Source: an optimization exercise on an open RTL-to-GDS flow (aim: small area, a short achievable clock period and few clock cycles per item). Production flows keep margins and buffers that such runs may drop. At most, simulation tests tie the RTL to the original design; equivalence was not proved. The series may have gaps, and a smaller design here may also do less where the tests do not look. The RTL of run 2 was laid out without a check of its function. No driver is modelled on the clock port, so clocking that relies on it looks cheaper here than on a real chip. Treat power and IR drop as tool artefacts here; the default activity estimate runs too high for this design.

**Run 1: IR drop map**

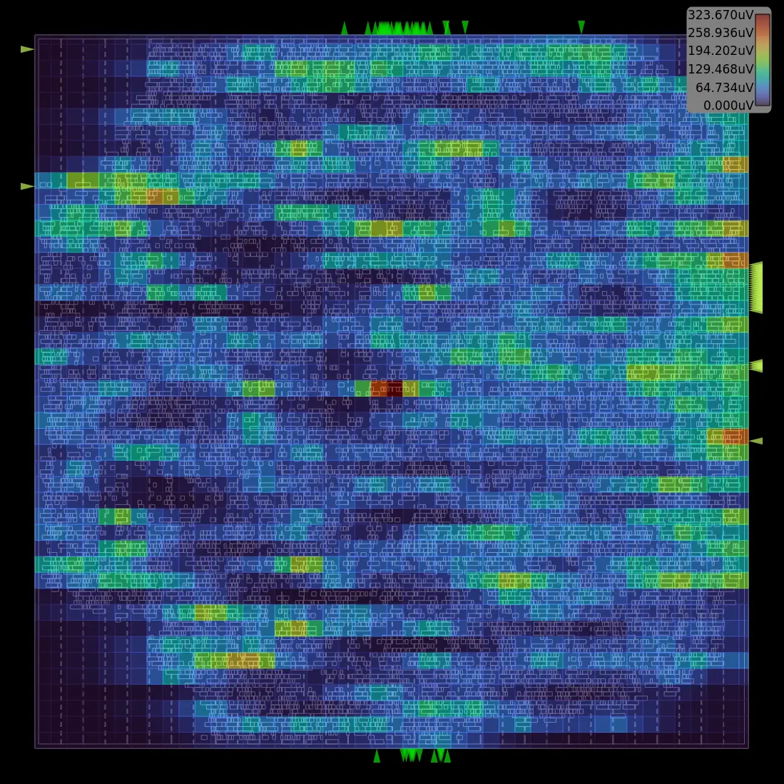
**Run 1: the metal 3 layer**

Scale: 1 px per um.
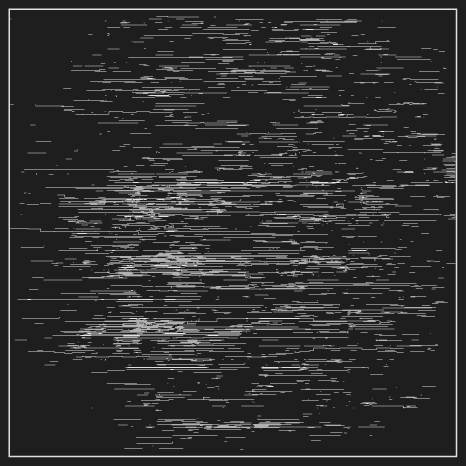
**Run 1: metal 2**

Scale: 1 px per um.
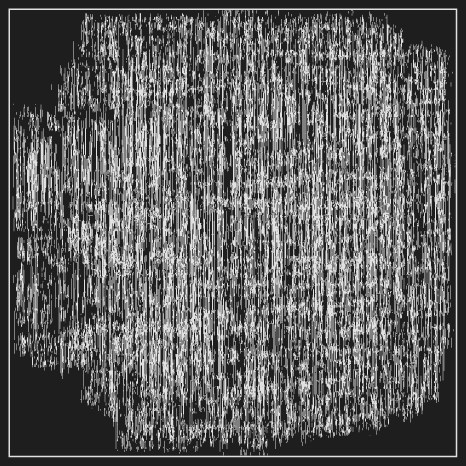
--- design/flow/design.v ---
`default_nettype none
module shift_add_multiplier_unit #(
    parameter OPERAND_WIDTH = 16
) (
    input logic i_clk,
    input logic i_reset,
    input logic i_operands_valid,
    input logic [OPERAND_WIDTH-1:0] i_operand_a,
    input logic [OPERAND_WIDTH-1:0] i_operand_b,
    output logic o_result_valid,
    output logic [OPERAND_WIDTH*2-1:0] o_result
);
    logic [$clog2(OPERAND_WIDTH):0] counter;
    logic [OPERAND_WIDTH*2-1:0] operand_a;
    logic [OPERAND_WIDTH-2:0] operand_b;
    logic [OPERAND_WIDTH*2-1:0] result;
    logic [OPERAND_WIDTH*2-2:0] accumulator;
    assign result = accumulator + ((operand_b[0]) ? operand_a : 0);
    always_ff @(posedge i_clk) begin
        if (i_reset) begin
            counter <= 0;
            operand_a <= 0;
            operand_b <= 0;
            accumulator <= 0;
        end else if ((counter == 0 || counter == OPERAND_WIDTH-1) && i_operands_valid) begin
            accumulator <= (i_operand_b[0]) ? i_operand_a : 0;
            operand_a <= { { (OPERAND_WIDTH-1){ 1'b0 } }, i_operand_a, 1'b0 };
            operand_b <= { 1'b0, i_operand_b[OPERAND_WIDTH-1:1] };
            counter <= 1;
        end else if (counter != 0) begin
            accumulator <= result;
            operand_a <= { operand_a[OPERAND_WIDTH*2-2:0], 1'b0};
            operand_b <= { 1'b0, operand_b[OPERAND_WIDTH-2:1] };
            counter <= (counter == OPERAND_WIDTH-1) ? 0 : counter + 1;
        end
    end
    assign o_result_valid = (counter == OPERAND_WIDTH-1);
    assign o_result = result;
endmodule
module shift_add_multiplier #(
    parameter OPERAND_WIDTH = 16
) (
    input logic i_clk,
    input logic i_reset,
    input logic i_operands_valid,
    input logic [OPERAND_WIDTH-1:0] i_operand_a,
    input logic [OPERAND_WIDTH-1:0] i_operand_b,
    output logic o_result_valid,
    output logic [OPERAND_WIDTH*2-1:0] o_result
);
    logic [$clog2(OPERAND_WIDTH):0] counter;
    logic [OPERAND_WIDTH-2:0] in_valid_vector;
    logic [OPERAND_WIDTH-2:0] out_valid_vector;
    logic [OPERAND_WIDTH*2-1:0] result_vector[OPERAND_WIDTH-2:0];
    logic result_valid;
    logic [OPERAND_WIDTH*2-1:0] result;
    always_ff @(posedge i_clk) begin
        if (i_reset) begin
            counter <= 0;
            result_valid <= 1'b0;
            result <= 0;
        end else begin
            counter <= (counter == OPERAND_WIDTH-2) ? 0 : counter + 1;
            result_valid <= |out_valid_vector;
            result <= result_vector[counter];
        end
    end
    always_comb begin
        for (int i = 0; i < OPERAND_WIDTH-1; i++) begin
            in_valid_vector[i] = i_operands_valid && counter == i;
        end
    end
    genvar k;
    generate
    for (k = 0; k < OPERAND_WIDTH - 1; k++) begin : g_units
        shift_add_multiplier_unit #(
            .OPERAND_WIDTH(OPERAND_WIDTH)
        ) unit (
            .i_clk(i_clk),
            .i_reset(i_reset),
            .i_operands_valid(in_valid_vector[k]),
            .i_operand_a(i_operand_a),
            .i_operand_b(i_operand_b),
            .o_result_valid(out_valid_vector[k]),
            .o_result(result_vector[k])
        );
    end
    endgenerate
    assign o_result_valid = result_valid;
    assign o_result = result;
endmodule
--- design/flow/run.sh ---
#!/bin/bash
# synth_recipe.tcl (not shown) runs the flow's synth.tcl, then flattens the netlist and writes it again
# the make line also repeats each setting of config.mk as NAME=value (left out here)
make -C /OpenROAD-flow-scripts/flow DESIGN_CONFIG=/design/flow/config.mk WORK_HOME=/design/flow/orfs CLKGATE_MAP_FILE= SYNTH_SCRIPT=/design/flow/synth_recipe.tcl finish
--- design/flow/config.mk ---
export PLATFORM = sky130hd
export DESIGN_NAME = shift_add_multiplier
export DESIGN_NICKNAME = shift_add_multiplier
export VERILOG_FILES = /design/flow/design.v
export SDC_FILE = /design/flow/constraint.sdc
export NUM_CORES = 4
export LEC_CHECK = 0
export CAP_MARGIN = 20
export CORE_MARGIN = 2
export CORE_UTILIZATION = 40
export SLEW_MARGIN = 20
--- design/flow/constraint.sdc ---
create_clock -name core_clock -period 5.5 [get_ports {i_clk}]
set_input_delay 1.1000 -clock core_clock [delete_from_list [all_inputs] [get_ports {i_clk}]]
set_output_delay 1.1000 -clock core_clock [all_outputs]
set_load 0.01 [all_outputs]
==> run_results.csv, run 1 <==
group,metric,value,unit
run_status,run_status,"complete, no violations",
sta,hold_viol,0,
flow_run,cap_violations,0,
logic_synthesis,yosysWarningCount,3,
placed_design,hpwl,268000,um
worst_setup_path,crit_top_cell,"a221oi_1",
logic_synthesis,synth_area,78100,um^2
sta,post-route-period-util,98.1,%
routing,detail-route-antenna-nets,0,
clock_tree,cts_resized,0,
worst_setup_path,critPathArrivalTime,6.08,ns
clock_tree,cts_root_buf,"clkbuf_16",
logic_synthesis,synth_edf_count,0,
logic_synthesis,async_flop_share,0,%
global_route,grt_overflow_total,0,
cells_and_area,clock_buffers,217,
logic_synthesis,yosys-top-cells-count,"1,615 x nand2_1, 1,268 x dfxtp_1, 1,107 x nor2_1",
routing,top_layer_used,"met5",
sta,slew_headroom,10.5,%
worst_setup_path,endpoint_kind,"flop",
sta,fin_worst_skew,0.0551,ns
logic_synthesis,synth_ff_type,"dfxtp_1",
placed_design,placed_area,81900,um^2
worst_setup_path,criticalPathCategory,"reg2reg",
cells_and_area,multiInputGateArea,49700,um^2
logic_synthesis,yosysUniqueCellTypes,94,
cells_and_area,sh_seq_area,29.0,%
clock_tree,cts_buffer_depth,3,
cells_and_area,seq_cell_count,1268,
global_route,grt_max_degree,167,
worst_setup_path,cp.required,6.18,ns
logic_synthesis,yosys.area.top_type_share,32.5,%
logic_synthesis,ys_ff_latch,1268,
worst_setup_path,rrSetupSlack,0.10,ns
global_route,grt_util_all_layers,34.6,%
worst_setup_path,cpLargestDelayFamily,"compound AO/OA/AOI/OAI gates",
worst_setup_path,critPathMaxFanout,25,
cells_and_area,buf_share,3.59,%
sta,final.setup.tns,0,ns
floorplanning,dieArea,199000,um^2
hold_path,min-delay-path-class,"reg2reg",
floorplanning,chipHeight,446,um
global_route,gr-usage-met1,45.9,%
cells_and_area,final_cell_count_no_fill,12700,
cells_and_area,nets,10500,
clock_tree,cts-buffers-inserted,155,
sta,setup_slack,0.103,ns
routing,wl_per_cell,28.2,um
logic_synthesis,synth.most_common_cell,"nand2_1",
cells_and_area,seq_area,25400,um^2
Testbench counts for the RTL of run 1, summed over its fixed seeds: cycles 40,064, items 40,000.
Notes on 'IR drop map' above:

Notes on 'the metal 3 layer' above:
nets with wire on the layer: 1,139
longest straight run: 182 um
wire length on this layer: 32.2 mm
routed vias: 79,600
Routed WL: 357,000 um
met3 Use GR: 7.56%

Notes on 'metal 2' above:
longest straight run: 144 um
wire length on this layer: 145 mm
main direction: vertical
grt met2 use: 49.2%

==> run 1: cell families after synthesis <==
logic type               count (synthesis)  synth area share (%)
AND/OR/NAND/NOR                       4123                  23.7
buffers and inverters                  926                  4.47
XOR/XNOR                               430                  4.82
multiplexers                            35                 0.453
AO/OA/AOI/OAI                         2939                  25.9
flip-flops                            1268                  32.5
adder cells (fa/ha/maj)                499                  8.14
==> run 1: path summary, 6_finish.rpt <==
check,from,to,cells after the start
worst max-delay path,g_units[11].unit.operand_b[0]$_SDFFE_PP0N_,result[20]$_SDFF_PP0_,13
worst min-delay path,g_units[13].unit.operand_a[30]$_SDFFE_PP0P_,g_units[13].unit.operand_a[31]$_SDFFE_PP0P_,2
worst max register to register,g_units[11].unit.operand_b[0]$_SDFFE_PP0N_,result[20]$_SDFF_PP0_,13
worst min register to register,g_units[13].unit.operand_a[30]$_SDFFE_PP0P_,g_units[13].unit.operand_a[31]$_SDFFE_PP0P_,2
==> run 1: cell usage in the layout (no fill, tap or decap), types with 31 or more instances in the layout <==
| cell | Yosys | layout |
|---|---|---|
| nand2_1 | 1615 | 1614 |
| dfxtp_1 | 1268 | 1267 |
| nor2_1 | 1107 | 1096 |
| a21oi_1 | 808 | 794 |
| and2_1 | 508 | 507 |
| ha_1 | 484 | 484 |
| nand3_1 | 351 | 345 |
| a22oi_1 | 311 | 311 |
| buf_4 | 2 | 292 |
| o21ai_0 | 282 | 279 |
| xnor2_1 | 272 | 272 |
| a31oi_1 | 249 | 249 |
| a222oi_1 | 230 | 230 |
| a311oi_1 | 177 | 177 |
| a21o_1 | 167 | 167 |
| clkbuf_16 | 0 | 159 |
| xor2_1 | 158 | 158 |
| inv_1 | 158 | 157 |
| nor3_1 | 158 | 148 |
| a211oi_1 | 111 | 110 |
| nand4_1 | 90 | 90 |
| a221oi_1 | 82 | 82 |
| o21bai_1 | 68 | 68 |
| o21a_1 | 62 | 62 |
| clkdlybuf4s50_1 | 0 | 60 |
| and3_1 | 65 | 58 |
| o211ai_1 | 49 | 49 |
| nor2b_1 | 47 | 46 |
| o21ai_1 | 34 | 33 |
| mux2i_1 | 32 | 32 |
| clkbuf_8 | 0 | 31 |
==> run 1: sequential cells by signal, summed over array words and instances (netlist names) <==
register,count
counter,5
g_units.unit.accumulator,465
result_valid,1
g_units.unit.operand_b,225
result,32
g_units.unit.counter,75
g_units.unit.operand_a,465
**Run 1: congestion heat map**

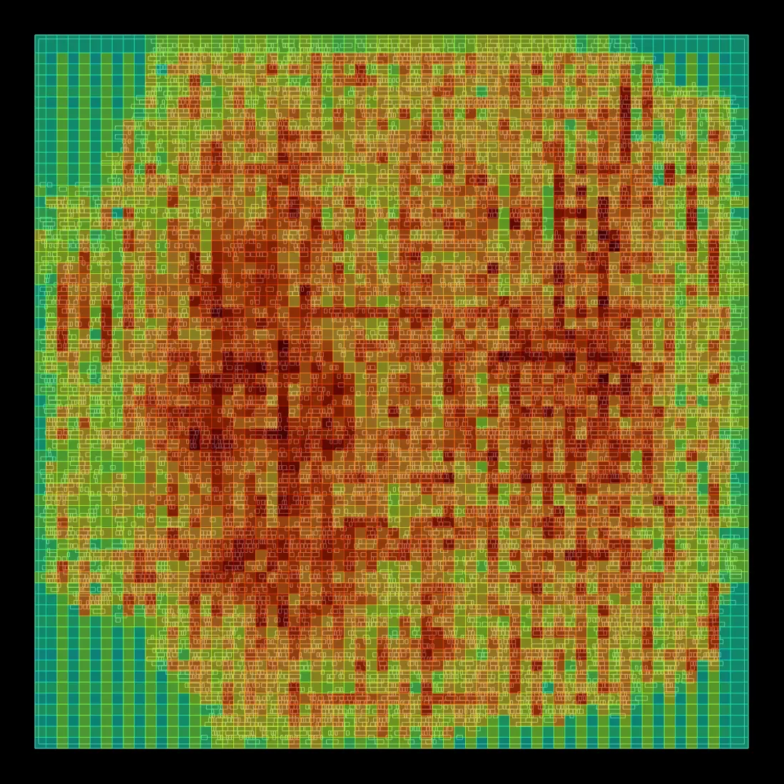

--- run 2 (changed files replaced; the others as in run 1) ---
==> design/flow/design.v <==
`default_nettype none
module shift_add_multiplier #(
    parameter OPERAND_WIDTH = 16
) (
    input logic i_clk,
    input logic i_reset,
    input logic i_operands_valid,
    input logic [OPERAND_WIDTH-1:0] i_operand_a,
    input logic [OPERAND_WIDTH-1:0] i_operand_b,
    output logic o_result_valid,
    output logic [OPERAND_WIDTH*2-1:0] o_result
);
  logic [16:0] bx;
  assign bx = {i_operand_b, 1'b0};
  logic [7:0] neg_d, one_d, two_d;
  always_comb begin
    for (int i = 0; i < 8; i++) begin
      neg_d[i] = bx[2*i+2];
      one_d[i] = bx[2*i+1] ^ bx[2*i];
      two_d[i] = (bx[2*i+2] & ~bx[2*i+1] & ~bx[2*i]) | (~bx[2*i+2] & bx[2*i+1] & bx[2*i]);
    end
  end
  logic [15:0] a_q;
  logic [7:0] neg_q, one_q, two_q;
  logic b15_q;
  logic v0_q, v1_q, v2_q;
  logic [62:0] m_d, m_q;
  logic [31:0] p_d, p_q;
  always_ff @(posedge i_clk) begin
    a_q <= i_operand_a;
    neg_q <= neg_d;
    one_q <= one_d;
    two_q <= two_d;
    b15_q <= i_operand_b[15];
    m_q <= m_d;
    p_q <= p_d;
  end
  always_ff @(posedge i_clk) begin
    if (i_reset) begin
      v0_q <= 1'b0;
      v1_q <= 1'b0;
      v2_q <= 1'b0;
    end else begin
      v0_q <= i_operands_valid;
      v1_q <= v0_q;
      v2_q <= v1_q;
    end
  end
  logic pp0_0_1;
  logic pp0_1_2;
  logic pp0_2_3;
  logic pp0_3_4;
  logic pp0_4_5;
  logic pp0_5_6;
  logic pp0_6_7;
  logic pp0_7_8;
  logic pp0_8_9;
  logic pp0_9_10;
  logic pp0_10_11;
  logic pp0_11_12;
  logic pp0_12_13;
  logic pp0_13_14;
  logic pp0_14_15;
  logic pp0_15_16;
  logic pp0_16_17;
  logic ns0_18;
  logic pp1_0_19;
  logic pp1_1_20;
  logic pp1_2_21;
  logic pp1_3_22;
  logic pp1_4_23;
  logic pp1_5_24;
  logic pp1_6_25;
  logic pp1_7_26;
  logic pp1_8_27;
  logic pp1_9_28;
  logic pp1_10_29;
  logic pp1_11_30;
  logic pp1_12_31;
  logic pp1_13_32;
  logic pp1_14_33;
  logic pp1_15_34;
  logic pp1_16_35;
  logic ns1_36;
  logic pp2_0_37;
  logic pp2_1_38;
  logic pp2_2_39;
  logic pp2_3_40;
  logic pp2_4_41;
  logic pp2_5_42;
  logic pp2_6_43;
  logic pp2_7_44;
  logic pp2_8_45;
  logic pp2_9_46;
  logic pp2_10_47;
  logic pp2_11_48;
  logic pp2_12_49;
  logic pp2_13_50;
  logic pp2_14_51;
  logic pp2_15_52;
  logic pp2_16_53;
  logic ns2_54;
  logic pp3_0_55;
  logic pp3_1_56;
  logic pp3_2_57;
  logic pp3_3_58;
  logic pp3_4_59;
  logic pp3_5_60;
  logic pp3_6_61;
  logic pp3_7_62;
  logic pp3_8_63;
  logic pp3_9_64;
  logic pp3_10_65;
  logic pp3_11_66;
  logic pp3_12_67;
  logic pp3_13_68;
  logic pp3_14_69;
  logic pp3_15_70;
  logic pp3_16_71;
  logic ns3_72;
  logic pp4_0_73;
  logic pp4_1_74;
  logic pp4_2_75;
  logic pp4_3_76;
  logic pp4_4_77;
  logic pp4_5_78;
  logic pp4_6_79;
  logic pp4_7_80;
  logic pp4_8_81;
  logic pp4_9_82;
  logic pp4_10_83;
  logic pp4_11_84;
  logic pp4_12_85;
  logic pp4_13_86;
  logic pp4_14_87;
  logic pp4_15_88;
  logic pp4_16_89;
  logic ns4_90;
  logic pp5_0_91;
  logic pp5_1_92;
  logic pp5_2_93;
  logic pp5_3_94;
  logic pp5_4_95;
  logic pp5_5_96;
  logic pp5_6_97;
  logic pp5_7_98;
  logic pp5_8_99;
  logic pp5_9_100;
  logic pp5_10_101;
  logic pp5_11_102;
  logic pp5_12_103;
  logic pp5_13_104;
  logic pp5_14_105;
  logic pp5_15_106;
  logic pp5_16_107;
  logic ns5_108;
  logic pp6_0_109;
  logic pp6_1_110;
  logic pp6_2_111;
  logic pp6_3_112;
  logic pp6_4_113;
  logic pp6_5_114;
  logic pp6_6_115;
  logic pp6_7_116;
  logic pp6_8_117;
  logic pp6_9_118;
  logic pp6_10_119;
  logic pp6_11_120;
  logic pp6_12_121;
  logic pp6_13_122;
  logic pp6_14_123;
  logic pp6_15_124;
  logic pp6_16_125;
  logic ns6_126;
  logic pp7_0_127;
  logic pp7_1_128;
  logic pp7_2_129;
  logic pp7_3_130;
  logic pp7_4_131;
  logic pp7_5_132;
  logic pp7_6_133;
  logic pp7_7_134;
  logic pp7_8_135;
  logic pp7_9_136;
  logic pp7_10_137;
  logic pp7_11_138;
  logic pp7_12_139;
  logic pp7_13_140;
  logic pp7_14_141;
  logic pp7_15_142;
  logic pp7_16_143;
  logic ns7_144;
  logic pp8_0_145;
  logic pp8_1_146;
  logic pp8_2_147;
  logic pp8_3_148;
  logic pp8_4_149;
  logic pp8_5_150;
  logic pp8_6_151;
  logic pp8_7_152;
  logic pp8_8_153;
  logic pp8_9_154;
  logic pp8_10_155;
  logic pp8_11_156;
  logic pp8_12_157;
  logic pp8_13_158;
  logic pp8_14_159;
  logic pp8_15_160;
  logic s10_161;
  logic c10_162;
  logic s11_163;
  logic c11_164;
  logic s12_165;
  logic c12_166;
  logic s12_167;
  logic c12_168;
  logic s13_169;
  logic c13_170;
  logic s13_171;
  logic c13_172;
  logic s14_173;
  logic c14_174;
  logic s14_175;
  logic c14_176;
  logic s14_177;
  logic c14_178;
  logic s15_179;
  logic c15_180;
  logic s15_181;
  logic c15_182;
  logic s15_183;
  logic c15_184;
  logic s16_185;
  logic c16_186;
  logic s16_187;
  logic c16_188;
  logic s16_189;
  logic c16_190;
  logic s17_191;
  logic c17_192;
  logic s17_193;
  logic c17_194;
  logic s17_195;
  logic c17_196;
  logic s18_197;
  logic c18_198;
  logic s18_199;
  logic c18_200;
  logic s18_201;
  logic c18_202;
  logic s19_203;
  logic c19_204;
  logic s19_205;
  logic c19_206;
  logic s19_207;
  logic c19_208;
  logic s20_209;
  logic c20_210;
  logic s20_211;
  logic c20_212;
  logic s20_213;
  logic c20_214;
  logic s21_215;
  logic c21_216;
  logic s21_217;
  logic c21_218;
  logic s22_219;
  logic c22_220;
  logic s22_221;
  logic c22_222;
  logic s23_223;
  logic c23_224;
  logic s24_225;
  logic c24_226;
  logic s6_227;
  logic c6_228;
  logic s7_229;
  logic c7_230;
  logic s8_231;
  logic c8_232;
  logic s8_233;
  logic c8_234;
  logic s9_235;
  logic c9_236;
  logic s9_237;
  logic c9_238;
  logic s10_239;
  logic c10_240;
  logic s10_241;
  logic c10_242;
  logic s11_243;
  logic c11_244;
  logic s11_245;
  logic c11_246;
  logic s12_247;
  logic c12_248;
  logic s12_249;
  logic c12_250;
  logic s13_251;
  logic c13_252;
  logic s13_253;
  logic c13_254;
  logic s14_255;
  logic c14_256;
  logic s14_257;
  logic c14_258;
  logic s15_259;
  logic c15_260;
  logic s15_261;
  logic c15_262;
  logic s16_263;
  logic c16_264;
  logic s16_265;
  logic c16_266;
  logic s17_267;
  logic c17_268;
  logic s17_269;
  logic c17_270;
  logic s18_271;
  logic c18_272;
  logic s18_273;
  logic c18_274;
  logic s19_275;
  logic c19_276;
  logic s19_277;
  logic c19_278;
  logic s20_279;
  logic c20_280;
  logic s20_281;
  logic c20_282;
  logic s21_283;
  logic c21_284;
  logic s21_285;
  logic c21_286;
  logic s22_287;
  logic c22_288;
  logic s22_289;
  logic c22_290;
  logic s23_291;
  logic c23_292;
  logic s23_293;
  logic c23_294;
  logic s24_295;
  logic c24_296;
  logic s24_297;
  logic c24_298;
  logic s25_299;
  logic c25_300;
  logic s25_301;
  logic c25_302;
  logic s26_303;
  logic c26_304;
  logic s26_305;
  logic c26_306;
  logic s27_307;
  logic c27_308;
  logic s28_309;
  logic c28_310;
  logic s4_311;
  logic c4_312;
  logic s5_313;
  logic c5_314;
  logic s6_315;
  logic c6_316;
  logic s7_317;
  logic c7_318;
  logic s8_319;
  logic c8_320;
  logic s9_321;
  logic c9_322;
  logic s10_323;
  logic c10_324;
  logic s11_325;
  logic c11_326;
  logic s12_327;
  logic c12_328;
  logic s13_329;
  logic c13_330;
  logic s14_331;
  logic c14_332;
  logic s15_333;
  logic c15_334;
  logic s16_335;
  logic c16_336;
  logic s17_337;
  logic c17_338;
  logic s18_339;
  logic c18_340;
  logic s19_341;
  logic c19_342;
  logic s20_343;
  logic c20_344;
  logic s21_345;
  logic c21_346;
  logic s22_347;
  logic c22_348;
  logic s23_349;
  logic c23_350;
  logic s24_351;
  logic c24_352;
  logic s25_353;
  logic c25_354;
  logic s26_355;
  logic c26_356;
  logic s27_357;
  logic c27_358;
  logic s28_359;
  logic c28_360;
  logic s29_361;
  logic c29_362;
  logic s30_363;
  logic c30_364;
  logic s2_365;
  logic c2_366;
  logic s3_367;
  logic c3_368;
  logic s4_369;
  logic c4_370;
  logic s5_371;
  logic c5_372;
  logic s6_373;
  logic c6_374;
  logic s7_375;
  logic c7_376;
  logic s8_377;
  logic c8_378;
  logic s9_379;
  logic c9_380;
  logic s10_381;
  logic c10_382;
  logic s11_383;
  logic c11_384;
  logic s12_385;
  logic c12_386;
  logic s13_387;
  logic c13_388;
  logic s14_389;
  logic c14_390;
  logic s15_391;
  logic c15_392;
  logic s16_393;
  logic c16_394;
  logic s17_395;
  logic c17_396;
  logic s18_397;
  logic c18_398;
  logic s19_399;
  logic c19_400;
  logic s20_401;
  logic c20_402;
  logic s21_403;
  logic c21_404;
  logic s22_405;
  logic c22_406;
  logic s23_407;
  logic c23_408;
  logic s24_409;
  logic c24_410;
  logic s25_411;
  logic c25_412;
  logic s26_413;
  logic c26_414;
  logic s27_415;
  logic c27_416;
  logic s28_417;
  logic c28_418;
  logic s29_419;
  logic c29_420;
  logic s30_421;
  logic c30_422;
  logic s31_423;
  logic c31_424;
  assign pp0_0_1 = ((one_q[0] & a_q[0])) ^ neg_q[0];
  assign pp0_1_2 = ((one_q[0] & a_q[1]) | (two_q[0] & a_q[0])) ^ neg_q[0];
  assign pp0_2_3 = ((one_q[0] & a_q[2]) | (two_q[0] & a_q[1])) ^ neg_q[0];
  assign pp0_3_4 = ((one_q[0] & a_q[3]) | (two_q[0] & a_q[2])) ^ neg_q[0];
  assign pp0_4_5 = ((one_q[0] & a_q[4]) | (two_q[0] & a_q[3])) ^ neg_q[0];
  assign pp0_5_6 = ((one_q[0] & a_q[5]) | (two_q[0] & a_q[4])) ^ neg_q[0];
  assign pp0_6_7 = ((one_q[0] & a_q[6]) | (two_q[0] & a_q[5])) ^ neg_q[0];
  assign pp0_7_8 = ((one_q[0] & a_q[7]) | (two_q[0] & a_q[6])) ^ neg_q[0];
  assign pp0_8_9 = ((one_q[0] & a_q[8]) | (two_q[0] & a_q[7])) ^ neg_q[0];
  assign pp0_9_10 = ((one_q[0] & a_q[9]) | (two_q[0] & a_q[8])) ^ neg_q[0];
  assign pp0_10_11 = ((one_q[0] & a_q[10]) | (two_q[0] & a_q[9])) ^ neg_q[0];
  assign pp0_11_12 = ((one_q[0] & a_q[11]) | (two_q[0] & a_q[10])) ^ neg_q[0];
  assign pp0_12_13 = ((one_q[0] & a_q[12]) | (two_q[0] & a_q[11])) ^ neg_q[0];
  assign pp0_13_14 = ((one_q[0] & a_q[13]) | (two_q[0] & a_q[12])) ^ neg_q[0];
  assign pp0_14_15 = ((one_q[0] & a_q[14]) | (two_q[0] & a_q[13])) ^ neg_q[0];
  assign pp0_15_16 = ((one_q[0] & a_q[15]) | (two_q[0] & a_q[14])) ^ neg_q[0];
  assign pp0_16_17 = ((two_q[0] & a_q[15])) ^ neg_q[0];
  assign ns0_18 = ~neg_q[0];
  assign pp1_0_19 = ((one_q[1] & a_q[0])) ^ neg_q[1];
  assign pp1_1_20 = ((one_q[1] & a_q[1]) | (two_q[1] & a_q[0])) ^ neg_q[1];
  assign pp1_2_21 = ((one_q[1] & a_q[2]) | (two_q[1] & a_q[1])) ^ neg_q[1];
  assign pp1_3_22 = ((one_q[1] & a_q[3]) | (two_q[1] & a_q[2])) ^ neg_q[1];
  assign pp1_4_23 = ((one_q[1] & a_q[4]) | (two_q[1] & a_q[3])) ^ neg_q[1];
  assign pp1_5_24 = ((one_q[1] & a_q[5]) | (two_q[1] & a_q[4])) ^ neg_q[1];
  assign pp1_6_25 = ((one_q[1] & a_q[6]) | (two_q[1] & a_q[5])) ^ neg_q[1];
  assign pp1_7_26 = ((one_q[1] & a_q[7]) | (two_q[1] & a_q[6])) ^ neg_q[1];
  assign pp1_8_27 = ((one_q[1] & a_q[8]) | (two_q[1] & a_q[7])) ^ neg_q[1];
  assign pp1_9_28 = ((one_q[1] & a_q[9]) | (two_q[1] & a_q[8])) ^ neg_q[1];
  assign pp1_10_29 = ((one_q[1] & a_q[10]) | (two_q[1] & a_q[9])) ^ neg_q[1];
  assign pp1_11_30 = ((one_q[1] & a_q[11]) | (two_q[1] & a_q[10])) ^ neg_q[1];
  assign pp1_12_31 = ((one_q[1] & a_q[12]) | (two_q[1] & a_q[11])) ^ neg_q[1];
  assign pp1_13_32 = ((one_q[1] & a_q[13]) | (two_q[1] & a_q[12])) ^ neg_q[1];
  assign pp1_14_33 = ((one_q[1] & a_q[14]) | (two_q[1] & a_q[13])) ^ neg_q[1];
  assign pp1_15_34 = ((one_q[1] & a_q[15]) | (two_q[1] & a_q[14])) ^ neg_q[1];
  assign pp1_16_35 = ((two_q[1] & a_q[15])) ^ neg_q[1];
  assign ns1_36 = ~neg_q[1];
  assign pp2_0_37 = ((one_q[2] & a_q[0])) ^ neg_q[2];
  assign pp2_1_38 = ((one_q[2] & a_q[1]) | (two_q[2] & a_q[0])) ^ neg_q[2];
  assign pp2_2_39 = ((one_q[2] & a_q[2]) | (two_q[2] & a_q[1])) ^ neg_q[2];
  assign pp2_3_40 = ((one_q[2] & a_q[3]) | (two_q[2] & a_q[2])) ^ neg_q[2];
  assign pp2_4_41 = ((one_q[2] & a_q[4]) | (two_q[2] & a_q[3])) ^ neg_q[2];
  assign pp2_5_42 = ((one_q[2] & a_q[5]) | (two_q[2] & a_q[4])) ^ neg_q[2];
  assign pp2_6_43 = ((one_q[2] & a_q[6]) | (two_q[2] & a_q[5])) ^ neg_q[2];
  assign pp2_7_44 = ((one_q[2] & a_q[7]) | (two_q[2] & a_q[6])) ^ neg_q[2];
  assign pp2_8_45 = ((one_q[2] & a_q[8]) | (two_q[2] & a_q[7])) ^ neg_q[2];
  assign pp2_9_46 = ((one_q[2] & a_q[9]) | (two_q[2] & a_q[8])) ^ neg_q[2];
  assign pp2_10_47 = ((one_q[2] & a_q[10]) | (two_q[2] & a_q[9])) ^ neg_q[2];
  assign pp2_11_48 = ((one_q[2] & a_q[11]) | (two_q[2] & a_q[10])) ^ neg_q[2];
  assign pp2_12_49 = ((one_q[2] & a_q[12]) | (two_q[2] & a_q[11])) ^ neg_q[2];
  assign pp2_13_50 = ((one_q[2] & a_q[13]) | (two_q[2] & a_q[12])) ^ neg_q[2];
  assign pp2_14_51 = ((one_q[2] & a_q[14]) | (two_q[2] & a_q[13])) ^ neg_q[2];
  assign pp2_15_52 = ((one_q[2] & a_q[15]) | (two_q[2] & a_q[14])) ^ neg_q[2];
  assign pp2_16_53 = ((two_q[2] & a_q[15])) ^ neg_q[2];
  assign ns2_54 = ~neg_q[2];
  assign pp3_0_55 = ((one_q[3] & a_q[0])) ^ neg_q[3];
  assign pp3_1_56 = ((one_q[3] & a_q[1]) | (two_q[3] & a_q[0])) ^ neg_q[3];
  assign pp3_2_57 = ((one_q[3] & a_q[2]) | (two_q[3] & a_q[1])) ^ neg_q[3];
  assign pp3_3_58 = ((one_q[3] & a_q[3]) | (two_q[3] & a_q[2])) ^ neg_q[3];
  assign pp3_4_59 = ((one_q[3] & a_q[4]) | (two_q[3] & a_q[3])) ^ neg_q[3];
  assign pp3_5_60 = ((one_q[3] & a_q[5]) | (two_q[3] & a_q[4])) ^ neg_q[3];
  assign pp3_6_61 = ((one_q[3] & a_q[6]) | (two_q[3] & a_q[5])) ^ neg_q[3];
  assign pp3_7_62 = ((one_q[3] & a_q[7]) | (two_q[3] & a_q[6])) ^ neg_q[3];
  assign pp3_8_63 = ((one_q[3] & a_q[8]) | (two_q[3] & a_q[7])) ^ neg_q[3];
  assign pp3_9_64 = ((one_q[3] & a_q[9]) | (two_q[3] & a_q[8])) ^ neg_q[3];
  assign pp3_10_65 = ((one_q[3] & a_q[10]) | (two_q[3] & a_q[9])) ^ neg_q[3];
  assign pp3_11_66 = ((one_q[3] & a_q[11]) | (two_q[3] & a_q[10])) ^ neg_q[3];
  assign pp3_12_67 = ((one_q[3] & a_q[12]) | (two_q[3] & a_q[11])) ^ neg_q[3];
  assign pp3_13_68 = ((one_q[3] & a_q[13]) | (two_q[3] & a_q[12])) ^ neg_q[3];
  assign pp3_14_69 = ((one_q[3] & a_q[14]) | (two_q[3] & a_q[13])) ^ neg_q[3];
  assign pp3_15_70 = ((one_q[3] & a_q[15]) | (two_q[3] & a_q[14])) ^ neg_q[3];
  assign pp3_16_71 = ((two_q[3] & a_q[15])) ^ neg_q[3];
  assign ns3_72 = ~neg_q[3];
  assign pp4_0_73 = ((one_q[4] & a_q[0])) ^ neg_q[4];
  assign pp4_1_74 = ((one_q[4] & a_q[1]) | (two_q[4] & a_q[0])) ^ neg_q[4];
  assign pp4_2_75 = ((one_q[4] & a_q[2]) | (two_q[4] & a_q[1])) ^ neg_q[4];
  assign pp4_3_76 = ((one_q[4] & a_q[3]) | (two_q[4] & a_q[2])) ^ neg_q[4];
  assign pp4_4_77 = ((one_q[4] & a_q[4]) | (two_q[4] & a_q[3])) ^ neg_q[4];
  assign pp4_5_78 = ((one_q[4] & a_q[5]) | (two_q[4] & a_q[4])) ^ neg_q[4];
  assign pp4_6_79 = ((one_q[4] & a_q[6]) | (two_q[4] & a_q[5])) ^ neg_q[4];
  assign pp4_7_80 = ((one_q[4] & a_q[7]) | (two_q[4] & a_q[6])) ^ neg_q[4];
  assign pp4_8_81 = ((one_q[4] & a_q[8]) | (two_q[4] & a_q[7])) ^ neg_q[4];
  assign pp4_9_82 = ((one_q[4] & a_q[9]) | (two_q[4] & a_q[8])) ^ neg_q[4];
  assign pp4_10_83 = ((one_q[4] & a_q[10]) | (two_q[4] & a_q[9])) ^ neg_q[4];
  assign pp4_11_84 = ((one_q[4] & a_q[11]) | (two_q[4] & a_q[10])) ^ neg_q[4];
  assign pp4_12_85 = ((one_q[4] & a_q[12]) | (two_q[4] & a_q[11])) ^ neg_q[4];
  assign pp4_13_86 = ((one_q[4] & a_q[13]) | (two_q[4] & a_q[12])) ^ neg_q[4];
  assign pp4_14_87 = ((one_q[4] & a_q[14]) | (two_q[4] & a_q[13])) ^ neg_q[4];
  assign pp4_15_88 = ((one_q[4] & a_q[15]) | (two_q[4] & a_q[14])) ^ neg_q[4];
  assign pp4_16_89 = ((two_q[4] & a_q[15])) ^ neg_q[4];
  assign ns4_90 = ~neg_q[4];
  assign pp5_0_91 = ((one_q[5] & a_q[0])) ^ neg_q[5];
  assign pp5_1_92 = ((one_q[5] & a_q[1]) | (two_q[5] & a_q[0])) ^ neg_q[5];
  assign pp5_2_93 = ((one_q[5] & a_q[2]) | (two_q[5] & a_q[1])) ^ neg_q[5];
  assign pp5_3_94 = ((one_q[5] & a_q[3]) | (two_q[5] & a_q[2])) ^ neg_q[5];
  assign pp5_4_95 = ((one_q[5] & a_q[4]) | (two_q[5] & a_q[3])) ^ neg_q[5];
  assign pp5_5_96 = ((one_q[5] & a_q[5]) | (two_q[5] & a_q[4])) ^ neg_q[5];
  assign pp5_6_97 = ((one_q[5] & a_q[6]) | (two_q[5] & a_q[5])) ^ neg_q[5];
  assign pp5_7_98 = ((one_q[5] & a_q[7]) | (two_q[5] & a_q[6])) ^ neg_q[5];
  assign pp5_8_99 = ((one_q[5] & a_q[8]) | (two_q[5] & a_q[7])) ^ neg_q[5];
  assign pp5_9_100 = ((one_q[5] & a_q[9]) | (two_q[5] & a_q[8])) ^ neg_q[5];
  assign pp5_10_101 = ((one_q[5] & a_q[10]) | (two_q[5] & a_q[9])) ^ neg_q[5];
  assign pp5_11_102 = ((one_q[5] & a_q[11]) | (two_q[5] & a_q[10])) ^ neg_q[5];
  assign pp5_12_103 = ((one_q[5] & a_q[12]) | (two_q[5] & a_q[11])) ^ neg_q[5];
  assign pp5_13_104 = ((one_q[5] & a_q[13]) | (two_q[5] & a_q[12])) ^ neg_q[5];
  assign pp5_14_105 = ((one_q[5] & a_q[14]) | (two_q[5] & a_q[13])) ^ neg_q[5];
  assign pp5_15_106 = ((one_q[5] & a_q[15]) | (two_q[5] & a_q[14])) ^ neg_q[5];
  assign pp5_16_107 = ((two_q[5] & a_q[15])) ^ neg_q[5];
  assign ns5_108 = ~neg_q[5];
  assign pp6_0_109 = ((one_q[6] & a_q[0])) ^ neg_q[6];
  assign pp6_1_110 = ((one_q[6] & a_q[1]) | (two_q[6] & a_q[0])) ^ neg_q[6];
  assign pp6_2_111 = ((one_q[6] & a_q[2]) | (two_q[6] & a_q[1])) ^ neg_q[6];
  assign pp6_3_112 = ((one_q[6] & a_q[3]) | (two_q[6] & a_q[2])) ^ neg_q[6];
  assign pp6_4_113 = ((one_q[6] & a_q[4]) | (two_q[6] & a_q[3])) ^ neg_q[6];
  assign pp6_5_114 = ((one_q[6] & a_q[5]) | (two_q[6] & a_q[4])) ^ neg_q[6];
  assign pp6_6_115 = ((one_q[6] & a_q[6]) | (two_q[6] & a_q[5])) ^ neg_q[6];
  assign pp6_7_116 = ((one_q[6] & a_q[7]) | (two_q[6] & a_q[6])) ^ neg_q[6];
  assign pp6_8_117 = ((one_q[6] & a_q[8]) | (two_q[6] & a_q[7])) ^ neg_q[6];
  assign pp6_9_118 = ((one_q[6] & a_q[9]) | (two_q[6] & a_q[8])) ^ neg_q[6];
  assign pp6_10_119 = ((one_q[6] & a_q[10]) | (two_q[6] & a_q[9])) ^ neg_q[6];
  assign pp6_11_120 = ((one_q[6] & a_q[11]) | (two_q[6] & a_q[10])) ^ neg_q[6];
  assign pp6_12_121 = ((one_q[6] & a_q[12]) | (two_q[6] & a_q[11])) ^ neg_q[6];
  assign pp6_13_122 = ((one_q[6] & a_q[13]) | (two_q[6] & a_q[12])) ^ neg_q[6];
  assign pp6_14_123 = ((one_q[6] & a_q[14]) | (two_q[6] & a_q[13])) ^ neg_q[6];
  assign pp6_15_124 = ((one_q[6] & a_q[15]) | (two_q[6] & a_q[14])) ^ neg_q[6];
  assign pp6_16_125 = ((two_q[6] & a_q[15])) ^ neg_q[6];
  assign ns6_126 = ~neg_q[6];
  assign pp7_0_127 = ((one_q[7] & a_q[0])) ^ neg_q[7];
  assign pp7_1_128 = ((one_q[7] & a_q[1]) | (two_q[7] & a_q[0])) ^ neg_q[7];
  assign pp7_2_129 = ((one_q[7] & a_q[2]) | (two_q[7] & a_q[1])) ^ neg_q[7];
  assign pp7_3_130 = ((one_q[7] & a_q[3]) | (two_q[7] & a_q[2])) ^ neg_q[7];
  assign pp7_4_131 = ((one_q[7] & a_q[4]) | (two_q[7] & a_q[3])) ^ neg_q[7];
  assign pp7_5_132 = ((one_q[7] & a_q[5]) | (two_q[7] & a_q[4])) ^ neg_q[7];
  assign pp7_6_133 = ((one_q[7] & a_q[6]) | (two_q[7] & a_q[5])) ^ neg_q[7];
  assign pp7_7_134 = ((one_q[7] & a_q[7]) | (two_q[7] & a_q[6])) ^ neg_q[7];
  assign pp7_8_135 = ((one_q[7] & a_q[8]) | (two_q[7] & a_q[7])) ^ neg_q[7];
  assign pp7_9_136 = ((one_q[7] & a_q[9]) | (two_q[7] & a_q[8])) ^ neg_q[7];
  assign pp7_10_137 = ((one_q[7] & a_q[10]) | (two_q[7] & a_q[9])) ^ neg_q[7];
  assign pp7_11_138 = ((one_q[7] & a_q[11]) | (two_q[7] & a_q[10])) ^ neg_q[7];
  assign pp7_12_139 = ((one_q[7] & a_q[12]) | (two_q[7] & a_q[11])) ^ neg_q[7];
  assign pp7_13_140 = ((one_q[7] & a_q[13]) | (two_q[7] & a_q[12])) ^ neg_q[7];
  assign pp7_14_141 = ((one_q[7] & a_q[14]) | (two_q[7] & a_q[13])) ^ neg_q[7];
  assign pp7_15_142 = ((one_q[7] & a_q[15]) | (two_q[7] & a_q[14])) ^ neg_q[7];
  assign pp7_16_143 = ((two_q[7] & a_q[15])) ^ neg_q[7];
  assign ns7_144 = ~neg_q[7];
  assign pp8_0_145 = a_q[0] & b15_q;
  assign pp8_1_146 = a_q[1] & b15_q;
  assign pp8_2_147 = a_q[2] & b15_q;
  assign pp8_3_148 = a_q[3] & b15_q;
  assign pp8_4_149 = a_q[4] & b15_q;
  assign pp8_5_150 = a_q[5] & b15_q;
  assign pp8_6_151 = a_q[6] & b15_q;
  assign pp8_7_152 = a_q[7] & b15_q;
  assign pp8_8_153 = a_q[8] & b15_q;
  assign pp8_9_154 = a_q[9] & b15_q;
  assign pp8_10_155 = a_q[10] & b15_q;
  assign pp8_11_156 = a_q[11] & b15_q;
  assign pp8_12_157 = a_q[12] & b15_q;
  assign pp8_13_158 = a_q[13] & b15_q;
  assign pp8_14_159 = a_q[14] & b15_q;
  assign pp8_15_160 = a_q[15] & b15_q;
  assign s10_161 = pp0_10_11 ^ pp1_8_27;
  assign c10_162 = pp0_10_11 & pp1_8_27;
  assign s11_163 = pp0_11_12 ^ pp1_9_28;
  assign c11_164 = pp0_11_12 & pp1_9_28;
  assign s12_165 = pp0_12_13 ^ pp1_10_29 ^ pp2_8_45;
  assign c12_166 = (pp0_12_13 & pp1_10_29) | (pp0_12_13 & pp2_8_45) | (pp1_10_29 & pp2_8_45);
  assign s12_167 = pp3_6_61 ^ pp4_4_77;
  assign c12_168 = pp3_6_61 & pp4_4_77;
  assign s13_169 = pp0_13_14 ^ pp1_11_30 ^ pp2_9_46;
  assign c13_170 = (pp0_13_14 & pp1_11_30) | (pp0_13_14 & pp2_9_46) | (pp1_11_30 & pp2_9_46);
  assign s13_171 = pp3_7_62 ^ pp4_5_78;
  assign c13_172 = pp3_7_62 & pp4_5_78;
  assign s14_173 = pp0_14_15 ^ pp1_12_31 ^ pp2_10_47;
  assign c14_174 = (pp0_14_15 & pp1_12_31) | (pp0_14_15 & pp2_10_47) | (pp1_12_31 & pp2_10_47);
  assign s14_175 = pp3_8_63 ^ pp4_6_79 ^ pp5_4_95;
  assign c14_176 = (pp3_8_63 & pp4_6_79) | (pp3_8_63 & pp5_4_95) | (pp4_6_79 & pp5_4_95);
  assign s14_177 = pp6_2_111 ^ pp7_0_127;
  assign c14_178 = pp6_2_111 & pp7_0_127;
  assign s15_179 = pp0_15_16 ^ pp1_13_32 ^ pp2_11_48;
  assign c15_180 = (pp0_15_16 & pp1_13_32) | (pp0_15_16 & pp2_11_48) | (pp1_13_32 & pp2_11_48);
  assign s15_181 = pp3_9_64 ^ pp4_7_80 ^ pp5_5_96;
  assign c15_182 = (pp3_9_64 & pp4_7_80) | (pp3_9_64 & pp5_5_96) | (pp4_7_80 & pp5_5_96);
  assign s15_183 = pp6_3_112 ^ pp7_1_128;
  assign c15_184 = pp6_3_112 & pp7_1_128;
  assign s16_185 = pp0_16_17 ^ pp1_14_33 ^ pp2_12_49;
  assign c16_186 = (pp0_16_17 & pp1_14_33) | (pp0_16_17 & pp2_12_49) | (pp1_14_33 & pp2_12_49);
  assign s16_187 = pp3_10_65 ^ pp4_8_81 ^ pp5_6_97;
  assign c16_188 = (pp3_10_65 & pp4_8_81) | (pp3_10_65 & pp5_6_97) | (pp4_8_81 & pp5_6_97);
  assign s16_189 = pp6_4_113 ^ pp7_2_129 ^ pp8_0_145;
  assign c16_190 = (pp6_4_113 & pp7_2_129) | (pp6_4_113 & pp8_0_145) | (pp7_2_129 & pp8_0_145);
  assign s17_191 = neg_q[0] ^ pp1_15_34 ^ pp2_13_50;
  assign c17_192 = (neg_q[0] & pp1_15_34) | (neg_q[0] & pp2_13_50) | (pp1_15_34 & pp2_13_50);
  assign s17_193 = pp3_11_66 ^ pp4_9_82 ^ pp5_7_98;
  assign c17_194 = (pp3_11_66 & pp4_9_82) | (pp3_11_66 & pp5_7_98) | (pp4_9_82 & pp5_7_98);
  assign s17_195 = pp6_5_114 ^ pp7_3_130 ^ pp8_1_146;
  assign c17_196 = (pp6_5_114 & pp7_3_130) | (pp6_5_114 & pp8_1_146) | (pp7_3_130 & pp8_1_146);
  assign s18_197 = neg_q[0] ^ pp1_16_35 ^ pp2_14_51;
  assign c18_198 = (neg_q[0] & pp1_16_35) | (neg_q[0] & pp2_14_51) | (pp1_16_35 & pp2_14_51);
  assign s18_199 = pp3_12_67 ^ pp4_10_83 ^ pp5_8_99;
  assign c18_200 = (pp3_12_67 & pp4_10_83) | (pp3_12_67 & pp5_8_99) | (pp4_10_83 & pp5_8_99);
  assign s18_201 = pp6_6_115 ^ pp7_4_131 ^ pp8_2_147;
  assign c18_202 = (pp6_6_115 & pp7_4_131) | (pp6_6_115 & pp8_2_147) | (pp7_4_131 & pp8_2_147);
  assign s19_203 = ns0_18 ^ ns1_36 ^ pp2_15_52;
  assign c19_204 = (ns0_18 & ns1_36) | (ns0_18 & pp2_15_52) | (ns1_36 & pp2_15_52);
  assign s19_205 = pp3_13_68 ^ pp4_11_84 ^ pp5_9_100;
  assign c19_206 = (pp3_13_68 & pp4_11_84) | (pp3_13_68 & pp5_9_100) | (pp4_11_84 & pp5_9_100);
  assign s19_207 = pp6_7_116 ^ pp7_5_132 ^ pp8_3_148;
  assign c19_208 = (pp6_7_116 & pp7_5_132) | (pp6_7_116 & pp8_3_148) | (pp7_5_132 & pp8_3_148);
  assign s20_209 = 1'b1 ^ pp2_16_53 ^ pp3_14_69;
  assign c20_210 = (1'b1 & pp2_16_53) | (1'b1 & pp3_14_69) | (pp2_16_53 & pp3_14_69);
  assign s20_211 = pp4_12_85 ^ pp5_10_101 ^ pp6_8_117;
  assign c20_212 = (pp4_12_85 & pp5_10_101) | (pp4_12_85 & pp6_8_117) | (pp5_10_101 & pp6_8_117);
  assign s20_213 = pp7_6_133 ^ pp8_4_149;
  assign c20_214 = pp7_6_133 & pp8_4_149;
  assign s21_215 = ns2_54 ^ pp3_15_70 ^ pp4_13_86;
  assign c21_216 = (ns2_54 & pp3_15_70) | (ns2_54 & pp4_13_86) | (pp3_15_70 & pp4_13_86);
  assign s21_217 = pp5_11_102 ^ pp6_9_118 ^ pp7_7_134;
  assign c21_218 = (pp5_11_102 & pp6_9_118) | (pp5_11_102 & pp7_7_134) | (pp6_9_118 & pp7_7_134);
  assign s22_219 = 1'b1 ^ pp3_16_71 ^ pp4_14_87;
  assign c22_220 = (1'b1 & pp3_16_71) | (1'b1 & pp4_14_87) | (pp3_16_71 & pp4_14_87);
  assign s22_221 = pp5_12_103 ^ pp6_10_119;
  assign c22_222 = pp5_12_103 & pp6_10_119;
  assign s23_223 = ns3_72 ^ pp4_15_88 ^ pp5_13_104;
  assign c23_224 = (ns3_72 & pp4_15_88) | (ns3_72 & pp5_13_104) | (pp4_15_88 & pp5_13_104);
  assign s24_225 = 1'b1 ^ pp4_16_89;
  assign c24_226 = 1'b1 & pp4_16_89;
  assign s6_227 = pp0_6_7 ^ pp1_4_23;
  assign c6_228 = pp0_6_7 & pp1_4_23;
  assign s7_229 = pp0_7_8 ^ pp1_5_24;
  assign c7_230 = pp0_7_8 & pp1_5_24;
  assign s8_231 = pp0_8_9 ^ pp1_6_25 ^ pp2_4_41;
  assign c8_232 = (pp0_8_9 & pp1_6_25) | (pp0_8_9 & pp2_4_41) | (pp1_6_25 & pp2_4_41);
  assign s8_233 = pp3_2_57 ^ pp4_0_73;
  assign c8_234 = pp3_2_57 & pp4_0_73;
  assign s9_235 = pp0_9_10 ^ pp1_7_26 ^ pp2_5_42;
  assign c9_236 = (pp0_9_10 & pp1_7_26) | (pp0_9_10 & pp2_5_42) | (pp1_7_26 & pp2_5_42);
  assign s9_237 = pp3_3_58 ^ pp4_1_74;
  assign c9_238 = pp3_3_58 & pp4_1_74;
  assign s10_239 = s10_161 ^ pp2_6_43 ^ pp3_4_59;
  assign c10_240 = (s10_161 & pp2_6_43) | (s10_161 & pp3_4_59) | (pp2_6_43 & pp3_4_59);
  assign s10_241 = pp4_2_75 ^ pp5_0_91 ^ neg_q[5];
  assign c10_242 = (pp4_2_75 & pp5_0_91) | (pp4_2_75 & neg_q[5]) | (pp5_0_91 & neg_q[5]);
  assign s11_243 = s11_163 ^ pp2_7_44 ^ pp3_5_60;
  assign c11_244 = (s11_163 & pp2_7_44) | (s11_163 & pp3_5_60) | (pp2_7_44 & pp3_5_60);
  assign s11_245 = pp4_3_76 ^ pp5_1_92 ^ c10_162;
  assign c11_246 = (pp4_3_76 & pp5_1_92) | (pp4_3_76 & c10_162) | (pp5_1_92 & c10_162);
  assign s12_247 = s12_165 ^ s12_167 ^ pp5_2_93;
  assign c12_248 = (s12_165 & s12_167) | (s12_165 & pp5_2_93) | (s12_167 & pp5_2_93);
  assign s12_249 = pp6_0_109 ^ neg_q[6] ^ c11_164;
  assign c12_250 = (pp6_0_109 & neg_q[6]) | (pp6_0_109 & c11_164) | (neg_q[6] & c11_164);
  assign s13_251 = s13_169 ^ s13_171 ^ pp5_3_94;
  assign c13_252 = (s13_169 & s13_171) | (s13_169 & pp5_3_94) | (s13_171 & pp5_3_94);
  assign s13_253 = pp6_1_110 ^ c12_166 ^ c12_168;
  assign c13_254 = (pp6_1_110 & c12_166) | (pp6_1_110 & c12_168) | (c12_166 & c12_168);
  assign s14_255 = s14_173 ^ s14_175 ^ s14_177;
  assign c14_256 = (s14_173 & s14_175) | (s14_173 & s14_177) | (s14_175 & s14_177);
  assign s14_257 = neg_q[7] ^ c13_170 ^ c13_172;
  assign c14_258 = (neg_q[7] & c13_170) | (neg_q[7] & c13_172) | (c13_170 & c13_172);
  assign s15_259 = s15_179 ^ s15_181 ^ s15_183;
  assign c15_260 = (s15_179 & s15_181) | (s15_179 & s15_183) | (s15_181 & s15_183);
  assign s15_261 = c14_174 ^ c14_176 ^ c14_178;
  assign c15_262 = (c14_174 & c14_176) | (c14_174 & c14_178) | (c14_176 & c14_178);
  assign s16_263 = s16_185 ^ s16_187 ^ s16_189;
  assign c16_264 = (s16_185 & s16_187) | (s16_185 & s16_189) | (s16_187 & s16_189);
  assign s16_265 = c15_180 ^ c15_182 ^ c15_184;
  assign c16_266 = (c15_180 & c15_182) | (c15_180 & c15_184) | (c15_182 & c15_184);
  assign s17_267 = s17_191 ^ s17_193 ^ s17_195;
  assign c17_268 = (s17_191 & s17_193) | (s17_191 & s17_195) | (s17_193 & s17_195);
  assign s17_269 = c16_186 ^ c16_188 ^ c16_190;
  assign c17_270 = (c16_186 & c16_188) | (c16_186 & c16_190) | (c16_188 & c16_190);
  assign s18_271 = s18_197 ^ s18_199 ^ s18_201;
  assign c18_272 = (s18_197 & s18_199) | (s18_197 & s18_201) | (s18_199 & s18_201);
  assign s18_273 = c17_192 ^ c17_194 ^ c17_196;
  assign c18_274 = (c17_192 & c17_194) | (c17_192 & c17_196) | (c17_194 & c17_196);
  assign s19_275 = s19_203 ^ s19_205 ^ s19_207;
  assign c19_276 = (s19_203 & s19_205) | (s19_203 & s19_207) | (s19_205 & s19_207);
  assign s19_277 = c18_198 ^ c18_200 ^ c18_202;
  assign c19_278 = (c18_198 & c18_200) | (c18_198 & c18_202) | (c18_200 & c18_202);
  assign s20_279 = s20_209 ^ s20_211 ^ s20_213;
  assign c20_280 = (s20_209 & s20_211) | (s20_209 & s20_213) | (s20_211 & s20_213);
  assign s20_281 = c19_204 ^ c19_206 ^ c19_208;
  assign c20_282 = (c19_204 & c19_206) | (c19_204 & c19_208) | (c19_206 & c19_208);
  assign s21_283 = s21_215 ^ s21_217 ^ pp8_5_150;
  assign c21_284 = (s21_215 & s21_217) | (s21_215 & pp8_5_150) | (s21_217 & pp8_5_150);
  assign s21_285 = c20_210 ^ c20_212 ^ c20_214;
  assign c21_286 = (c20_210 & c20_212) | (c20_210 & c20_214) | (c20_212 & c20_214);
  assign s22_287 = s22_219 ^ s22_221 ^ pp7_8_135;
  assign c22_288 = (s22_219 & s22_221) | (s22_219 & pp7_8_135) | (s22_221 & pp7_8_135);
  assign s22_289 = pp8_6_151 ^ c21_216 ^ c21_218;
  assign c22_290 = (pp8_6_151 & c21_216) | (pp8_6_151 & c21_218) | (c21_216 & c21_218);
  assign s23_291 = s23_223 ^ pp6_11_120 ^ pp7_9_136;
  assign c23_292 = (s23_223 & pp6_11_120) | (s23_223 & pp7_9_136) | (pp6_11_120 & pp7_9_136);
  assign s23_293 = pp8_7_152 ^ c22_220 ^ c22_222;
  assign c23_294 = (pp8_7_152 & c22_220) | (pp8_7_152 & c22_222) | (c22_220 & c22_222);
  assign s24_295 = s24_225 ^ pp5_14_105 ^ pp6_12_121;
  assign c24_296 = (s24_225 & pp5_14_105) | (s24_225 & pp6_12_121) | (pp5_14_105 & pp6_12_121);
  assign s24_297 = pp7_10_137 ^ pp8_8_153 ^ c23_224;
  assign c24_298 = (pp7_10_137 & pp8_8_153) | (pp7_10_137 & c23_224) | (pp8_8_153 & c23_224);
  assign s25_299 = ns4_90 ^ pp5_15_106 ^ pp6_13_122;
  assign c25_300 = (ns4_90 & pp5_15_106) | (ns4_90 & pp6_13_122) | (pp5_15_106 & pp6_13_122);
  assign s25_301 = pp7_11_138 ^ pp8_9_154 ^ c24_226;
  assign c25_302 = (pp7_11_138 & pp8_9_154) | (pp7_11_138 & c24_226) | (pp8_9_154 & c24_226);
  assign s26_303 = 1'b1 ^ pp5_16_107 ^ pp6_14_123;
  assign c26_304 = (1'b1 & pp5_16_107) | (1'b1 & pp6_14_123) | (pp5_16_107 & pp6_14_123);
  assign s26_305 = pp7_12_139 ^ pp8_10_155;
  assign c26_306 = pp7_12_139 & pp8_10_155;
  assign s27_307 = ns5_108 ^ pp6_15_124 ^ pp7_13_140;
  assign c27_308 = (ns5_108 & pp6_15_124) | (ns5_108 & pp7_13_140) | (pp6_15_124 & pp7_13_140);
  assign s28_309 = 1'b1 ^ pp6_16_125;
  assign c28_310 = 1'b1 & pp6_16_125;
  assign s4_311 = pp0_4_5 ^ pp1_2_21;
  assign c4_312 = pp0_4_5 & pp1_2_21;
  assign s5_313 = pp0_5_6 ^ pp1_3_22;
  assign c5_314 = pp0_5_6 & pp1_3_22;
  assign s6_315 = s6_227 ^ pp2_2_39 ^ pp3_0_55;
  assign c6_316 = (s6_227 & pp2_2_39) | (s6_227 & pp3_0_55) | (pp2_2_39 & pp3_0_55);
  assign s7_317 = s7_229 ^ pp2_3_40 ^ pp3_1_56;
  assign c7_318 = (s7_229 & pp2_3_40) | (s7_229 & pp3_1_56) | (pp2_3_40 & pp3_1_56);
  assign s8_319 = s8_231 ^ s8_233 ^ neg_q[4];
  assign c8_320 = (s8_231 & s8_233) | (s8_231 & neg_q[4]) | (s8_233 & neg_q[4]);
  assign s9_321 = s9_235 ^ s9_237 ^ c8_232;
  assign c9_322 = (s9_235 & s9_237) | (s9_235 & c8_232) | (s9_237 & c8_232);
  assign s10_323 = s10_239 ^ s10_241 ^ c9_236;
  assign c10_324 = (s10_239 & s10_241) | (s10_239 & c9_236) | (s10_241 & c9_236);
  assign s11_325 = s11_243 ^ s11_245 ^ c10_240;
  assign c11_326 = (s11_243 & s11_245) | (s11_243 & c10_240) | (s11_245 & c10_240);
  assign s12_327 = s12_247 ^ s12_249 ^ c11_244;
  assign c12_328 = (s12_247 & s12_249) | (s12_247 & c11_244) | (s12_249 & c11_244);
  assign s13_329 = s13_251 ^ s13_253 ^ c12_248;
  assign c13_330 = (s13_251 & s13_253) | (s13_251 & c12_248) | (s13_253 & c12_248);
  assign s14_331 = s14_255 ^ s14_257 ^ c13_252;
  assign c14_332 = (s14_255 & s14_257) | (s14_255 & c13_252) | (s14_257 & c13_252);
  assign s15_333 = s15_259 ^ s15_261 ^ c14_256;
  assign c15_334 = (s15_259 & s15_261) | (s15_259 & c14_256) | (s15_261 & c14_256);
  assign s16_335 = s16_263 ^ s16_265 ^ c15_260;
  assign c16_336 = (s16_263 & s16_265) | (s16_263 & c15_260) | (s16_265 & c15_260);
  assign s17_337 = s17_267 ^ s17_269 ^ c16_264;
  assign c17_338 = (s17_267 & s17_269) | (s17_267 & c16_264) | (s17_269 & c16_264);
  assign s18_339 = s18_271 ^ s18_273 ^ c17_268;
  assign c18_340 = (s18_271 & s18_273) | (s18_271 & c17_268) | (s18_273 & c17_268);
  assign s19_341 = s19_275 ^ s19_277 ^ c18_272;
  assign c19_342 = (s19_275 & s19_277) | (s19_275 & c18_272) | (s19_277 & c18_272);
  assign s20_343 = s20_279 ^ s20_281 ^ c19_276;
  assign c20_344 = (s20_279 & s20_281) | (s20_279 & c19_276) | (s20_281 & c19_276);
  assign s21_345 = s21_283 ^ s21_285 ^ c20_280;
  assign c21_346 = (s21_283 & s21_285) | (s21_283 & c20_280) | (s21_285 & c20_280);
  assign s22_347 = s22_287 ^ s22_289 ^ c21_284;
  assign c22_348 = (s22_287 & s22_289) | (s22_287 & c21_284) | (s22_289 & c21_284);
  assign s23_349 = s23_291 ^ s23_293 ^ c22_288;
  assign c23_350 = (s23_291 & s23_293) | (s23_291 & c22_288) | (s23_293 & c22_288);
  assign s24_351 = s24_295 ^ s24_297 ^ c23_292;
  assign c24_352 = (s24_295 & s24_297) | (s24_295 & c23_292) | (s24_297 & c23_292);
  assign s25_353 = s25_299 ^ s25_301 ^ c24_296;
  assign c25_354 = (s25_299 & s25_301) | (s25_299 & c24_296) | (s25_301 & c24_296);
  assign s26_355 = s26_303 ^ s26_305 ^ c25_300;
  assign c26_356 = (s26_303 & s26_305) | (s26_303 & c25_300) | (s26_305 & c25_300);
  assign s27_357 = s27_307 ^ pp8_11_156 ^ c26_304;
  assign c27_358 = (s27_307 & pp8_11_156) | (s27_307 & c26_304) | (pp8_11_156 & c26_304);
  assign s28_359 = s28_309 ^ pp7_14_141 ^ pp8_12_157;
  assign c28_360 = (s28_309 & pp7_14_141) | (s28_309 & pp8_12_157) | (pp7_14_141 & pp8_12_157);
  assign s29_361 = ns6_126 ^ pp7_15_142 ^ pp8_13_158;
  assign c29_362 = (ns6_126 & pp7_15_142) | (ns6_126 & pp8_13_158) | (pp7_15_142 & pp8_13_158);
  assign s30_363 = 1'b1 ^ pp7_16_143;
  assign c30_364 = 1'b1 & pp7_16_143;
  assign s2_365 = pp0_2_3 ^ pp1_0_19;
  assign c2_366 = pp0_2_3 & pp1_0_19;
  assign s3_367 = pp0_3_4 ^ pp1_1_20;
  assign c3_368 = pp0_3_4 & pp1_1_20;
  assign s4_369 = s4_311 ^ pp2_0_37 ^ neg_q[2];
  assign c4_370 = (s4_311 & pp2_0_37) | (s4_311 & neg_q[2]) | (pp2_0_37 & neg_q[2]);
  assign s5_371 = s5_313 ^ pp2_1_38 ^ c4_312;
  assign c5_372 = (s5_313 & pp2_1_38) | (s5_313 & c4_312) | (pp2_1_38 & c4_312);
  assign s6_373 = s6_315 ^ neg_q[3] ^ c5_314;
  assign c6_374 = (s6_315 & neg_q[3]) | (s6_315 & c5_314) | (neg_q[3] & c5_314);
  assign s7_375 = s7_317 ^ c6_228 ^ c6_316;
  assign c7_376 = (s7_317 & c6_228) | (s7_317 & c6_316) | (c6_228 & c6_316);
  assign s8_377 = s8_319 ^ c7_230 ^ c7_318;
  assign c8_378 = (s8_319 & c7_230) | (s8_319 & c7_318) | (c7_230 & c7_318);
  assign s9_379 = s9_321 ^ c8_234 ^ c8_320;
  assign c9_380 = (s9_321 & c8_234) | (s9_321 & c8_320) | (c8_234 & c8_320);
  assign s10_381 = s10_323 ^ c9_238 ^ c9_322;
  assign c10_382 = (s10_323 & c9_238) | (s10_323 & c9_322) | (c9_238 & c9_322);
  assign s11_383 = s11_325 ^ c10_242 ^ c10_324;
  assign c11_384 = (s11_325 & c10_242) | (s11_325 & c10_324) | (c10_242 & c10_324);
  assign s12_385 = s12_327 ^ c11_246 ^ c11_326;
  assign c12_386 = (s12_327 & c11_246) | (s12_327 & c11_326) | (c11_246 & c11_326);
  assign s13_387 = s13_329 ^ c12_250 ^ c12_328;
  assign c13_388 = (s13_329 & c12_250) | (s13_329 & c12_328) | (c12_250 & c12_328);
  assign s14_389 = s14_331 ^ c13_254 ^ c13_330;
  assign c14_390 = (s14_331 & c13_254) | (s14_331 & c13_330) | (c13_254 & c13_330);
  assign s15_391 = s15_333 ^ c14_258 ^ c14_332;
  assign c15_392 = (s15_333 & c14_258) | (s15_333 & c14_332) | (c14_258 & c14_332);
  assign s16_393 = s16_335 ^ c15_262 ^ c15_334;
  assign c16_394 = (s16_335 & c15_262) | (s16_335 & c15_334) | (c15_262 & c15_334);
  assign s17_395 = s17_337 ^ c16_266 ^ c16_336;
  assign c17_396 = (s17_337 & c16_266) | (s17_337 & c16_336) | (c16_266 & c16_336);
  assign s18_397 = s18_339 ^ c17_270 ^ c17_338;
  assign c18_398 = (s18_339 & c17_270) | (s18_339 & c17_338) | (c17_270 & c17_338);
  assign s19_399 = s19_341 ^ c18_274 ^ c18_340;
  assign c19_400 = (s19_341 & c18_274) | (s19_341 & c18_340) | (c18_274 & c18_340);
  assign s20_401 = s20_343 ^ c19_278 ^ c19_342;
  assign c20_402 = (s20_343 & c19_278) | (s20_343 & c19_342) | (c19_278 & c19_342);
  assign s21_403 = s21_345 ^ c20_282 ^ c20_344;
  assign c21_404 = (s21_345 & c20_282) | (s21_345 & c20_344) | (c20_282 & c20_344);
  assign s22_405 = s22_347 ^ c21_286 ^ c21_346;
  assign c22_406 = (s22_347 & c21_286) | (s22_347 & c21_346) | (c21_286 & c21_346);
  assign s23_407 = s23_349 ^ c22_290 ^ c22_348;
  assign c23_408 = (s23_349 & c22_290) | (s23_349 & c22_348) | (c22_290 & c22_348);
  assign s24_409 = s24_351 ^ c23_294 ^ c23_350;
  assign c24_410 = (s24_351 & c23_294) | (s24_351 & c23_350) | (c23_294 & c23_350);
  assign s25_411 = s25_353 ^ c24_298 ^ c24_352;
  assign c25_412 = (s25_353 & c24_298) | (s25_353 & c24_352) | (c24_298 & c24_352);
  assign s26_413 = s26_355 ^ c25_302 ^ c25_354;
  assign c26_414 = (s26_355 & c25_302) | (s26_355 & c25_354) | (c25_302 & c25_354);
  assign s27_415 = s27_357 ^ c26_306 ^ c26_356;
  assign c27_416 = (s27_357 & c26_306) | (s27_357 & c26_356) | (c26_306 & c26_356);
  assign s28_417 = s28_359 ^ c27_308 ^ c27_358;
  assign c28_418 = (s28_359 & c27_308) | (s28_359 & c27_358) | (c27_308 & c27_358);
  assign s29_419 = s29_361 ^ c28_310 ^ c28_360;
  assign c29_420 = (s29_361 & c28_310) | (s29_361 & c28_360) | (c28_310 & c28_360);
  assign s30_421 = s30_363 ^ pp8_14_159 ^ c29_362;
  assign c30_422 = (s30_363 & pp8_14_159) | (s30_363 & c29_362) | (pp8_14_159 & c29_362);
  assign s31_423 = ns7_144 ^ pp8_15_160 ^ c30_364;
  assign c31_424 = (ns7_144 & pp8_15_160) | (ns7_144 & c30_364) | (pp8_15_160 & c30_364);
  assign m_d[0] = pp0_0_1;
  assign m_d[1] = neg_q[0];
  assign m_d[2] = pp0_1_2;
  assign m_d[3] = s2_365;
  assign m_d[4] = neg_q[1];
  assign m_d[5] = s3_367;
  assign m_d[6] = c2_366;
  assign m_d[7] = s4_369;
  assign m_d[8] = c3_368;
  assign m_d[9] = s5_371;
  assign m_d[10] = c4_370;
  assign m_d[11] = s6_373;
  assign m_d[12] = c5_372;
  assign m_d[13] = s7_375;
  assign m_d[14] = c6_374;
  assign m_d[15] = s8_377;
  assign m_d[16] = c7_376;
  assign m_d[17] = s9_379;
  assign m_d[18] = c8_378;
  assign m_d[19] = s10_381;
  assign m_d[20] = c9_380;
  assign m_d[21] = s11_383;
  assign m_d[22] = c10_382;
  assign m_d[23] = s12_385;
  assign m_d[24] = c11_384;
  assign m_d[25] = s13_387;
  assign m_d[26] = c12_386;
  assign m_d[27] = s14_389;
  assign m_d[28] = c13_388;
  assign m_d[29] = s15_391;
  assign m_d[30] = c14_390;
  assign m_d[31] = s16_393;
  assign m_d[32] = c15_392;
  assign m_d[33] = s17_395;
  assign m_d[34] = c16_394;
  assign m_d[35] = s18_397;
  assign m_d[36] = c17_396;
  assign m_d[37] = s19_399;
  assign m_d[38] = c18_398;
  assign m_d[39] = s20_401;
  assign m_d[40] = c19_400;
  assign m_d[41] = s21_403;
  assign m_d[42] = c20_402;
  assign m_d[43] = s22_405;
  assign m_d[44] = c21_404;
  assign m_d[45] = s23_407;
  assign m_d[46] = c22_406;
  assign m_d[47] = s24_409;
  assign m_d[48] = c23_408;
  assign m_d[49] = s25_411;
  assign m_d[50] = c24_410;
  assign m_d[51] = s26_413;
  assign m_d[52] = c25_412;
  assign m_d[53] = s27_415;
  assign m_d[54] = c26_414;
  assign m_d[55] = s28_417;
  assign m_d[56] = c27_416;
  assign m_d[57] = s29_419;
  assign m_d[58] = c28_418;
  assign m_d[59] = s30_421;
  assign m_d[60] = c29_420;
  assign m_d[61] = s31_423;
  assign m_d[62] = c30_422;
  logic [31:0] rx, ry;
  assign rx[0] = m_q[0];
  assign ry[0] = m_q[1];
  assign rx[1] = m_q[2];
  assign ry[1] = 1'b0;
  assign rx[2] = m_q[3];
  assign ry[2] = m_q[4];
  assign rx[3] = m_q[5];
  assign ry[3] = m_q[6];
  assign rx[4] = m_q[7];
  assign ry[4] = m_q[8];
  assign rx[5] = m_q[9];
  assign ry[5] = m_q[10];
  assign rx[6] = m_q[11];
  assign ry[6] = m_q[12];
  assign rx[7] = m_q[13];
  assign ry[7] = m_q[14];
  assign rx[8] = m_q[15];
  assign ry[8] = m_q[16];
  assign rx[9] = m_q[17];
  assign ry[9] = m_q[18];
  assign rx[10] = m_q[19];
  assign ry[10] = m_q[20];
  assign rx[11] = m_q[21];
  assign ry[11] = m_q[22];
  assign rx[12] = m_q[23];
  assign ry[12] = m_q[24];
  assign rx[13] = m_q[25];
  assign ry[13] = m_q[26];
  assign rx[14] = m_q[27];
  assign ry[14] = m_q[28];
  assign rx[15] = m_q[29];
  assign ry[15] = m_q[30];
  assign rx[16] = m_q[31];
  assign ry[16] = m_q[32];
  assign rx[17] = m_q[33];
  assign ry[17] = m_q[34];
  assign rx[18] = m_q[35];
  assign ry[18] = m_q[36];
  assign rx[19] = m_q[37];
  assign ry[19] = m_q[38];
  assign rx[20] = m_q[39];
  assign ry[20] = m_q[40];
  assign rx[21] = m_q[41];
  assign ry[21] = m_q[42];
  assign rx[22] = m_q[43];
  assign ry[22] = m_q[44];
  assign rx[23] = m_q[45];
  assign ry[23] = m_q[46];
  assign rx[24] = m_q[47];
  assign ry[24] = m_q[48];
  assign rx[25] = m_q[49];
  assign ry[25] = m_q[50];
  assign rx[26] = m_q[51];
  assign ry[26] = m_q[52];
  assign rx[27] = m_q[53];
  assign ry[27] = m_q[54];
  assign rx[28] = m_q[55];
  assign ry[28] = m_q[56];
  assign rx[29] = m_q[57];
  assign ry[29] = m_q[58];
  assign rx[30] = m_q[59];
  assign ry[30] = m_q[60];
  assign rx[31] = m_q[61];
  assign ry[31] = m_q[62];
  assign p_d = rx + ry;
  assign o_result = p_q;
  assign o_result_valid = v2_q;
endmodule
==> design/flow/config.mk <==
export PLATFORM = sky130hd
export DESIGN_NAME = shift_add_multiplier
export DESIGN_NICKNAME = shift_add_multiplier
export VERILOG_FILES = /design/flow/design.v
export SDC_FILE = /design/flow/constraint.sdc
export NUM_CORES = 4
export LEC_CHECK = 0
export ABC_CLOCK_PERIOD_IN_PS = 2400
export CAP_MARGIN = 20
export CORE_MARGIN = 2
export CORE_UTILIZATION = 60
export PLACE_DENSITY = 0.7
export SETUP_SLACK_MARGIN = 3.1
export SLEW_MARGIN = 20
**Run 2: congestion heat map**

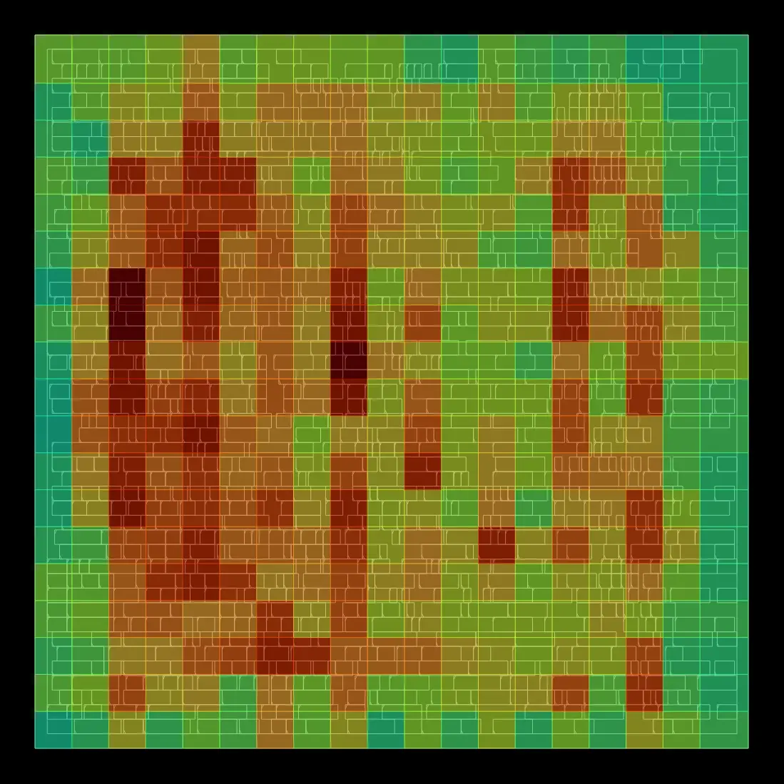
per-cell routed wire length: 19.5 um
Layout Utilization: 77.0%
grt met2 use: 44.3%
Tot GR Track Use: 29.3%

**Run 2: metal 2**

Scale: 4 px per um.
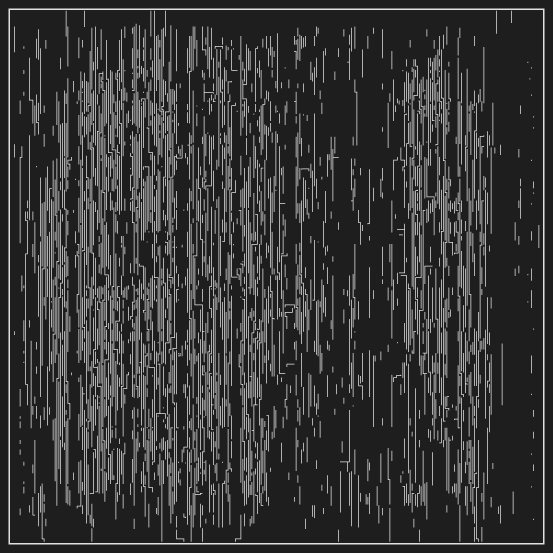
longest straight run: 39.1 um
nets with wire on the layer: 1,063
wire length on this layer: 11,700 um
main direction: vertical
Routed WL: 26,000 um
routed vias: 7,735

==> run 2 against run 1 <==
  * Final cell count shrank 89%
  * Flip-flop and latch count fell by 1130
  * Cell area is 86% lower
  * Non-clock buffer count shrank 222
==> run_results.csv, run 2 <==
group,metric,value,unit
hold_path,min-delay-path-class,"reg2reg",
sta,hold_viol,0,
worst_setup_path,path_cells,"buf_6, a22oi_2, xor2_2, fa_2, inv_2, fa_2, fa_1, fa_2",
routing,wl_met2,11700,um
logic_synthesis,yosys-top-cells-count,"138 x dfxtp_1, 128 x xnor2_1, 120 x a22oi_1",
logic_synthesis,synthXorXnorAreaFrac,15.0,%
logic_synthesis,synth_area,10000,um^2
clock_tree,cts-buffers-inserted,17,
cells_and_area,final_cell_mix,"121 x xnor2_1, 100 x dfxtp_1, 93 x inv_1",
clock_tree,ctsHoldBuffers,0,
floorplanning,ios,68,
sta,post-route-period-util,55.7,%
worst_setup_path,rrSetupSlack,2.44,ns
logic_synthesis,synth_ff_type,"dfxtp_1",
logic_synthesis,synthSimpleGateAreaFrac,6.22,%
logic_synthesis,yosysUniqueCellTypes,54,
cells_and_area,layout_commonest_cell,"xnor2_1",
logic_synthesis,synth_compound_area_share,16.1,%
sta,slew_headroom,65.0,%
clock_tree,clkLatencyLatePin,0.42,ns
sta,rsz0062_at_grt,"true",
sta,final.setup.tns,0,ns
logic_synthesis,synth.area.mux_share,0.312,%
cells_and_area,max_flop_register,"m_q",
logic_synthesis,synth.most_common_cell,"dfxtp_1",
logic_synthesis,seq_area_frac_synth,27.6,%
placed_design,hpwl,16800,um
cells_and_area,syn_to_final_growth,26.5,%
global_route,grt_pass1_vias,7468,
cells_and_area,nets,1296,
sta,setup_slack,2.44,ns
floorplanning,dieArea,17700,um^2
logic_synthesis,async_flop_share,0,%
clock_tree,cts_root_buf,"clkbuf_16",
logic_synthesis,synth_top_family_by_area,"adder cells",
clock_tree,cts_sinks,138,
logic_synthesis,synth_cells,1025,
worst_setup_path,crit_path_top_delay_cell,"fa_2",
logic_synthesis,ys_top_cells_by_area,"dfxtp_1 28%, fa_1 21%, xnor2_1 11%",
global_route,grt_overflow_total,0,
global_route,grt_pass1_wl,40400,um
flow_run,cap_violations,0,
routing,avgViaCountPerCell,5.78,
logic_synthesis,yosys.area.top_type_share,27.6,%
cells_and_area,top_regs,"m_q: 63 flops, p_q: 32 flops, a_q: 16 flops",
logic_synthesis,yosysWarningCount,1,
worst_setup_path,crit_top_cell,"fa_2",
routing,drc_errors,0,
global_route,grt_max_degree,25,
logic_synthesis,synth_top_cell_by_area,"dfxtp_1",
worst_setup_path,critPathArrivalTime,3.43,ns
placed_design,place_inst,1224,
sta,fin_worst_skew,0.00691,ns
placed_design,placed_area,10900,um^2
logic_synthesis,synthAdderAreaFrac,27.3,%
worst_setup_path,critPathMaxFanout,6,
clock_tree,htree_levels,4,
cells_and_area,final_area,12700,um^2
worst_setup_path,endpoint_kind,"flop",
run_status,run_status,"complete, no violations",
logic_synthesis,ys_ff_latch,138,
routing,detail-route-antenna-nets,0,
clock_tree,cts_buffer_depth,2,
logic_synthesis,synth_edf_count,0,
cells_and_area,final_cell_count_no_fill,1338,
cells_and_area,largest_reg_flops,63,
worst_setup_path,criticalPathCategory,"reg2reg",
worst_setup_path,cp.required,5.86,ns
sta,setup_viol,0,
floorplanning,chipHeight,133,um
sta,period_needed,3.06,ns
routing,wl_met3,2400,um
routing,top_layer_used,"met4",
-- run 2: cell types whose count changed in the layout (fill, tap and decap cells not counted), moves of 246 or more --
cell / change
o21ai_0: -258
a31oi_1: -246
ha_1: -440
dfxtp_1: -1167
a22oi_1: -248
nor2_1: -1077
nand3_1: -336
nand2_1: -1565
a21oi_1: -766
and2_1: -498
-- run 2: worst paths after layout --
kind	start	end	cells past startpoint
worst min-delay path	v1_q$_SDFF_PP0_	v2_q$_SDFF_PP0_	1
worst max register to register	a_q[8]$_DFF_P_	m_q[37]$_DFF_P_	8
worst min register to register	v1_q$_SDFF_PP0_	v2_q$_SDFF_PP0_	1
worst max-delay path	a_q[8]$_DFF_P_	m_q[37]$_DFF_P_	8
-- run 2: what timing repair did --
item	in CTS	in global routing
cloned	0	0
buffers inserted	59	23
endpoints found under the setup margin	60	59
pin swaps	8	35
resized for setup	117	65
-- run 2: cell type report --
| cell class | instances | area (um^2) |
|---|---|---|
| Multi-Input combinational cell | 689 | 7110 |
| Fill cell | 1132 | 3790 |
| Sequential cell | 138 | 2900 |
| Timing Repair Buffer | 152 | 1430 |
| Clock buffer | 19 | 433 |
| Inverter | 107 | 407 |
| Tap cell | 220 | 275 |
| Clock inverter | 13 | 120 |
-- run 2: logic make-up after synthesis --
family          Yosys count
flops                   138
mux                       3
simple gates            127
fa+ha+maj               156
compound gates          231
xor+xnor                172
buf+inv                 198
-- run 2: worst max-delay path, delay by kind of cell (launching register included) --
family | cells | cell delay (ns)
fa+ha+maj | 4 | 2.08
flops | 1 | 0.37
compound gates | 1 | 0.22
buf+inv | 2 | 0.19
xor+xnor | 1 | 0.14
-- run 2: routing by layer --
layer	global-route usage [%]	vias up
met3	8.30	52
li1	-	3574
met5	0	-
met1	41.8	3720
met4	7.68	0
met2	44.3	389
**Run 2: the metal 3 layer**

Scale: 3 px per um.
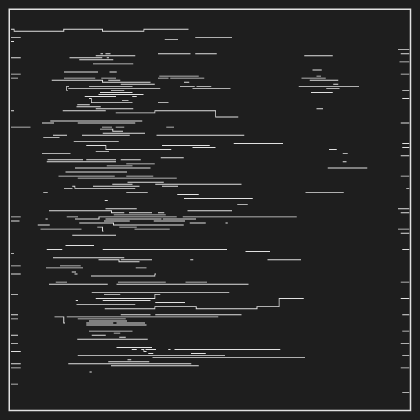

==> run 3: too many edits to list; what changed since run 2 <==
design/flow/design.v: 1028 -> 1212 lines; modules unchanged: 0
  shift_add_multiplier: edited, 1027 -> 1211 lines
--- a/design/flow/config.mk
+++ b/design/flow/config.mk
@@ -6,9 +6,9 @@
 export NUM_CORES = 4
 export LEC_CHECK = 0
-export ABC_CLOCK_PERIOD_IN_PS = 2400
 export CAP_MARGIN = 20
 export CORE_MARGIN = 2
 export CORE_UTILIZATION = 60
 export PLACE_DENSITY = 0.7
-export SETUP_SLACK_MARGIN = 3.1
+export SETUP_SLACK_MARGIN = 3.3
 export SLEW_MARGIN = 20
+export TNS_END_PERCENT = 0
**Run 3: the metal 3 layer**

Scale: 3 px per um.
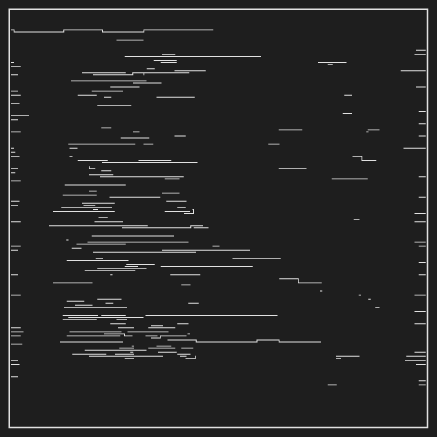
main direction: horizontal
nets with wire on the layer: 122
wire length on this layer: 1,590 um
longest straight run: 45.1 um
share of all routed wire: 6.4%
Routed WL: 24,700 um
routed vias: 8,230
met3 Use GR: 4.14%

==> run 3 against run 2 <==
  * Final cell count up 5.9%
  * Critical path depth unchanged
  * Non-clock buffer count down 81
  * Core utilization down 8.5 points
  * Global-route usage down 3.0 points
  * Maximum frequency up 9.6%
  * Highest routed layer unchanged
==> run_results.csv, run 3 <==
group,metric,value,unit
global_route,grt_overflow_total,0,
floorplanning,ios,68,
worst_setup_path,crit_top_cell,"maj3_2",
sta,rsz0062_at_grt,"true",
sta,hold_viol,0,
clock_tree,cts_root_buf,"clkbuf_16",
flow_run,cap_violations,0,
sta,post-route-period-util,50.8,%
worst_setup_path,cp.required,5.83,ns
global_route,grt_util_all_layers,26.3,%
cells_and_area,final_area,12300,um^2
global_route,grt_max_degree,22,
cells_and_area,multiInputGateArea,7480,um^2
sta,period_needed,2.79,ns
sta,slew_headroom,53.0,%
worst_setup_path,criticalPathCategory,"reg2reg",
clock_tree,cts_sinks,146,
worst_setup_path,cp_num_buf_inv,0,
worst_setup_path,cpLargestDelayFamily,"simple AND/OR/NAND/NOR gates",
cells_and_area,syn_to_final_growth,12.3,%
logic_synthesis,yosys-top-cells-count,"233 x xnor2_1, 146 x dfxtp_1, 115 x a22oi_1",
logic_synthesis,synth_top_cell_by_area,"dfxtp_1",
cells_and_area,fillers,1441,
worst_setup_path,endpoint_kind,"flop",
global_route,grt_pass1_vias,8018,
logic_synthesis,seq_area_frac_synth,26.8,%
placed_design,hpwl,18200,um
sta,setup_viol,0,
routing,detail-route-antenna-nets,0,
clock_tree,clkLatencyLatePin,0.43,ns
logic_synthesis,async_flop_share,0,%
worst_setup_path,critPathMaxFanout,6,
clock_tree,cts_buffer_depth,2,
hold_path,min-delay-path-class,"reg2reg",
routing,avgViaCountPerCell,5.81,
clock_tree,htree_levels,4,
logic_synthesis,synth_ff_type,"dfxtp_1",
cells_and_area,largest_reg_flops,71,
run_status,run_status,"complete, no violations",
logic_synthesis,synth_area,10900,um^2
logic_synthesis,yosysUniqueCellTypes,64,
logic_synthesis,ys_top_cells_by_area,"dfxtp_1 27%, xnor2_1 19%, a22oi_1 7.9%",
sta,fin_worst_skew,0.0165,ns
global_route,grt_pass1_wl,41100,um
Testbench counts for the RTL of run 3, summed over its fixed seeds: cycles 40,012, items 40,000.
**Run 3: gate-type map**

Scale: 4 px per um.
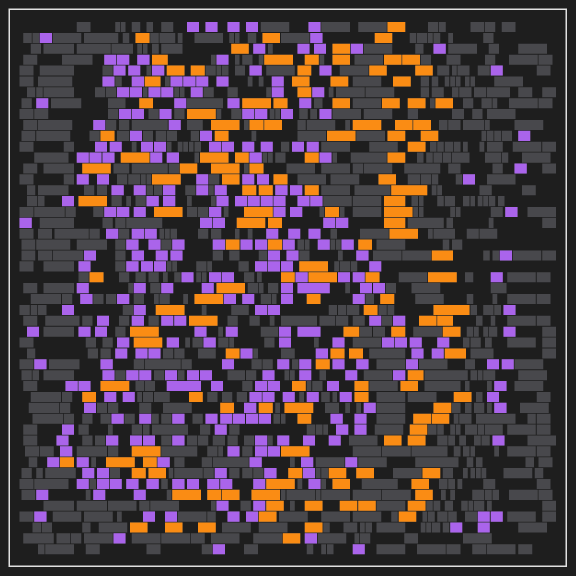
| family | color | cells |
|---|---|---|
| adder and majority cells | orange | 149 |
| XOR/XNOR gates | purple | 300 |
leading cell type in the layout, fill and taps excluded: xnor2_1
multi-input gate share of the layout cell area: 61.0%
fin cells: 1,417

==> run 3: path summary, 6_finish.rpt <==
path	startpoint	end	slack, ns	cells after the start
max reg2reg	m_q[31]$_DFF_P_	p_q[29]$_DFF_P_	2.71	8
min	m_q[1]$_DFF_P_	p_q[0]$_DFF_P_	0.44	1
min reg2reg	m_q[1]$_DFF_P_	p_q[0]$_DFF_P_	0.44	1
max	m_q[31]$_DFF_P_	p_q[29]$_DFF_P_	2.71	8
==> run 3: cells by family after synthesis <==
| group | after synthesis | synth area share [%] |
|---|---|---|
| multiplexers | 3 | 0.275 |
| flip-flops | 146 | 26.8 |
| buffers and inverters | 138 | 5.70 |
| adder cells (fa/ha/maj) | 149 | 18.3 |
| AO/OA/AOI/OAI | 266 | 17.2 |
| AND/OR/NAND/NOR | 170 | 7.41 |
| XOR/XNOR | 300 | 24.4 |
==> run 3: worst reg2reg max path: cells and delay by family (launching register included) <==
kind,cells,cell delay (ns)
and+or+nand+nor,3,0.98
DFF,1,0.32
adders and majority gates,3,0.95
AOI/OAI and AO/OA,2,0.45
==> run 3: area by class of cell <==
class | instances | share of cell area [%]
sequential | 146 | 24.4
clock inverter | 14 | 1.35
clock buffer | 18 | 3.50
tap | 229 | 2.34
multi-input combinational | 888 | 61.0
inverter | 51 | 1.56
timing repair buffer | 71 | 5.78
==> run 3: per-layer routing <==
metal  global-route usage (%)  vias up  wire (um)
met5                        0        -          0
met4                     10.3        0        548
met3                     4.14       39       1590
met2                     39.7      318      10700
met1                     38.0     3827      11800
li1                         -     4046          -
==> run 3: what timing repair did <==
item                       4_1_cts  5_1_grt
setup endpoints to repair      108      110
buffers inserted                 2        0
pin swaps                        3        4
hold buffers                     0        0
gates resized for setup         42       20
==> run 3: per-stage QoR <==
step	worst slack (ns)	utilization, %	hold slack (ns)
4_1_cts	2.68	68.1	0.451
5_1_grt	2.60	68.5	0.462
3_5_place_dp	2.31	64.2	0.436
6_report	2.71	68.5	0.444
3_3_place_gp	2.38	64.2	0.426
2_1_floorplan	2.75	-	0.326
**Run 3: congestion heat map**

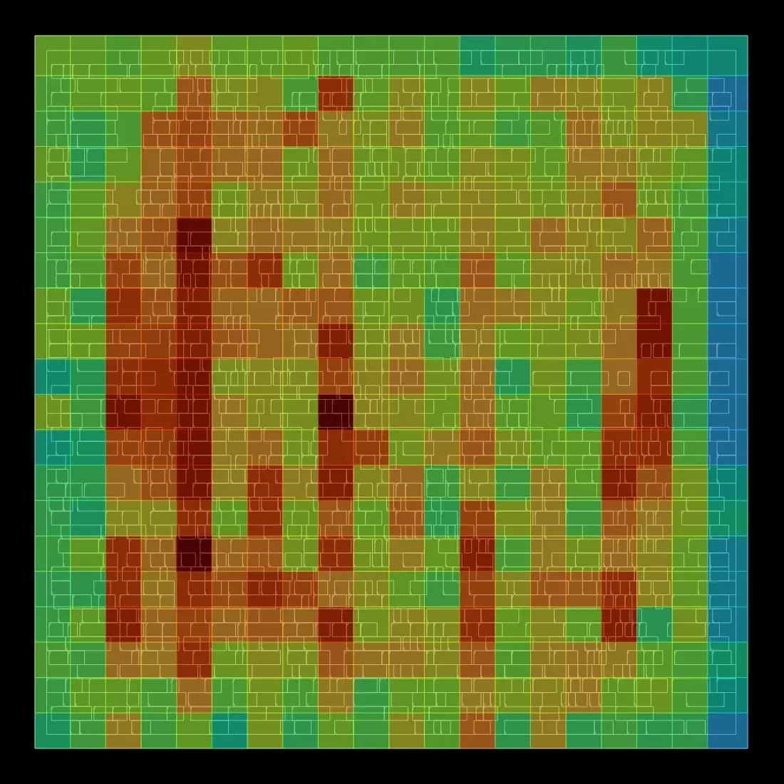

==> inputs of run 4 (changes only) <==
==> design/flow/flow/run.sh (new file) <==
#!/bin/bash
# Own layout flow: the standard flow (standard.sh, unchanged synthesis and
# steps), with the port buffers made of sky130_fd_sc_hd__buf_2 cells instead of
# the delay cells buffer_ports picks by default.
set -euo pipefail
bash standard.sh "BUFFER_PORTS_ARGS=-buffer_cell sky130_fd_sc_hd__buf_2" finish > standard_flow.log 2>&1
==> design/flow/standard.sh (new file) <==
#!/bin/bash
# synth_recipe.tcl (not shown) runs the flow's synth.tcl, then flattens the netlist and writes it again
# the make line also repeats each setting of config.mk as NAME=value (left out here)
make -C /OpenROAD-flow-scripts/flow DESIGN_CONFIG=/design/flow/config.mk WORK_HOME=/design/flow/orfs CLKGATE_MAP_FILE= SYNTH_SCRIPT=/design/flow/synth_recipe.tcl "${@:-finish}"
removed: design/flow/run.sh
**Run 4: congestion heat map**

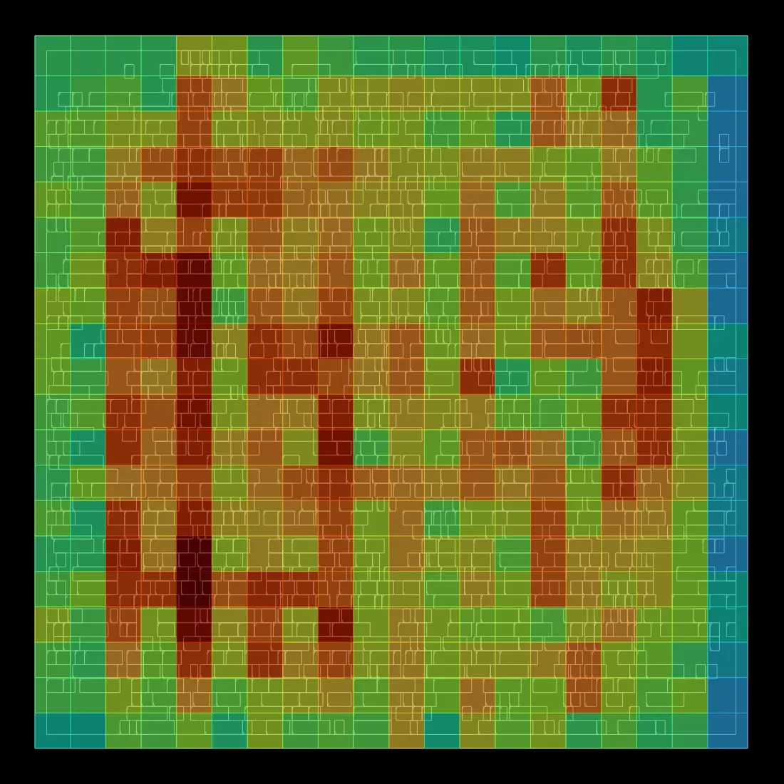
Layout Utilization: 67.6%
grt met2 use: 39.6%

**Run 4: IR drop map**

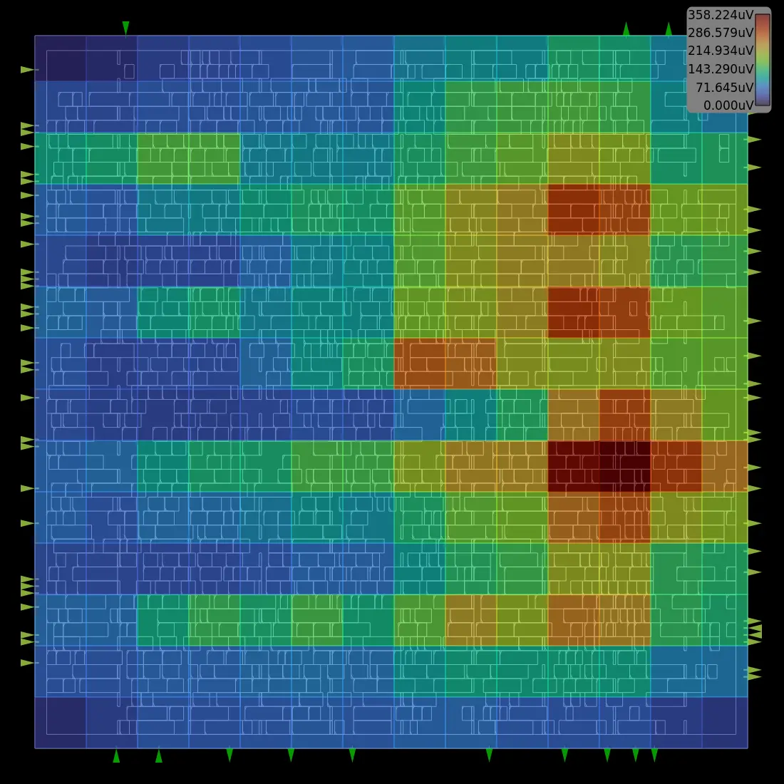

==> run 4 against run 3 <==
  * Synthesized cell count unchanged
  * Worst hold slack lost 0.00080 ns
  * Setup slack got worse by 0.019 ns
  * Sequential share of layout area is 0.35 points higher
  * Register-to-register slack got worse by 0.02 ns
  * Critical endpoint is now p_q[27]$_DFF_P_
==> run_results.csv, run 4 <==
group,metric,value,unit
routing,wl_per_cell,17.9,um
logic_synthesis,synth_area,10900,um^2
logic_synthesis,synthSimpleGateAreaFrac,7.41,%
routing,detail-route-antenna-nets,0,
sta,period_needed,2.81,ns
sta,fin_worst_skew,0.0128,ns
logic_synthesis,synthXorXnorAreaFrac,24.4,%
hold_path,min-delay-path-class,"reg2reg",
sta,rsz0062_at_grt,"true",
routing,drc_errors,0,
logic_synthesis,yosysWarningCount,1,
routing,avgViaCountPerCell,5.94,
sta,worst_pin_slew,0.737,ns
floorplanning,core_area,17900,um^2
logic_synthesis,synth.area.mux_share,0.275,%
cells_and_area,top_regs,"m_q: 71 flops, p_q: 32 flops, a_q: 16 flops",
clock_tree,cts_root_buf,"clkbuf_16",
clock_tree,clkLatencyLatePin,0.44,ns
cells_and_area,final_cell_mix,"231 x xnor2_1, 115 x a22oi_1, 106 x dfxtp_1",
logic_synthesis,synth_ff_type,"dfxtp_1",
sta,slew_headroom,50.5,%
cells_and_area,diodes,0,
logic_synthesis,yosys-top-cells-count,"233 x xnor2_1, 146 x dfxtp_1, 115 x a22oi_1",
global_route,grt_max_degree,22,
run_status,run_status,"complete, no violations",
clock_tree,ctsHoldBuffers,0,
cells_and_area,fillers,1447,
logic_synthesis,synth.most_common_cell,"xnor2_1",
logic_synthesis,synth_cells,1172,
cells_and_area,multiInputGateArea,7550,um^2
logic_synthesis,synth_top_family_by_area,"XOR/XNOR gates",
global_route,grt_overflow_total,0,
logic_synthesis,synthAdderAreaFrac,18.3,%
clock_tree,htree_levels,4,
floorplanning,chipHeight,139,um
cells_and_area,drive_gt1_share,16.8,%
worst_setup_path,criticalPathCategory,"reg2reg",
floorplanning,rows,49,
cells_and_area,syn_to_final_growth,10.8,%
worst_setup_path,cp.required,5.82,ns
clock_tree,cts_sinks,146,
logic_synthesis,async_flop_share,0,%
logic_synthesis,ys_top_cells_by_area,"dfxtp_1 27%, xnor2_1 19%, a22oi_1 7.9%",
flow_run,cap_violations,0,
sta,hold_viol,0,
cells_and_area,nets,1319,
global_route,grt_util_all_layers,26.9,%
clock_tree,cts-buffers-inserted,17,
cells_and_area,layout_commonest_cell,"xnor2_1",
logic_synthesis,ys_ff_latch,146,
routing,drt_iter0_markers,760,
sta,setup_viol,0,
worst_setup_path,endpoint_kind,"flop",
sta,final.setup.tns,0,ns
routing,wl,25600,um
clock_tree,cts_buffer_depth,2,
clock_tree,cts_tree,"built",
placed_design,io_buffers,67,
sta,post-route-period-util,51.1,%
logic_synthesis,yosysUniqueCellTypes,64,
worst_setup_path,critPathMaxFanout,3,
logic_synthesis,seq_area_frac_synth,26.8,%
cells_and_area,max_flop_register,"m_q",
logic_synthesis,synth_compound_area_share,17.2,%
logic_synthesis,synth_edf_count,0,
cells_and_area,seq_area,3000,um^2
routing,vias,8483,
floorplanning,ios,68,
cells_and_area,largest_reg_flops,71,
floorplanning,initial_core_util,61.0,%
floorplanning,dieArea,19300,um^2
global_route,antenna_found_initial,0,
global_route,grt_pass1_wl,41200,um
global_route,grt_pass1_vias,8060,
worst_setup_path,critPathArrivalTime,3.13,ns
placed_design,hpwl,18300,um
sta,max_freq,356,MHz
logic_synthesis,synth_top_cell_by_area,"dfxtp_1",
logic_synthesis,yosys.area.top_type_share,26.8,%
[run 4: cell counts after synthesis]
Identical to the previous run, type by type.
[run 4: final timing paths]
| check | from | endpoint | slack, ns | cells past startpoint |
|---|---|---|---|---|
| max | m_q[31]$_DFF_P_ | p_q[27]$_DFF_P_ | 2.69 | 9 |
| min | v0_q$_SDFF_PP0_ | v1_q$_SDFF_PP0_ | 0.44 | 1 |
| max reg2reg | m_q[31]$_DFF_P_ | p_q[27]$_DFF_P_ | 2.69 | 9 |
| min reg2reg | v0_q$_SDFF_PP0_ | v1_q$_SDFF_PP0_ | 0.44 | 1 |
[run 4: layer usage]
metal | part of all wire, % | GRT usage (%)
met5 | 0 | 0
met4 | 2.3 | 9.84
met3 | 7.7 | 6.77
met2 | 44 | 39.6
met1 | 46 | 38.2
[run 4: stage by stage]
stage	hold slack, ns	worst slack, ns	instance area, um^2	std cells
after global routing	0.462	2.62	12100	1428
after detailed placement	0.435	2.28	11200	1383
after floorplan	0.326	2.75	11000	1172
after CTS	0.450	2.67	11900	1422
final	0.444	2.69	12100	1428
after global placement	0.424	2.41	11200	1383
[run 4: logic make-up after synthesis]
family	count (synthesis)
xor+xnor	300
mux	3
simple gates	170
compound gates	266
fa+ha+maj	149
flops	146
buf+inv	138
[run 4: worst max-delay path, cell delays in order, from the launching register on]
cell,delay [ns]
dfxtp_2,0.33
maj3_2,0.32
maj3_2,0.33
ha_4,0.30
nand2_2,0.05
or3_4,0.39
or4_4,0.52
o21a_1,0.22
buf_4,0.14
xnor2_1,0.11
[run 4: repair_timing]
action | in CTS | in global routing
setup endpoints to repair | 76 | 77
resized for setup | 47 | 29
pin swaps | 7 | 7
cloned | 0 | 0
endpoints found under the hold margin | 0 | 0
buffers inserted | 7 | 6
[run 4: layout make-up]
class | instances | area share [%]
clock inverter | 12 | 1.21
inverter | 51 | 1.58
sequential | 146 | 24.8
clock buffer | 20 | 3.77
timing repair buffer | 82 | 3.87
multi-input combinational | 888 | 62.4
tap | 229 | 2.37
**Run 4: the metal 3 layer**

Scale: 3 px per um.
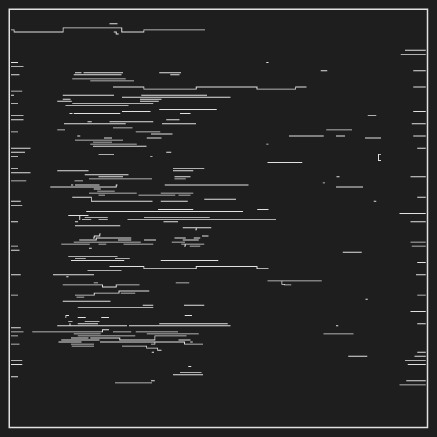

--- run 5: outline of the changes from run 4 ---
design/flow/design.v: 1212 -> 1633 lines; modules unchanged: 0
  shift_add_multiplier: edited, 1211 -> 1632 lines
==> design/flow/flow/run.sh (replaced) <==
#!/bin/bash
# Own layout flow: the standard flow (standard.sh: the standard synthesis
# and ORFS steps unchanged) with these settings:
#  - port buffers are sky130_fd_sc_hd__buf_2 cells instead of the delay cells
#    buffer_ports picks by default;
#  - clock tree: clkbuf_8 buffers and no dummy load cells;
#  - after clock tree synthesis, flow/post_cts.tcl downsizes cells where that
#    leaves the worst setup slack unchanged (area recovery, same logic).
# standard.sh's full output goes to standard_flow.log; ORFS keeps each step's
# log under orfs/logs/.
set -euo pipefail
here=$(pwd)
bash standard.sh \
  "BUFFER_PORTS_ARGS=-buffer_cell sky130_fd_sc_hd__buf_2" \
  "CTS_ARGS=-sink_clustering_enable -repair_clock_nets -dont_use_dummy_load -buf_list sky130_fd_sc_hd__clkbuf_8" \
  "POST_CTS_TCL=$here/flow/post_cts.tcl" \
  finish > standard_flow.log 2>&1
==> design/flow/flow/post_cts.tcl (new file) <==
# POST_CTS hook: area recovery by downsizing cells whose smaller drive
# strength leaves the worst slack unchanged (see sizer.tcl).
source [file join [file dirname [info script]] sizer.tcl]
set sz_period [get_property [lindex [all_clocks] 0] period]
estimate_parasitics -placement
puts "sizer start: period [format %.3f [expr {$sz_period - [sz_wns]}]] area [format %.0f [sz_area]]"
sz_down 0.05
check_placement -verbose
puts "sizer end: period [format %.3f [expr {$sz_period - [sz_wns]}]] area [format %.0f [sz_area]]"
==> design/flow/flow/sizer.tcl (new file) <==

proc sz_base {name} {
  regsub {_[0-9]+$} $name "" b
  return $b
}

proc sz_wns {} {
  return [expr {[sta::worst_slack_cmd max] * 1e9}]
}

# replace_cell drops the parasitics of the nets on the cell; estimate them again
proc sz_swap {iname cell} {
  replace_cell $iname $cell
  estimate_parasitics -placement
}

proc sz_area {} {
  return [expr {[rsz::design_area] * 1e12}]
}

# families: base name -> list of lib cell names
global sz_fam sz_area_of
set sz_fam [dict create]
set sz_area_of [dict create]
foreach lc [get_lib_cells *] {
  set n [get_name $lc]
  if {![string match sky130_fd_sc_hd__* $n]} { continue }
  if {[string match *lpflow* $n] || [string match *probe* $n]} { continue }
  dict lappend sz_fam [sz_base $n] $n
  dict set sz_area_of $n [get_property $lc area]
}

proc sz_alts {inst} {
  global sz_fam
  if {[string match clk* [get_full_name $inst]]} { return {} }
  set cur [get_property $inst ref_name]
  set b [sz_base $cur]
  if {![dict exists $sz_fam $b]} { return {} }
  if {[string match *clkbuf* $b] || [string match *clkinv* $b] || [string match *tap* $b] || [string match *fill* $b] || [string match *conb* $b]} { return {} }
  set r {}
  foreach n [dict get $sz_fam $b] { if {$n ne $cur} { lappend r $n } }
  return $r
}

proc sz_cost {period} {
  return [expr {[sz_area] * $period}]
}

proc sz_path_insts {pe} {
  set r {}
  foreach p [get_property $pe points] {
    set pin [get_property $p pin]
    if {[get_property $pin direction] ne "output"} { continue }
    set c [get_cells -quiet -of_objects $pin]
    if {$c eq ""} { continue }
    lappend r [get_full_name $c]
  }
  return [lsort -unique $r]
}

proc sz_endpoint_slack {ep} {
  set pe [find_timing_paths -to $ep -group_path_count 1]
  return [get_property $pe slack]
}

# upsizing along the worst path
proc sz_up {clk_period max_moves} {
  global sz_area_of
  set moves {}
  set best_cost [sz_cost [expr {$clk_period - [sz_wns]}]]
  set best_n 0
  set stall 0
  for {set it 0} {$it < $max_moves} {incr it} {
    set wns [sz_wns]
    set pe [find_timing_paths -group_path_count 1 -sort_by_slack]
    set ep [get_full_name [get_property $pe endpoint]]
    set eps [get_property $pe slack]
    set best {}
    set best_gain 0.0
    foreach iname [sz_path_insts $pe] {
      set inst [get_cells $iname]
      set cur [get_property $inst ref_name]
      foreach alt [sz_alts $inst] {
        sz_swap $iname $alt
        set nw [sz_wns]
        if {$nw >= $wns - 1e-4} {
          set ns [sz_endpoint_slack [get_pins $ep]]
          set da [expr {[dict get $sz_area_of $alt] - [dict get $sz_area_of $cur]}]
          set gain [expr {($ns - $eps) / (abs($da) + 1.0)}]
          if {$ns > $eps + 0.001 && $gain > $best_gain} {
            set best_gain $gain
            set best [list $iname $cur $alt]
          }
        }
        sz_swap $iname $cur
      }
    }
    if {$best eq {}} { break }
    sz_swap [lindex $best 0] [lindex $best 2]
    lappend moves $best
    set c [sz_cost [expr {$clk_period - [sz_wns]}]]
    if {$c < $best_cost - 1e-6} {
      set best_cost $c
      set best_n [llength $moves]
    }
  }
  # undo the moves after the best point
  for {set i [expr {[llength $moves] - 1}]} {$i >= $best_n} {incr i -1} {
    set m [lindex $moves $i]
    sz_swap [lindex $m 0] [lindex $m 1]
  }
  puts "sizer up: [llength $moves] moves tried, kept $best_n, period [format %.3f [expr {$clk_period - [sz_wns]}]] area [format %.0f [sz_area]]"
}

# downsizing cells whose change leaves the worst slack as it is
proc sz_through_slack {iname} {
  set pins [get_pins -quiet -of_objects [get_cells $iname] -filter "direction==output"]
  if {$pins eq ""} { return 1e9 }
  set pe [find_timing_paths -through $pins -group_path_count 1]
  if {$pe eq ""} { return 1e9 }
  return [get_property $pe slack]
}

proc sz_down {{guard 0.05}} {
  global sz_area_of
  set wns [sz_wns]
  set n 0
  set insts {}
  foreach inst [get_cells *] {
    if {[sz_alts $inst] eq {}} { continue }
    lappend insts [get_full_name $inst]
  }
  foreach iname $insts {
    set inst [get_cells $iname]
    set cur [get_property $inst ref_name]
    set ca [dict get $sz_area_of $cur]
    # smaller alternatives, smallest first
    set cands {}
    foreach alt [sz_alts $inst] {
      set a [dict get $sz_area_of $alt]
      if {$a < $ca} { lappend cands [list $a $alt] }
    }
    foreach c [lsort -real -index 0 $cands] {
      set alt [lindex $c 1]
      sz_swap $iname $alt
      if {[sz_wns] >= $wns - 1e-4 && [sz_through_slack $iname] >= $wns + $guard} {
        incr n
        break
      }
      sz_swap $iname $cur
    }
  }
  puts "sizer down: $n cells downsized, area [format %.0f [sz_area]]"
}
**Run 5: the metal 3 layer**

Scale: 3 px per um.
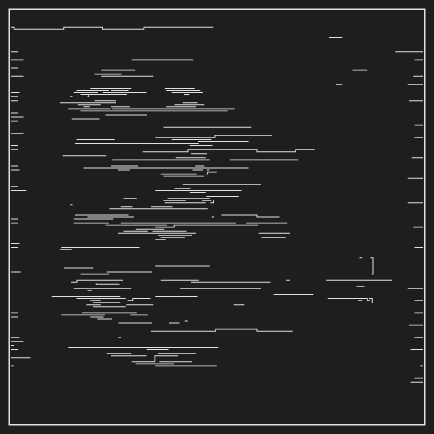
nets with wire on the layer: 137
longest straight run: 54.7 um
wire length on this layer: 2,030 um
main direction: horizontal
share of all routed wire: 8.6%
met3 Use GR: 5.58%
routed vias: 8,103
Routed WL: 23,800 um

==> run 5 against run 4 <==
  * Clock skew up 0.011 ns
  * Maximum frequency up 6.2%
  * Routed wire length down 7.1%
  * First-iteration DRC count down 8.0%
  * Synthesized cell count down 0.51%
  * Via count down 4.5%
  * Flip-flop and latch count unchanged
  * Largest cell class unchanged
==> run_results.csv, run 5 <==
group,metric,value,unit
sta,fin_worst_skew,0.0237,ns
routing,drt_iter0_markers,699,
flow_run,cap_violations,0,
floorplanning,ios,68,
sta,max_freq,378,MHz
global_route,grt_overflow_total,0,
floorplanning,dieArea,19000,um^2
clock_tree,cts_sinks,146,
floorplanning,initial_core_util,60.6,%
cells_and_area,drive_gt1_share,10.1,%
global_route,grt_pass1_wl,39500,um
worst_setup_path,critPathMaxFanout,7,
cells_and_area,largest_reg_flops,71,
logic_synthesis,seq_area_frac_synth,27.1,%
routing,wl_per_cell,16.9,um
floorplanning,chipHeight,138,um
worst_setup_path,crit_top_cell,"maj3_2",
cells_and_area,nets,1318,
logic_synthesis,synth_area,10800,um^2
run_status,run_status,"complete, no violations",
cells_and_area,syn_to_final_growth,7.26,%
worst_setup_path,criticalPathCategory,"reg2reg",
logic_synthesis,ys_ff_latch,146,
sta,period_needed,2.65,ns
hold_path,hold_end,"v1_q$_SDFF_PP0_",
hold_path,min_path_cells,1,
hold_path,min-delay-path-class,"reg2reg",
sta,rsz0062_at_grt,"true",
logic_synthesis,ys_top_cells_by_area,"dfxtp_1 27%, xnor2_1 20%, a22oi_1 8.5%",
worst_setup_path,regToRegEndpoint,"p_q[30]$_DFF_P_",
placed_design,io_buffers,67,
global_route,grt_util_all_layers,25.3,%
logic_synthesis,async_flop_share,0,%
logic_synthesis,synth.most_common_cell,"xnor2_1",
worst_setup_path,worstReg2RegStart,"m_q[31]$_DFF_P_",
cells_and_area,top_regs,"m_q: 71 flops, p_q: 32 flops, a_q: 16 flops",
sta,setup_viol,0,
clock_tree,cts_tree,"built",
global_route,grt_max_degree,27,
logic_synthesis,synth_top_cell_by_area,"dfxtp_1",
placed_design,pre_cts_ws,2.45,ns
clock_tree,clkLatencyLatePin,0.46,ns
cells_and_area,diodes,0,
global_route,antenna_found_initial,0,
worst_setup_path,rrSetupSlack,2.85,ns
logic_synthesis,yosys-top-cells-count,"243 x xnor2_1, 146 x dfxtp_1, 122 x a22oi_1",
sta,post-route-period-util,48.1,%
Testbench counts for the RTL of run 5, summed over its fixed seeds: cycles 40,012, items 40,000.
**Run 5: congestion heat map**

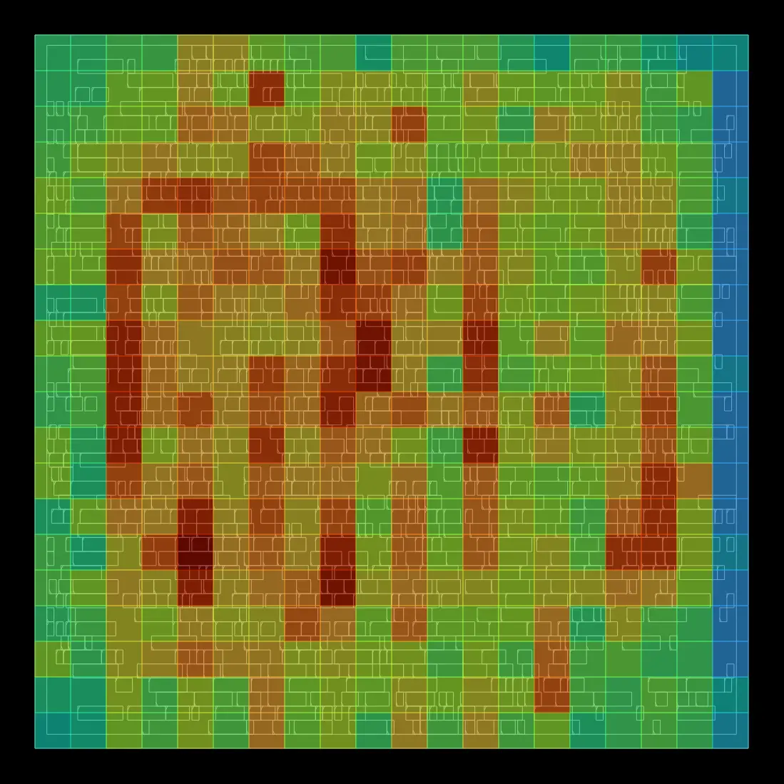
most crowded layer after global routing: met1
Layout Utilization: 65.0%

-- run 5: kinds of logic after synthesis --
family                   synth area share [%]
XOR/XNOR                                 24.9
AO/OA/AOI/OAI                            16.1
buffers and inverters                    5.48
flip-flops                               27.1
multiplexers                            0.383
adder cells (fa/ha/maj)                  18.0
AND/OR/NAND/NOR                          7.98
-- run 5: worst max-delay path by stage --
stage,end,slack (ns),cells after the start
3_3_place_gp,m_q[62]$_DFF_P_,2.51,9
2_1_floorplan,p_q[30]$_DFF_P_,2.79,12
6_report,p_q[30]$_DFF_P_,2.85,11
3_5_place_dp,m_q[62]$_DFF_P_,2.45,9
5_1_grt,p_q[28]$_DFF_P_,2.75,11
-- run 5: final cells by class --
class                      count  share of cell area (%)
clock buffer                  17                    2.02
inverter                      46                    1.49
multi-input combinational    887                    64.1
sequential                   146                    26.3
tap                          229                    2.48
timing repair buffer          87                    3.55
-- run 5: critical path: cells and delay by family (launching register included) --
family	cells	cell delay (ns)
AOI/OAI and AO/OA	4	0.78
DFF	1	0.32
and+or+nand+nor	3	0.44
xor gates and xnor gates	1	0.10
adders and majority gates	3	0.92
-- run 5: layer usage --
| layer | vias to the layer above | global-route usage [%] | part of all wire, % |
|---|---|---|---|
| met5 | - | 0 | 0 |
| met4 | 0 | 6.39 | 1.1 |
| met3 | 24 | 5.58 | 8.5 |
| met2 | 337 | 37.2 | 43 |
| met1 | 3747 | 37.8 | 48 |
| li1 | 3995 | - | - |
-- run 5: metrics by stage --
stage / hold slack [ns] / instances / instance area (um^2) / utilization, %
global route: 0.467 / 1412 / 11600 / 65.0
detailed placement: 0.430 / 1380 / 11000 / 62.1
floorplan: 0.326 / 1166 / 10800 / -
finish: 0.443 / 1412 / 11600 / 65.0
global placement: 0.419 / 1380 / 11000 / 62.1

==> screenshots <==
Metal 2.
Scale: 3 px per um.
panel A
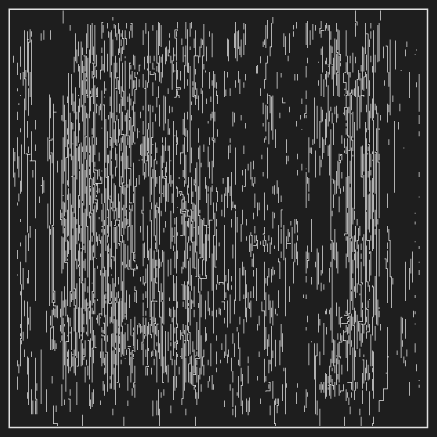
panel B
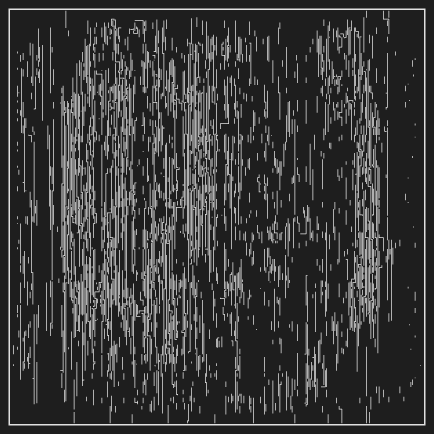
| from | picture |
|---|---|
| run 5 | panel B |
| run 3 | panel A |

Key to panel A:
nets with wire on the layer: 1,028
wire length on this layer: 10,700 um


==> layout pictures side by side <==
Gate-type map.
Scale: 4 px per um.
Plate I
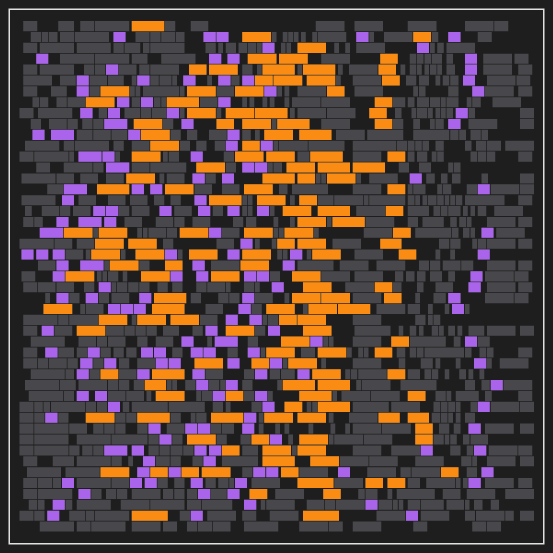
Plate II
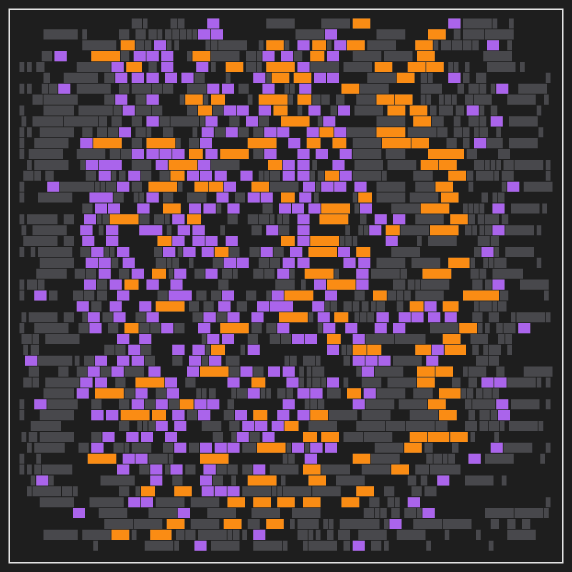
| from | picture |
|---|---|
| run 2 | Plate I |
| run 5 | Plate II |

re-timing with driven ports:
The results above use ideal ports. As a check the final layouts listed here were re-extracted and re-timed, cells and wires unchanged.
Step 1 assumes that a clkbuf_16 drives the clock port and a buf_2 every other input.
Step 2 moves the port delays by t, midway between the first and last clock arrival at a register: inputs arrive t later, outputs are due t later. That takes back most of the time a late clock gives input paths.
Slacks: no drivers / after step 1 / after step 2; pairs: no drivers / after step 1.
run | t, ns | setup slack, ns | pins driven straight from the clock port
run 1 | 0.911 | 0.103 / 0.103 / 0.103 | 1
run 2 | 0.468 | 2.439 / 2.439 / 2.439 | 1
run 3 | 0.472 | 2.707 / 2.707 / 2.707 | 1
run 4 | 0.476 | 2.688 / 2.688 / 2.688 | 1
run 5 | 0.487 | 2.853 / 2.853 / 2.853 | 1
After both steps every run listed still meets setup and hold.
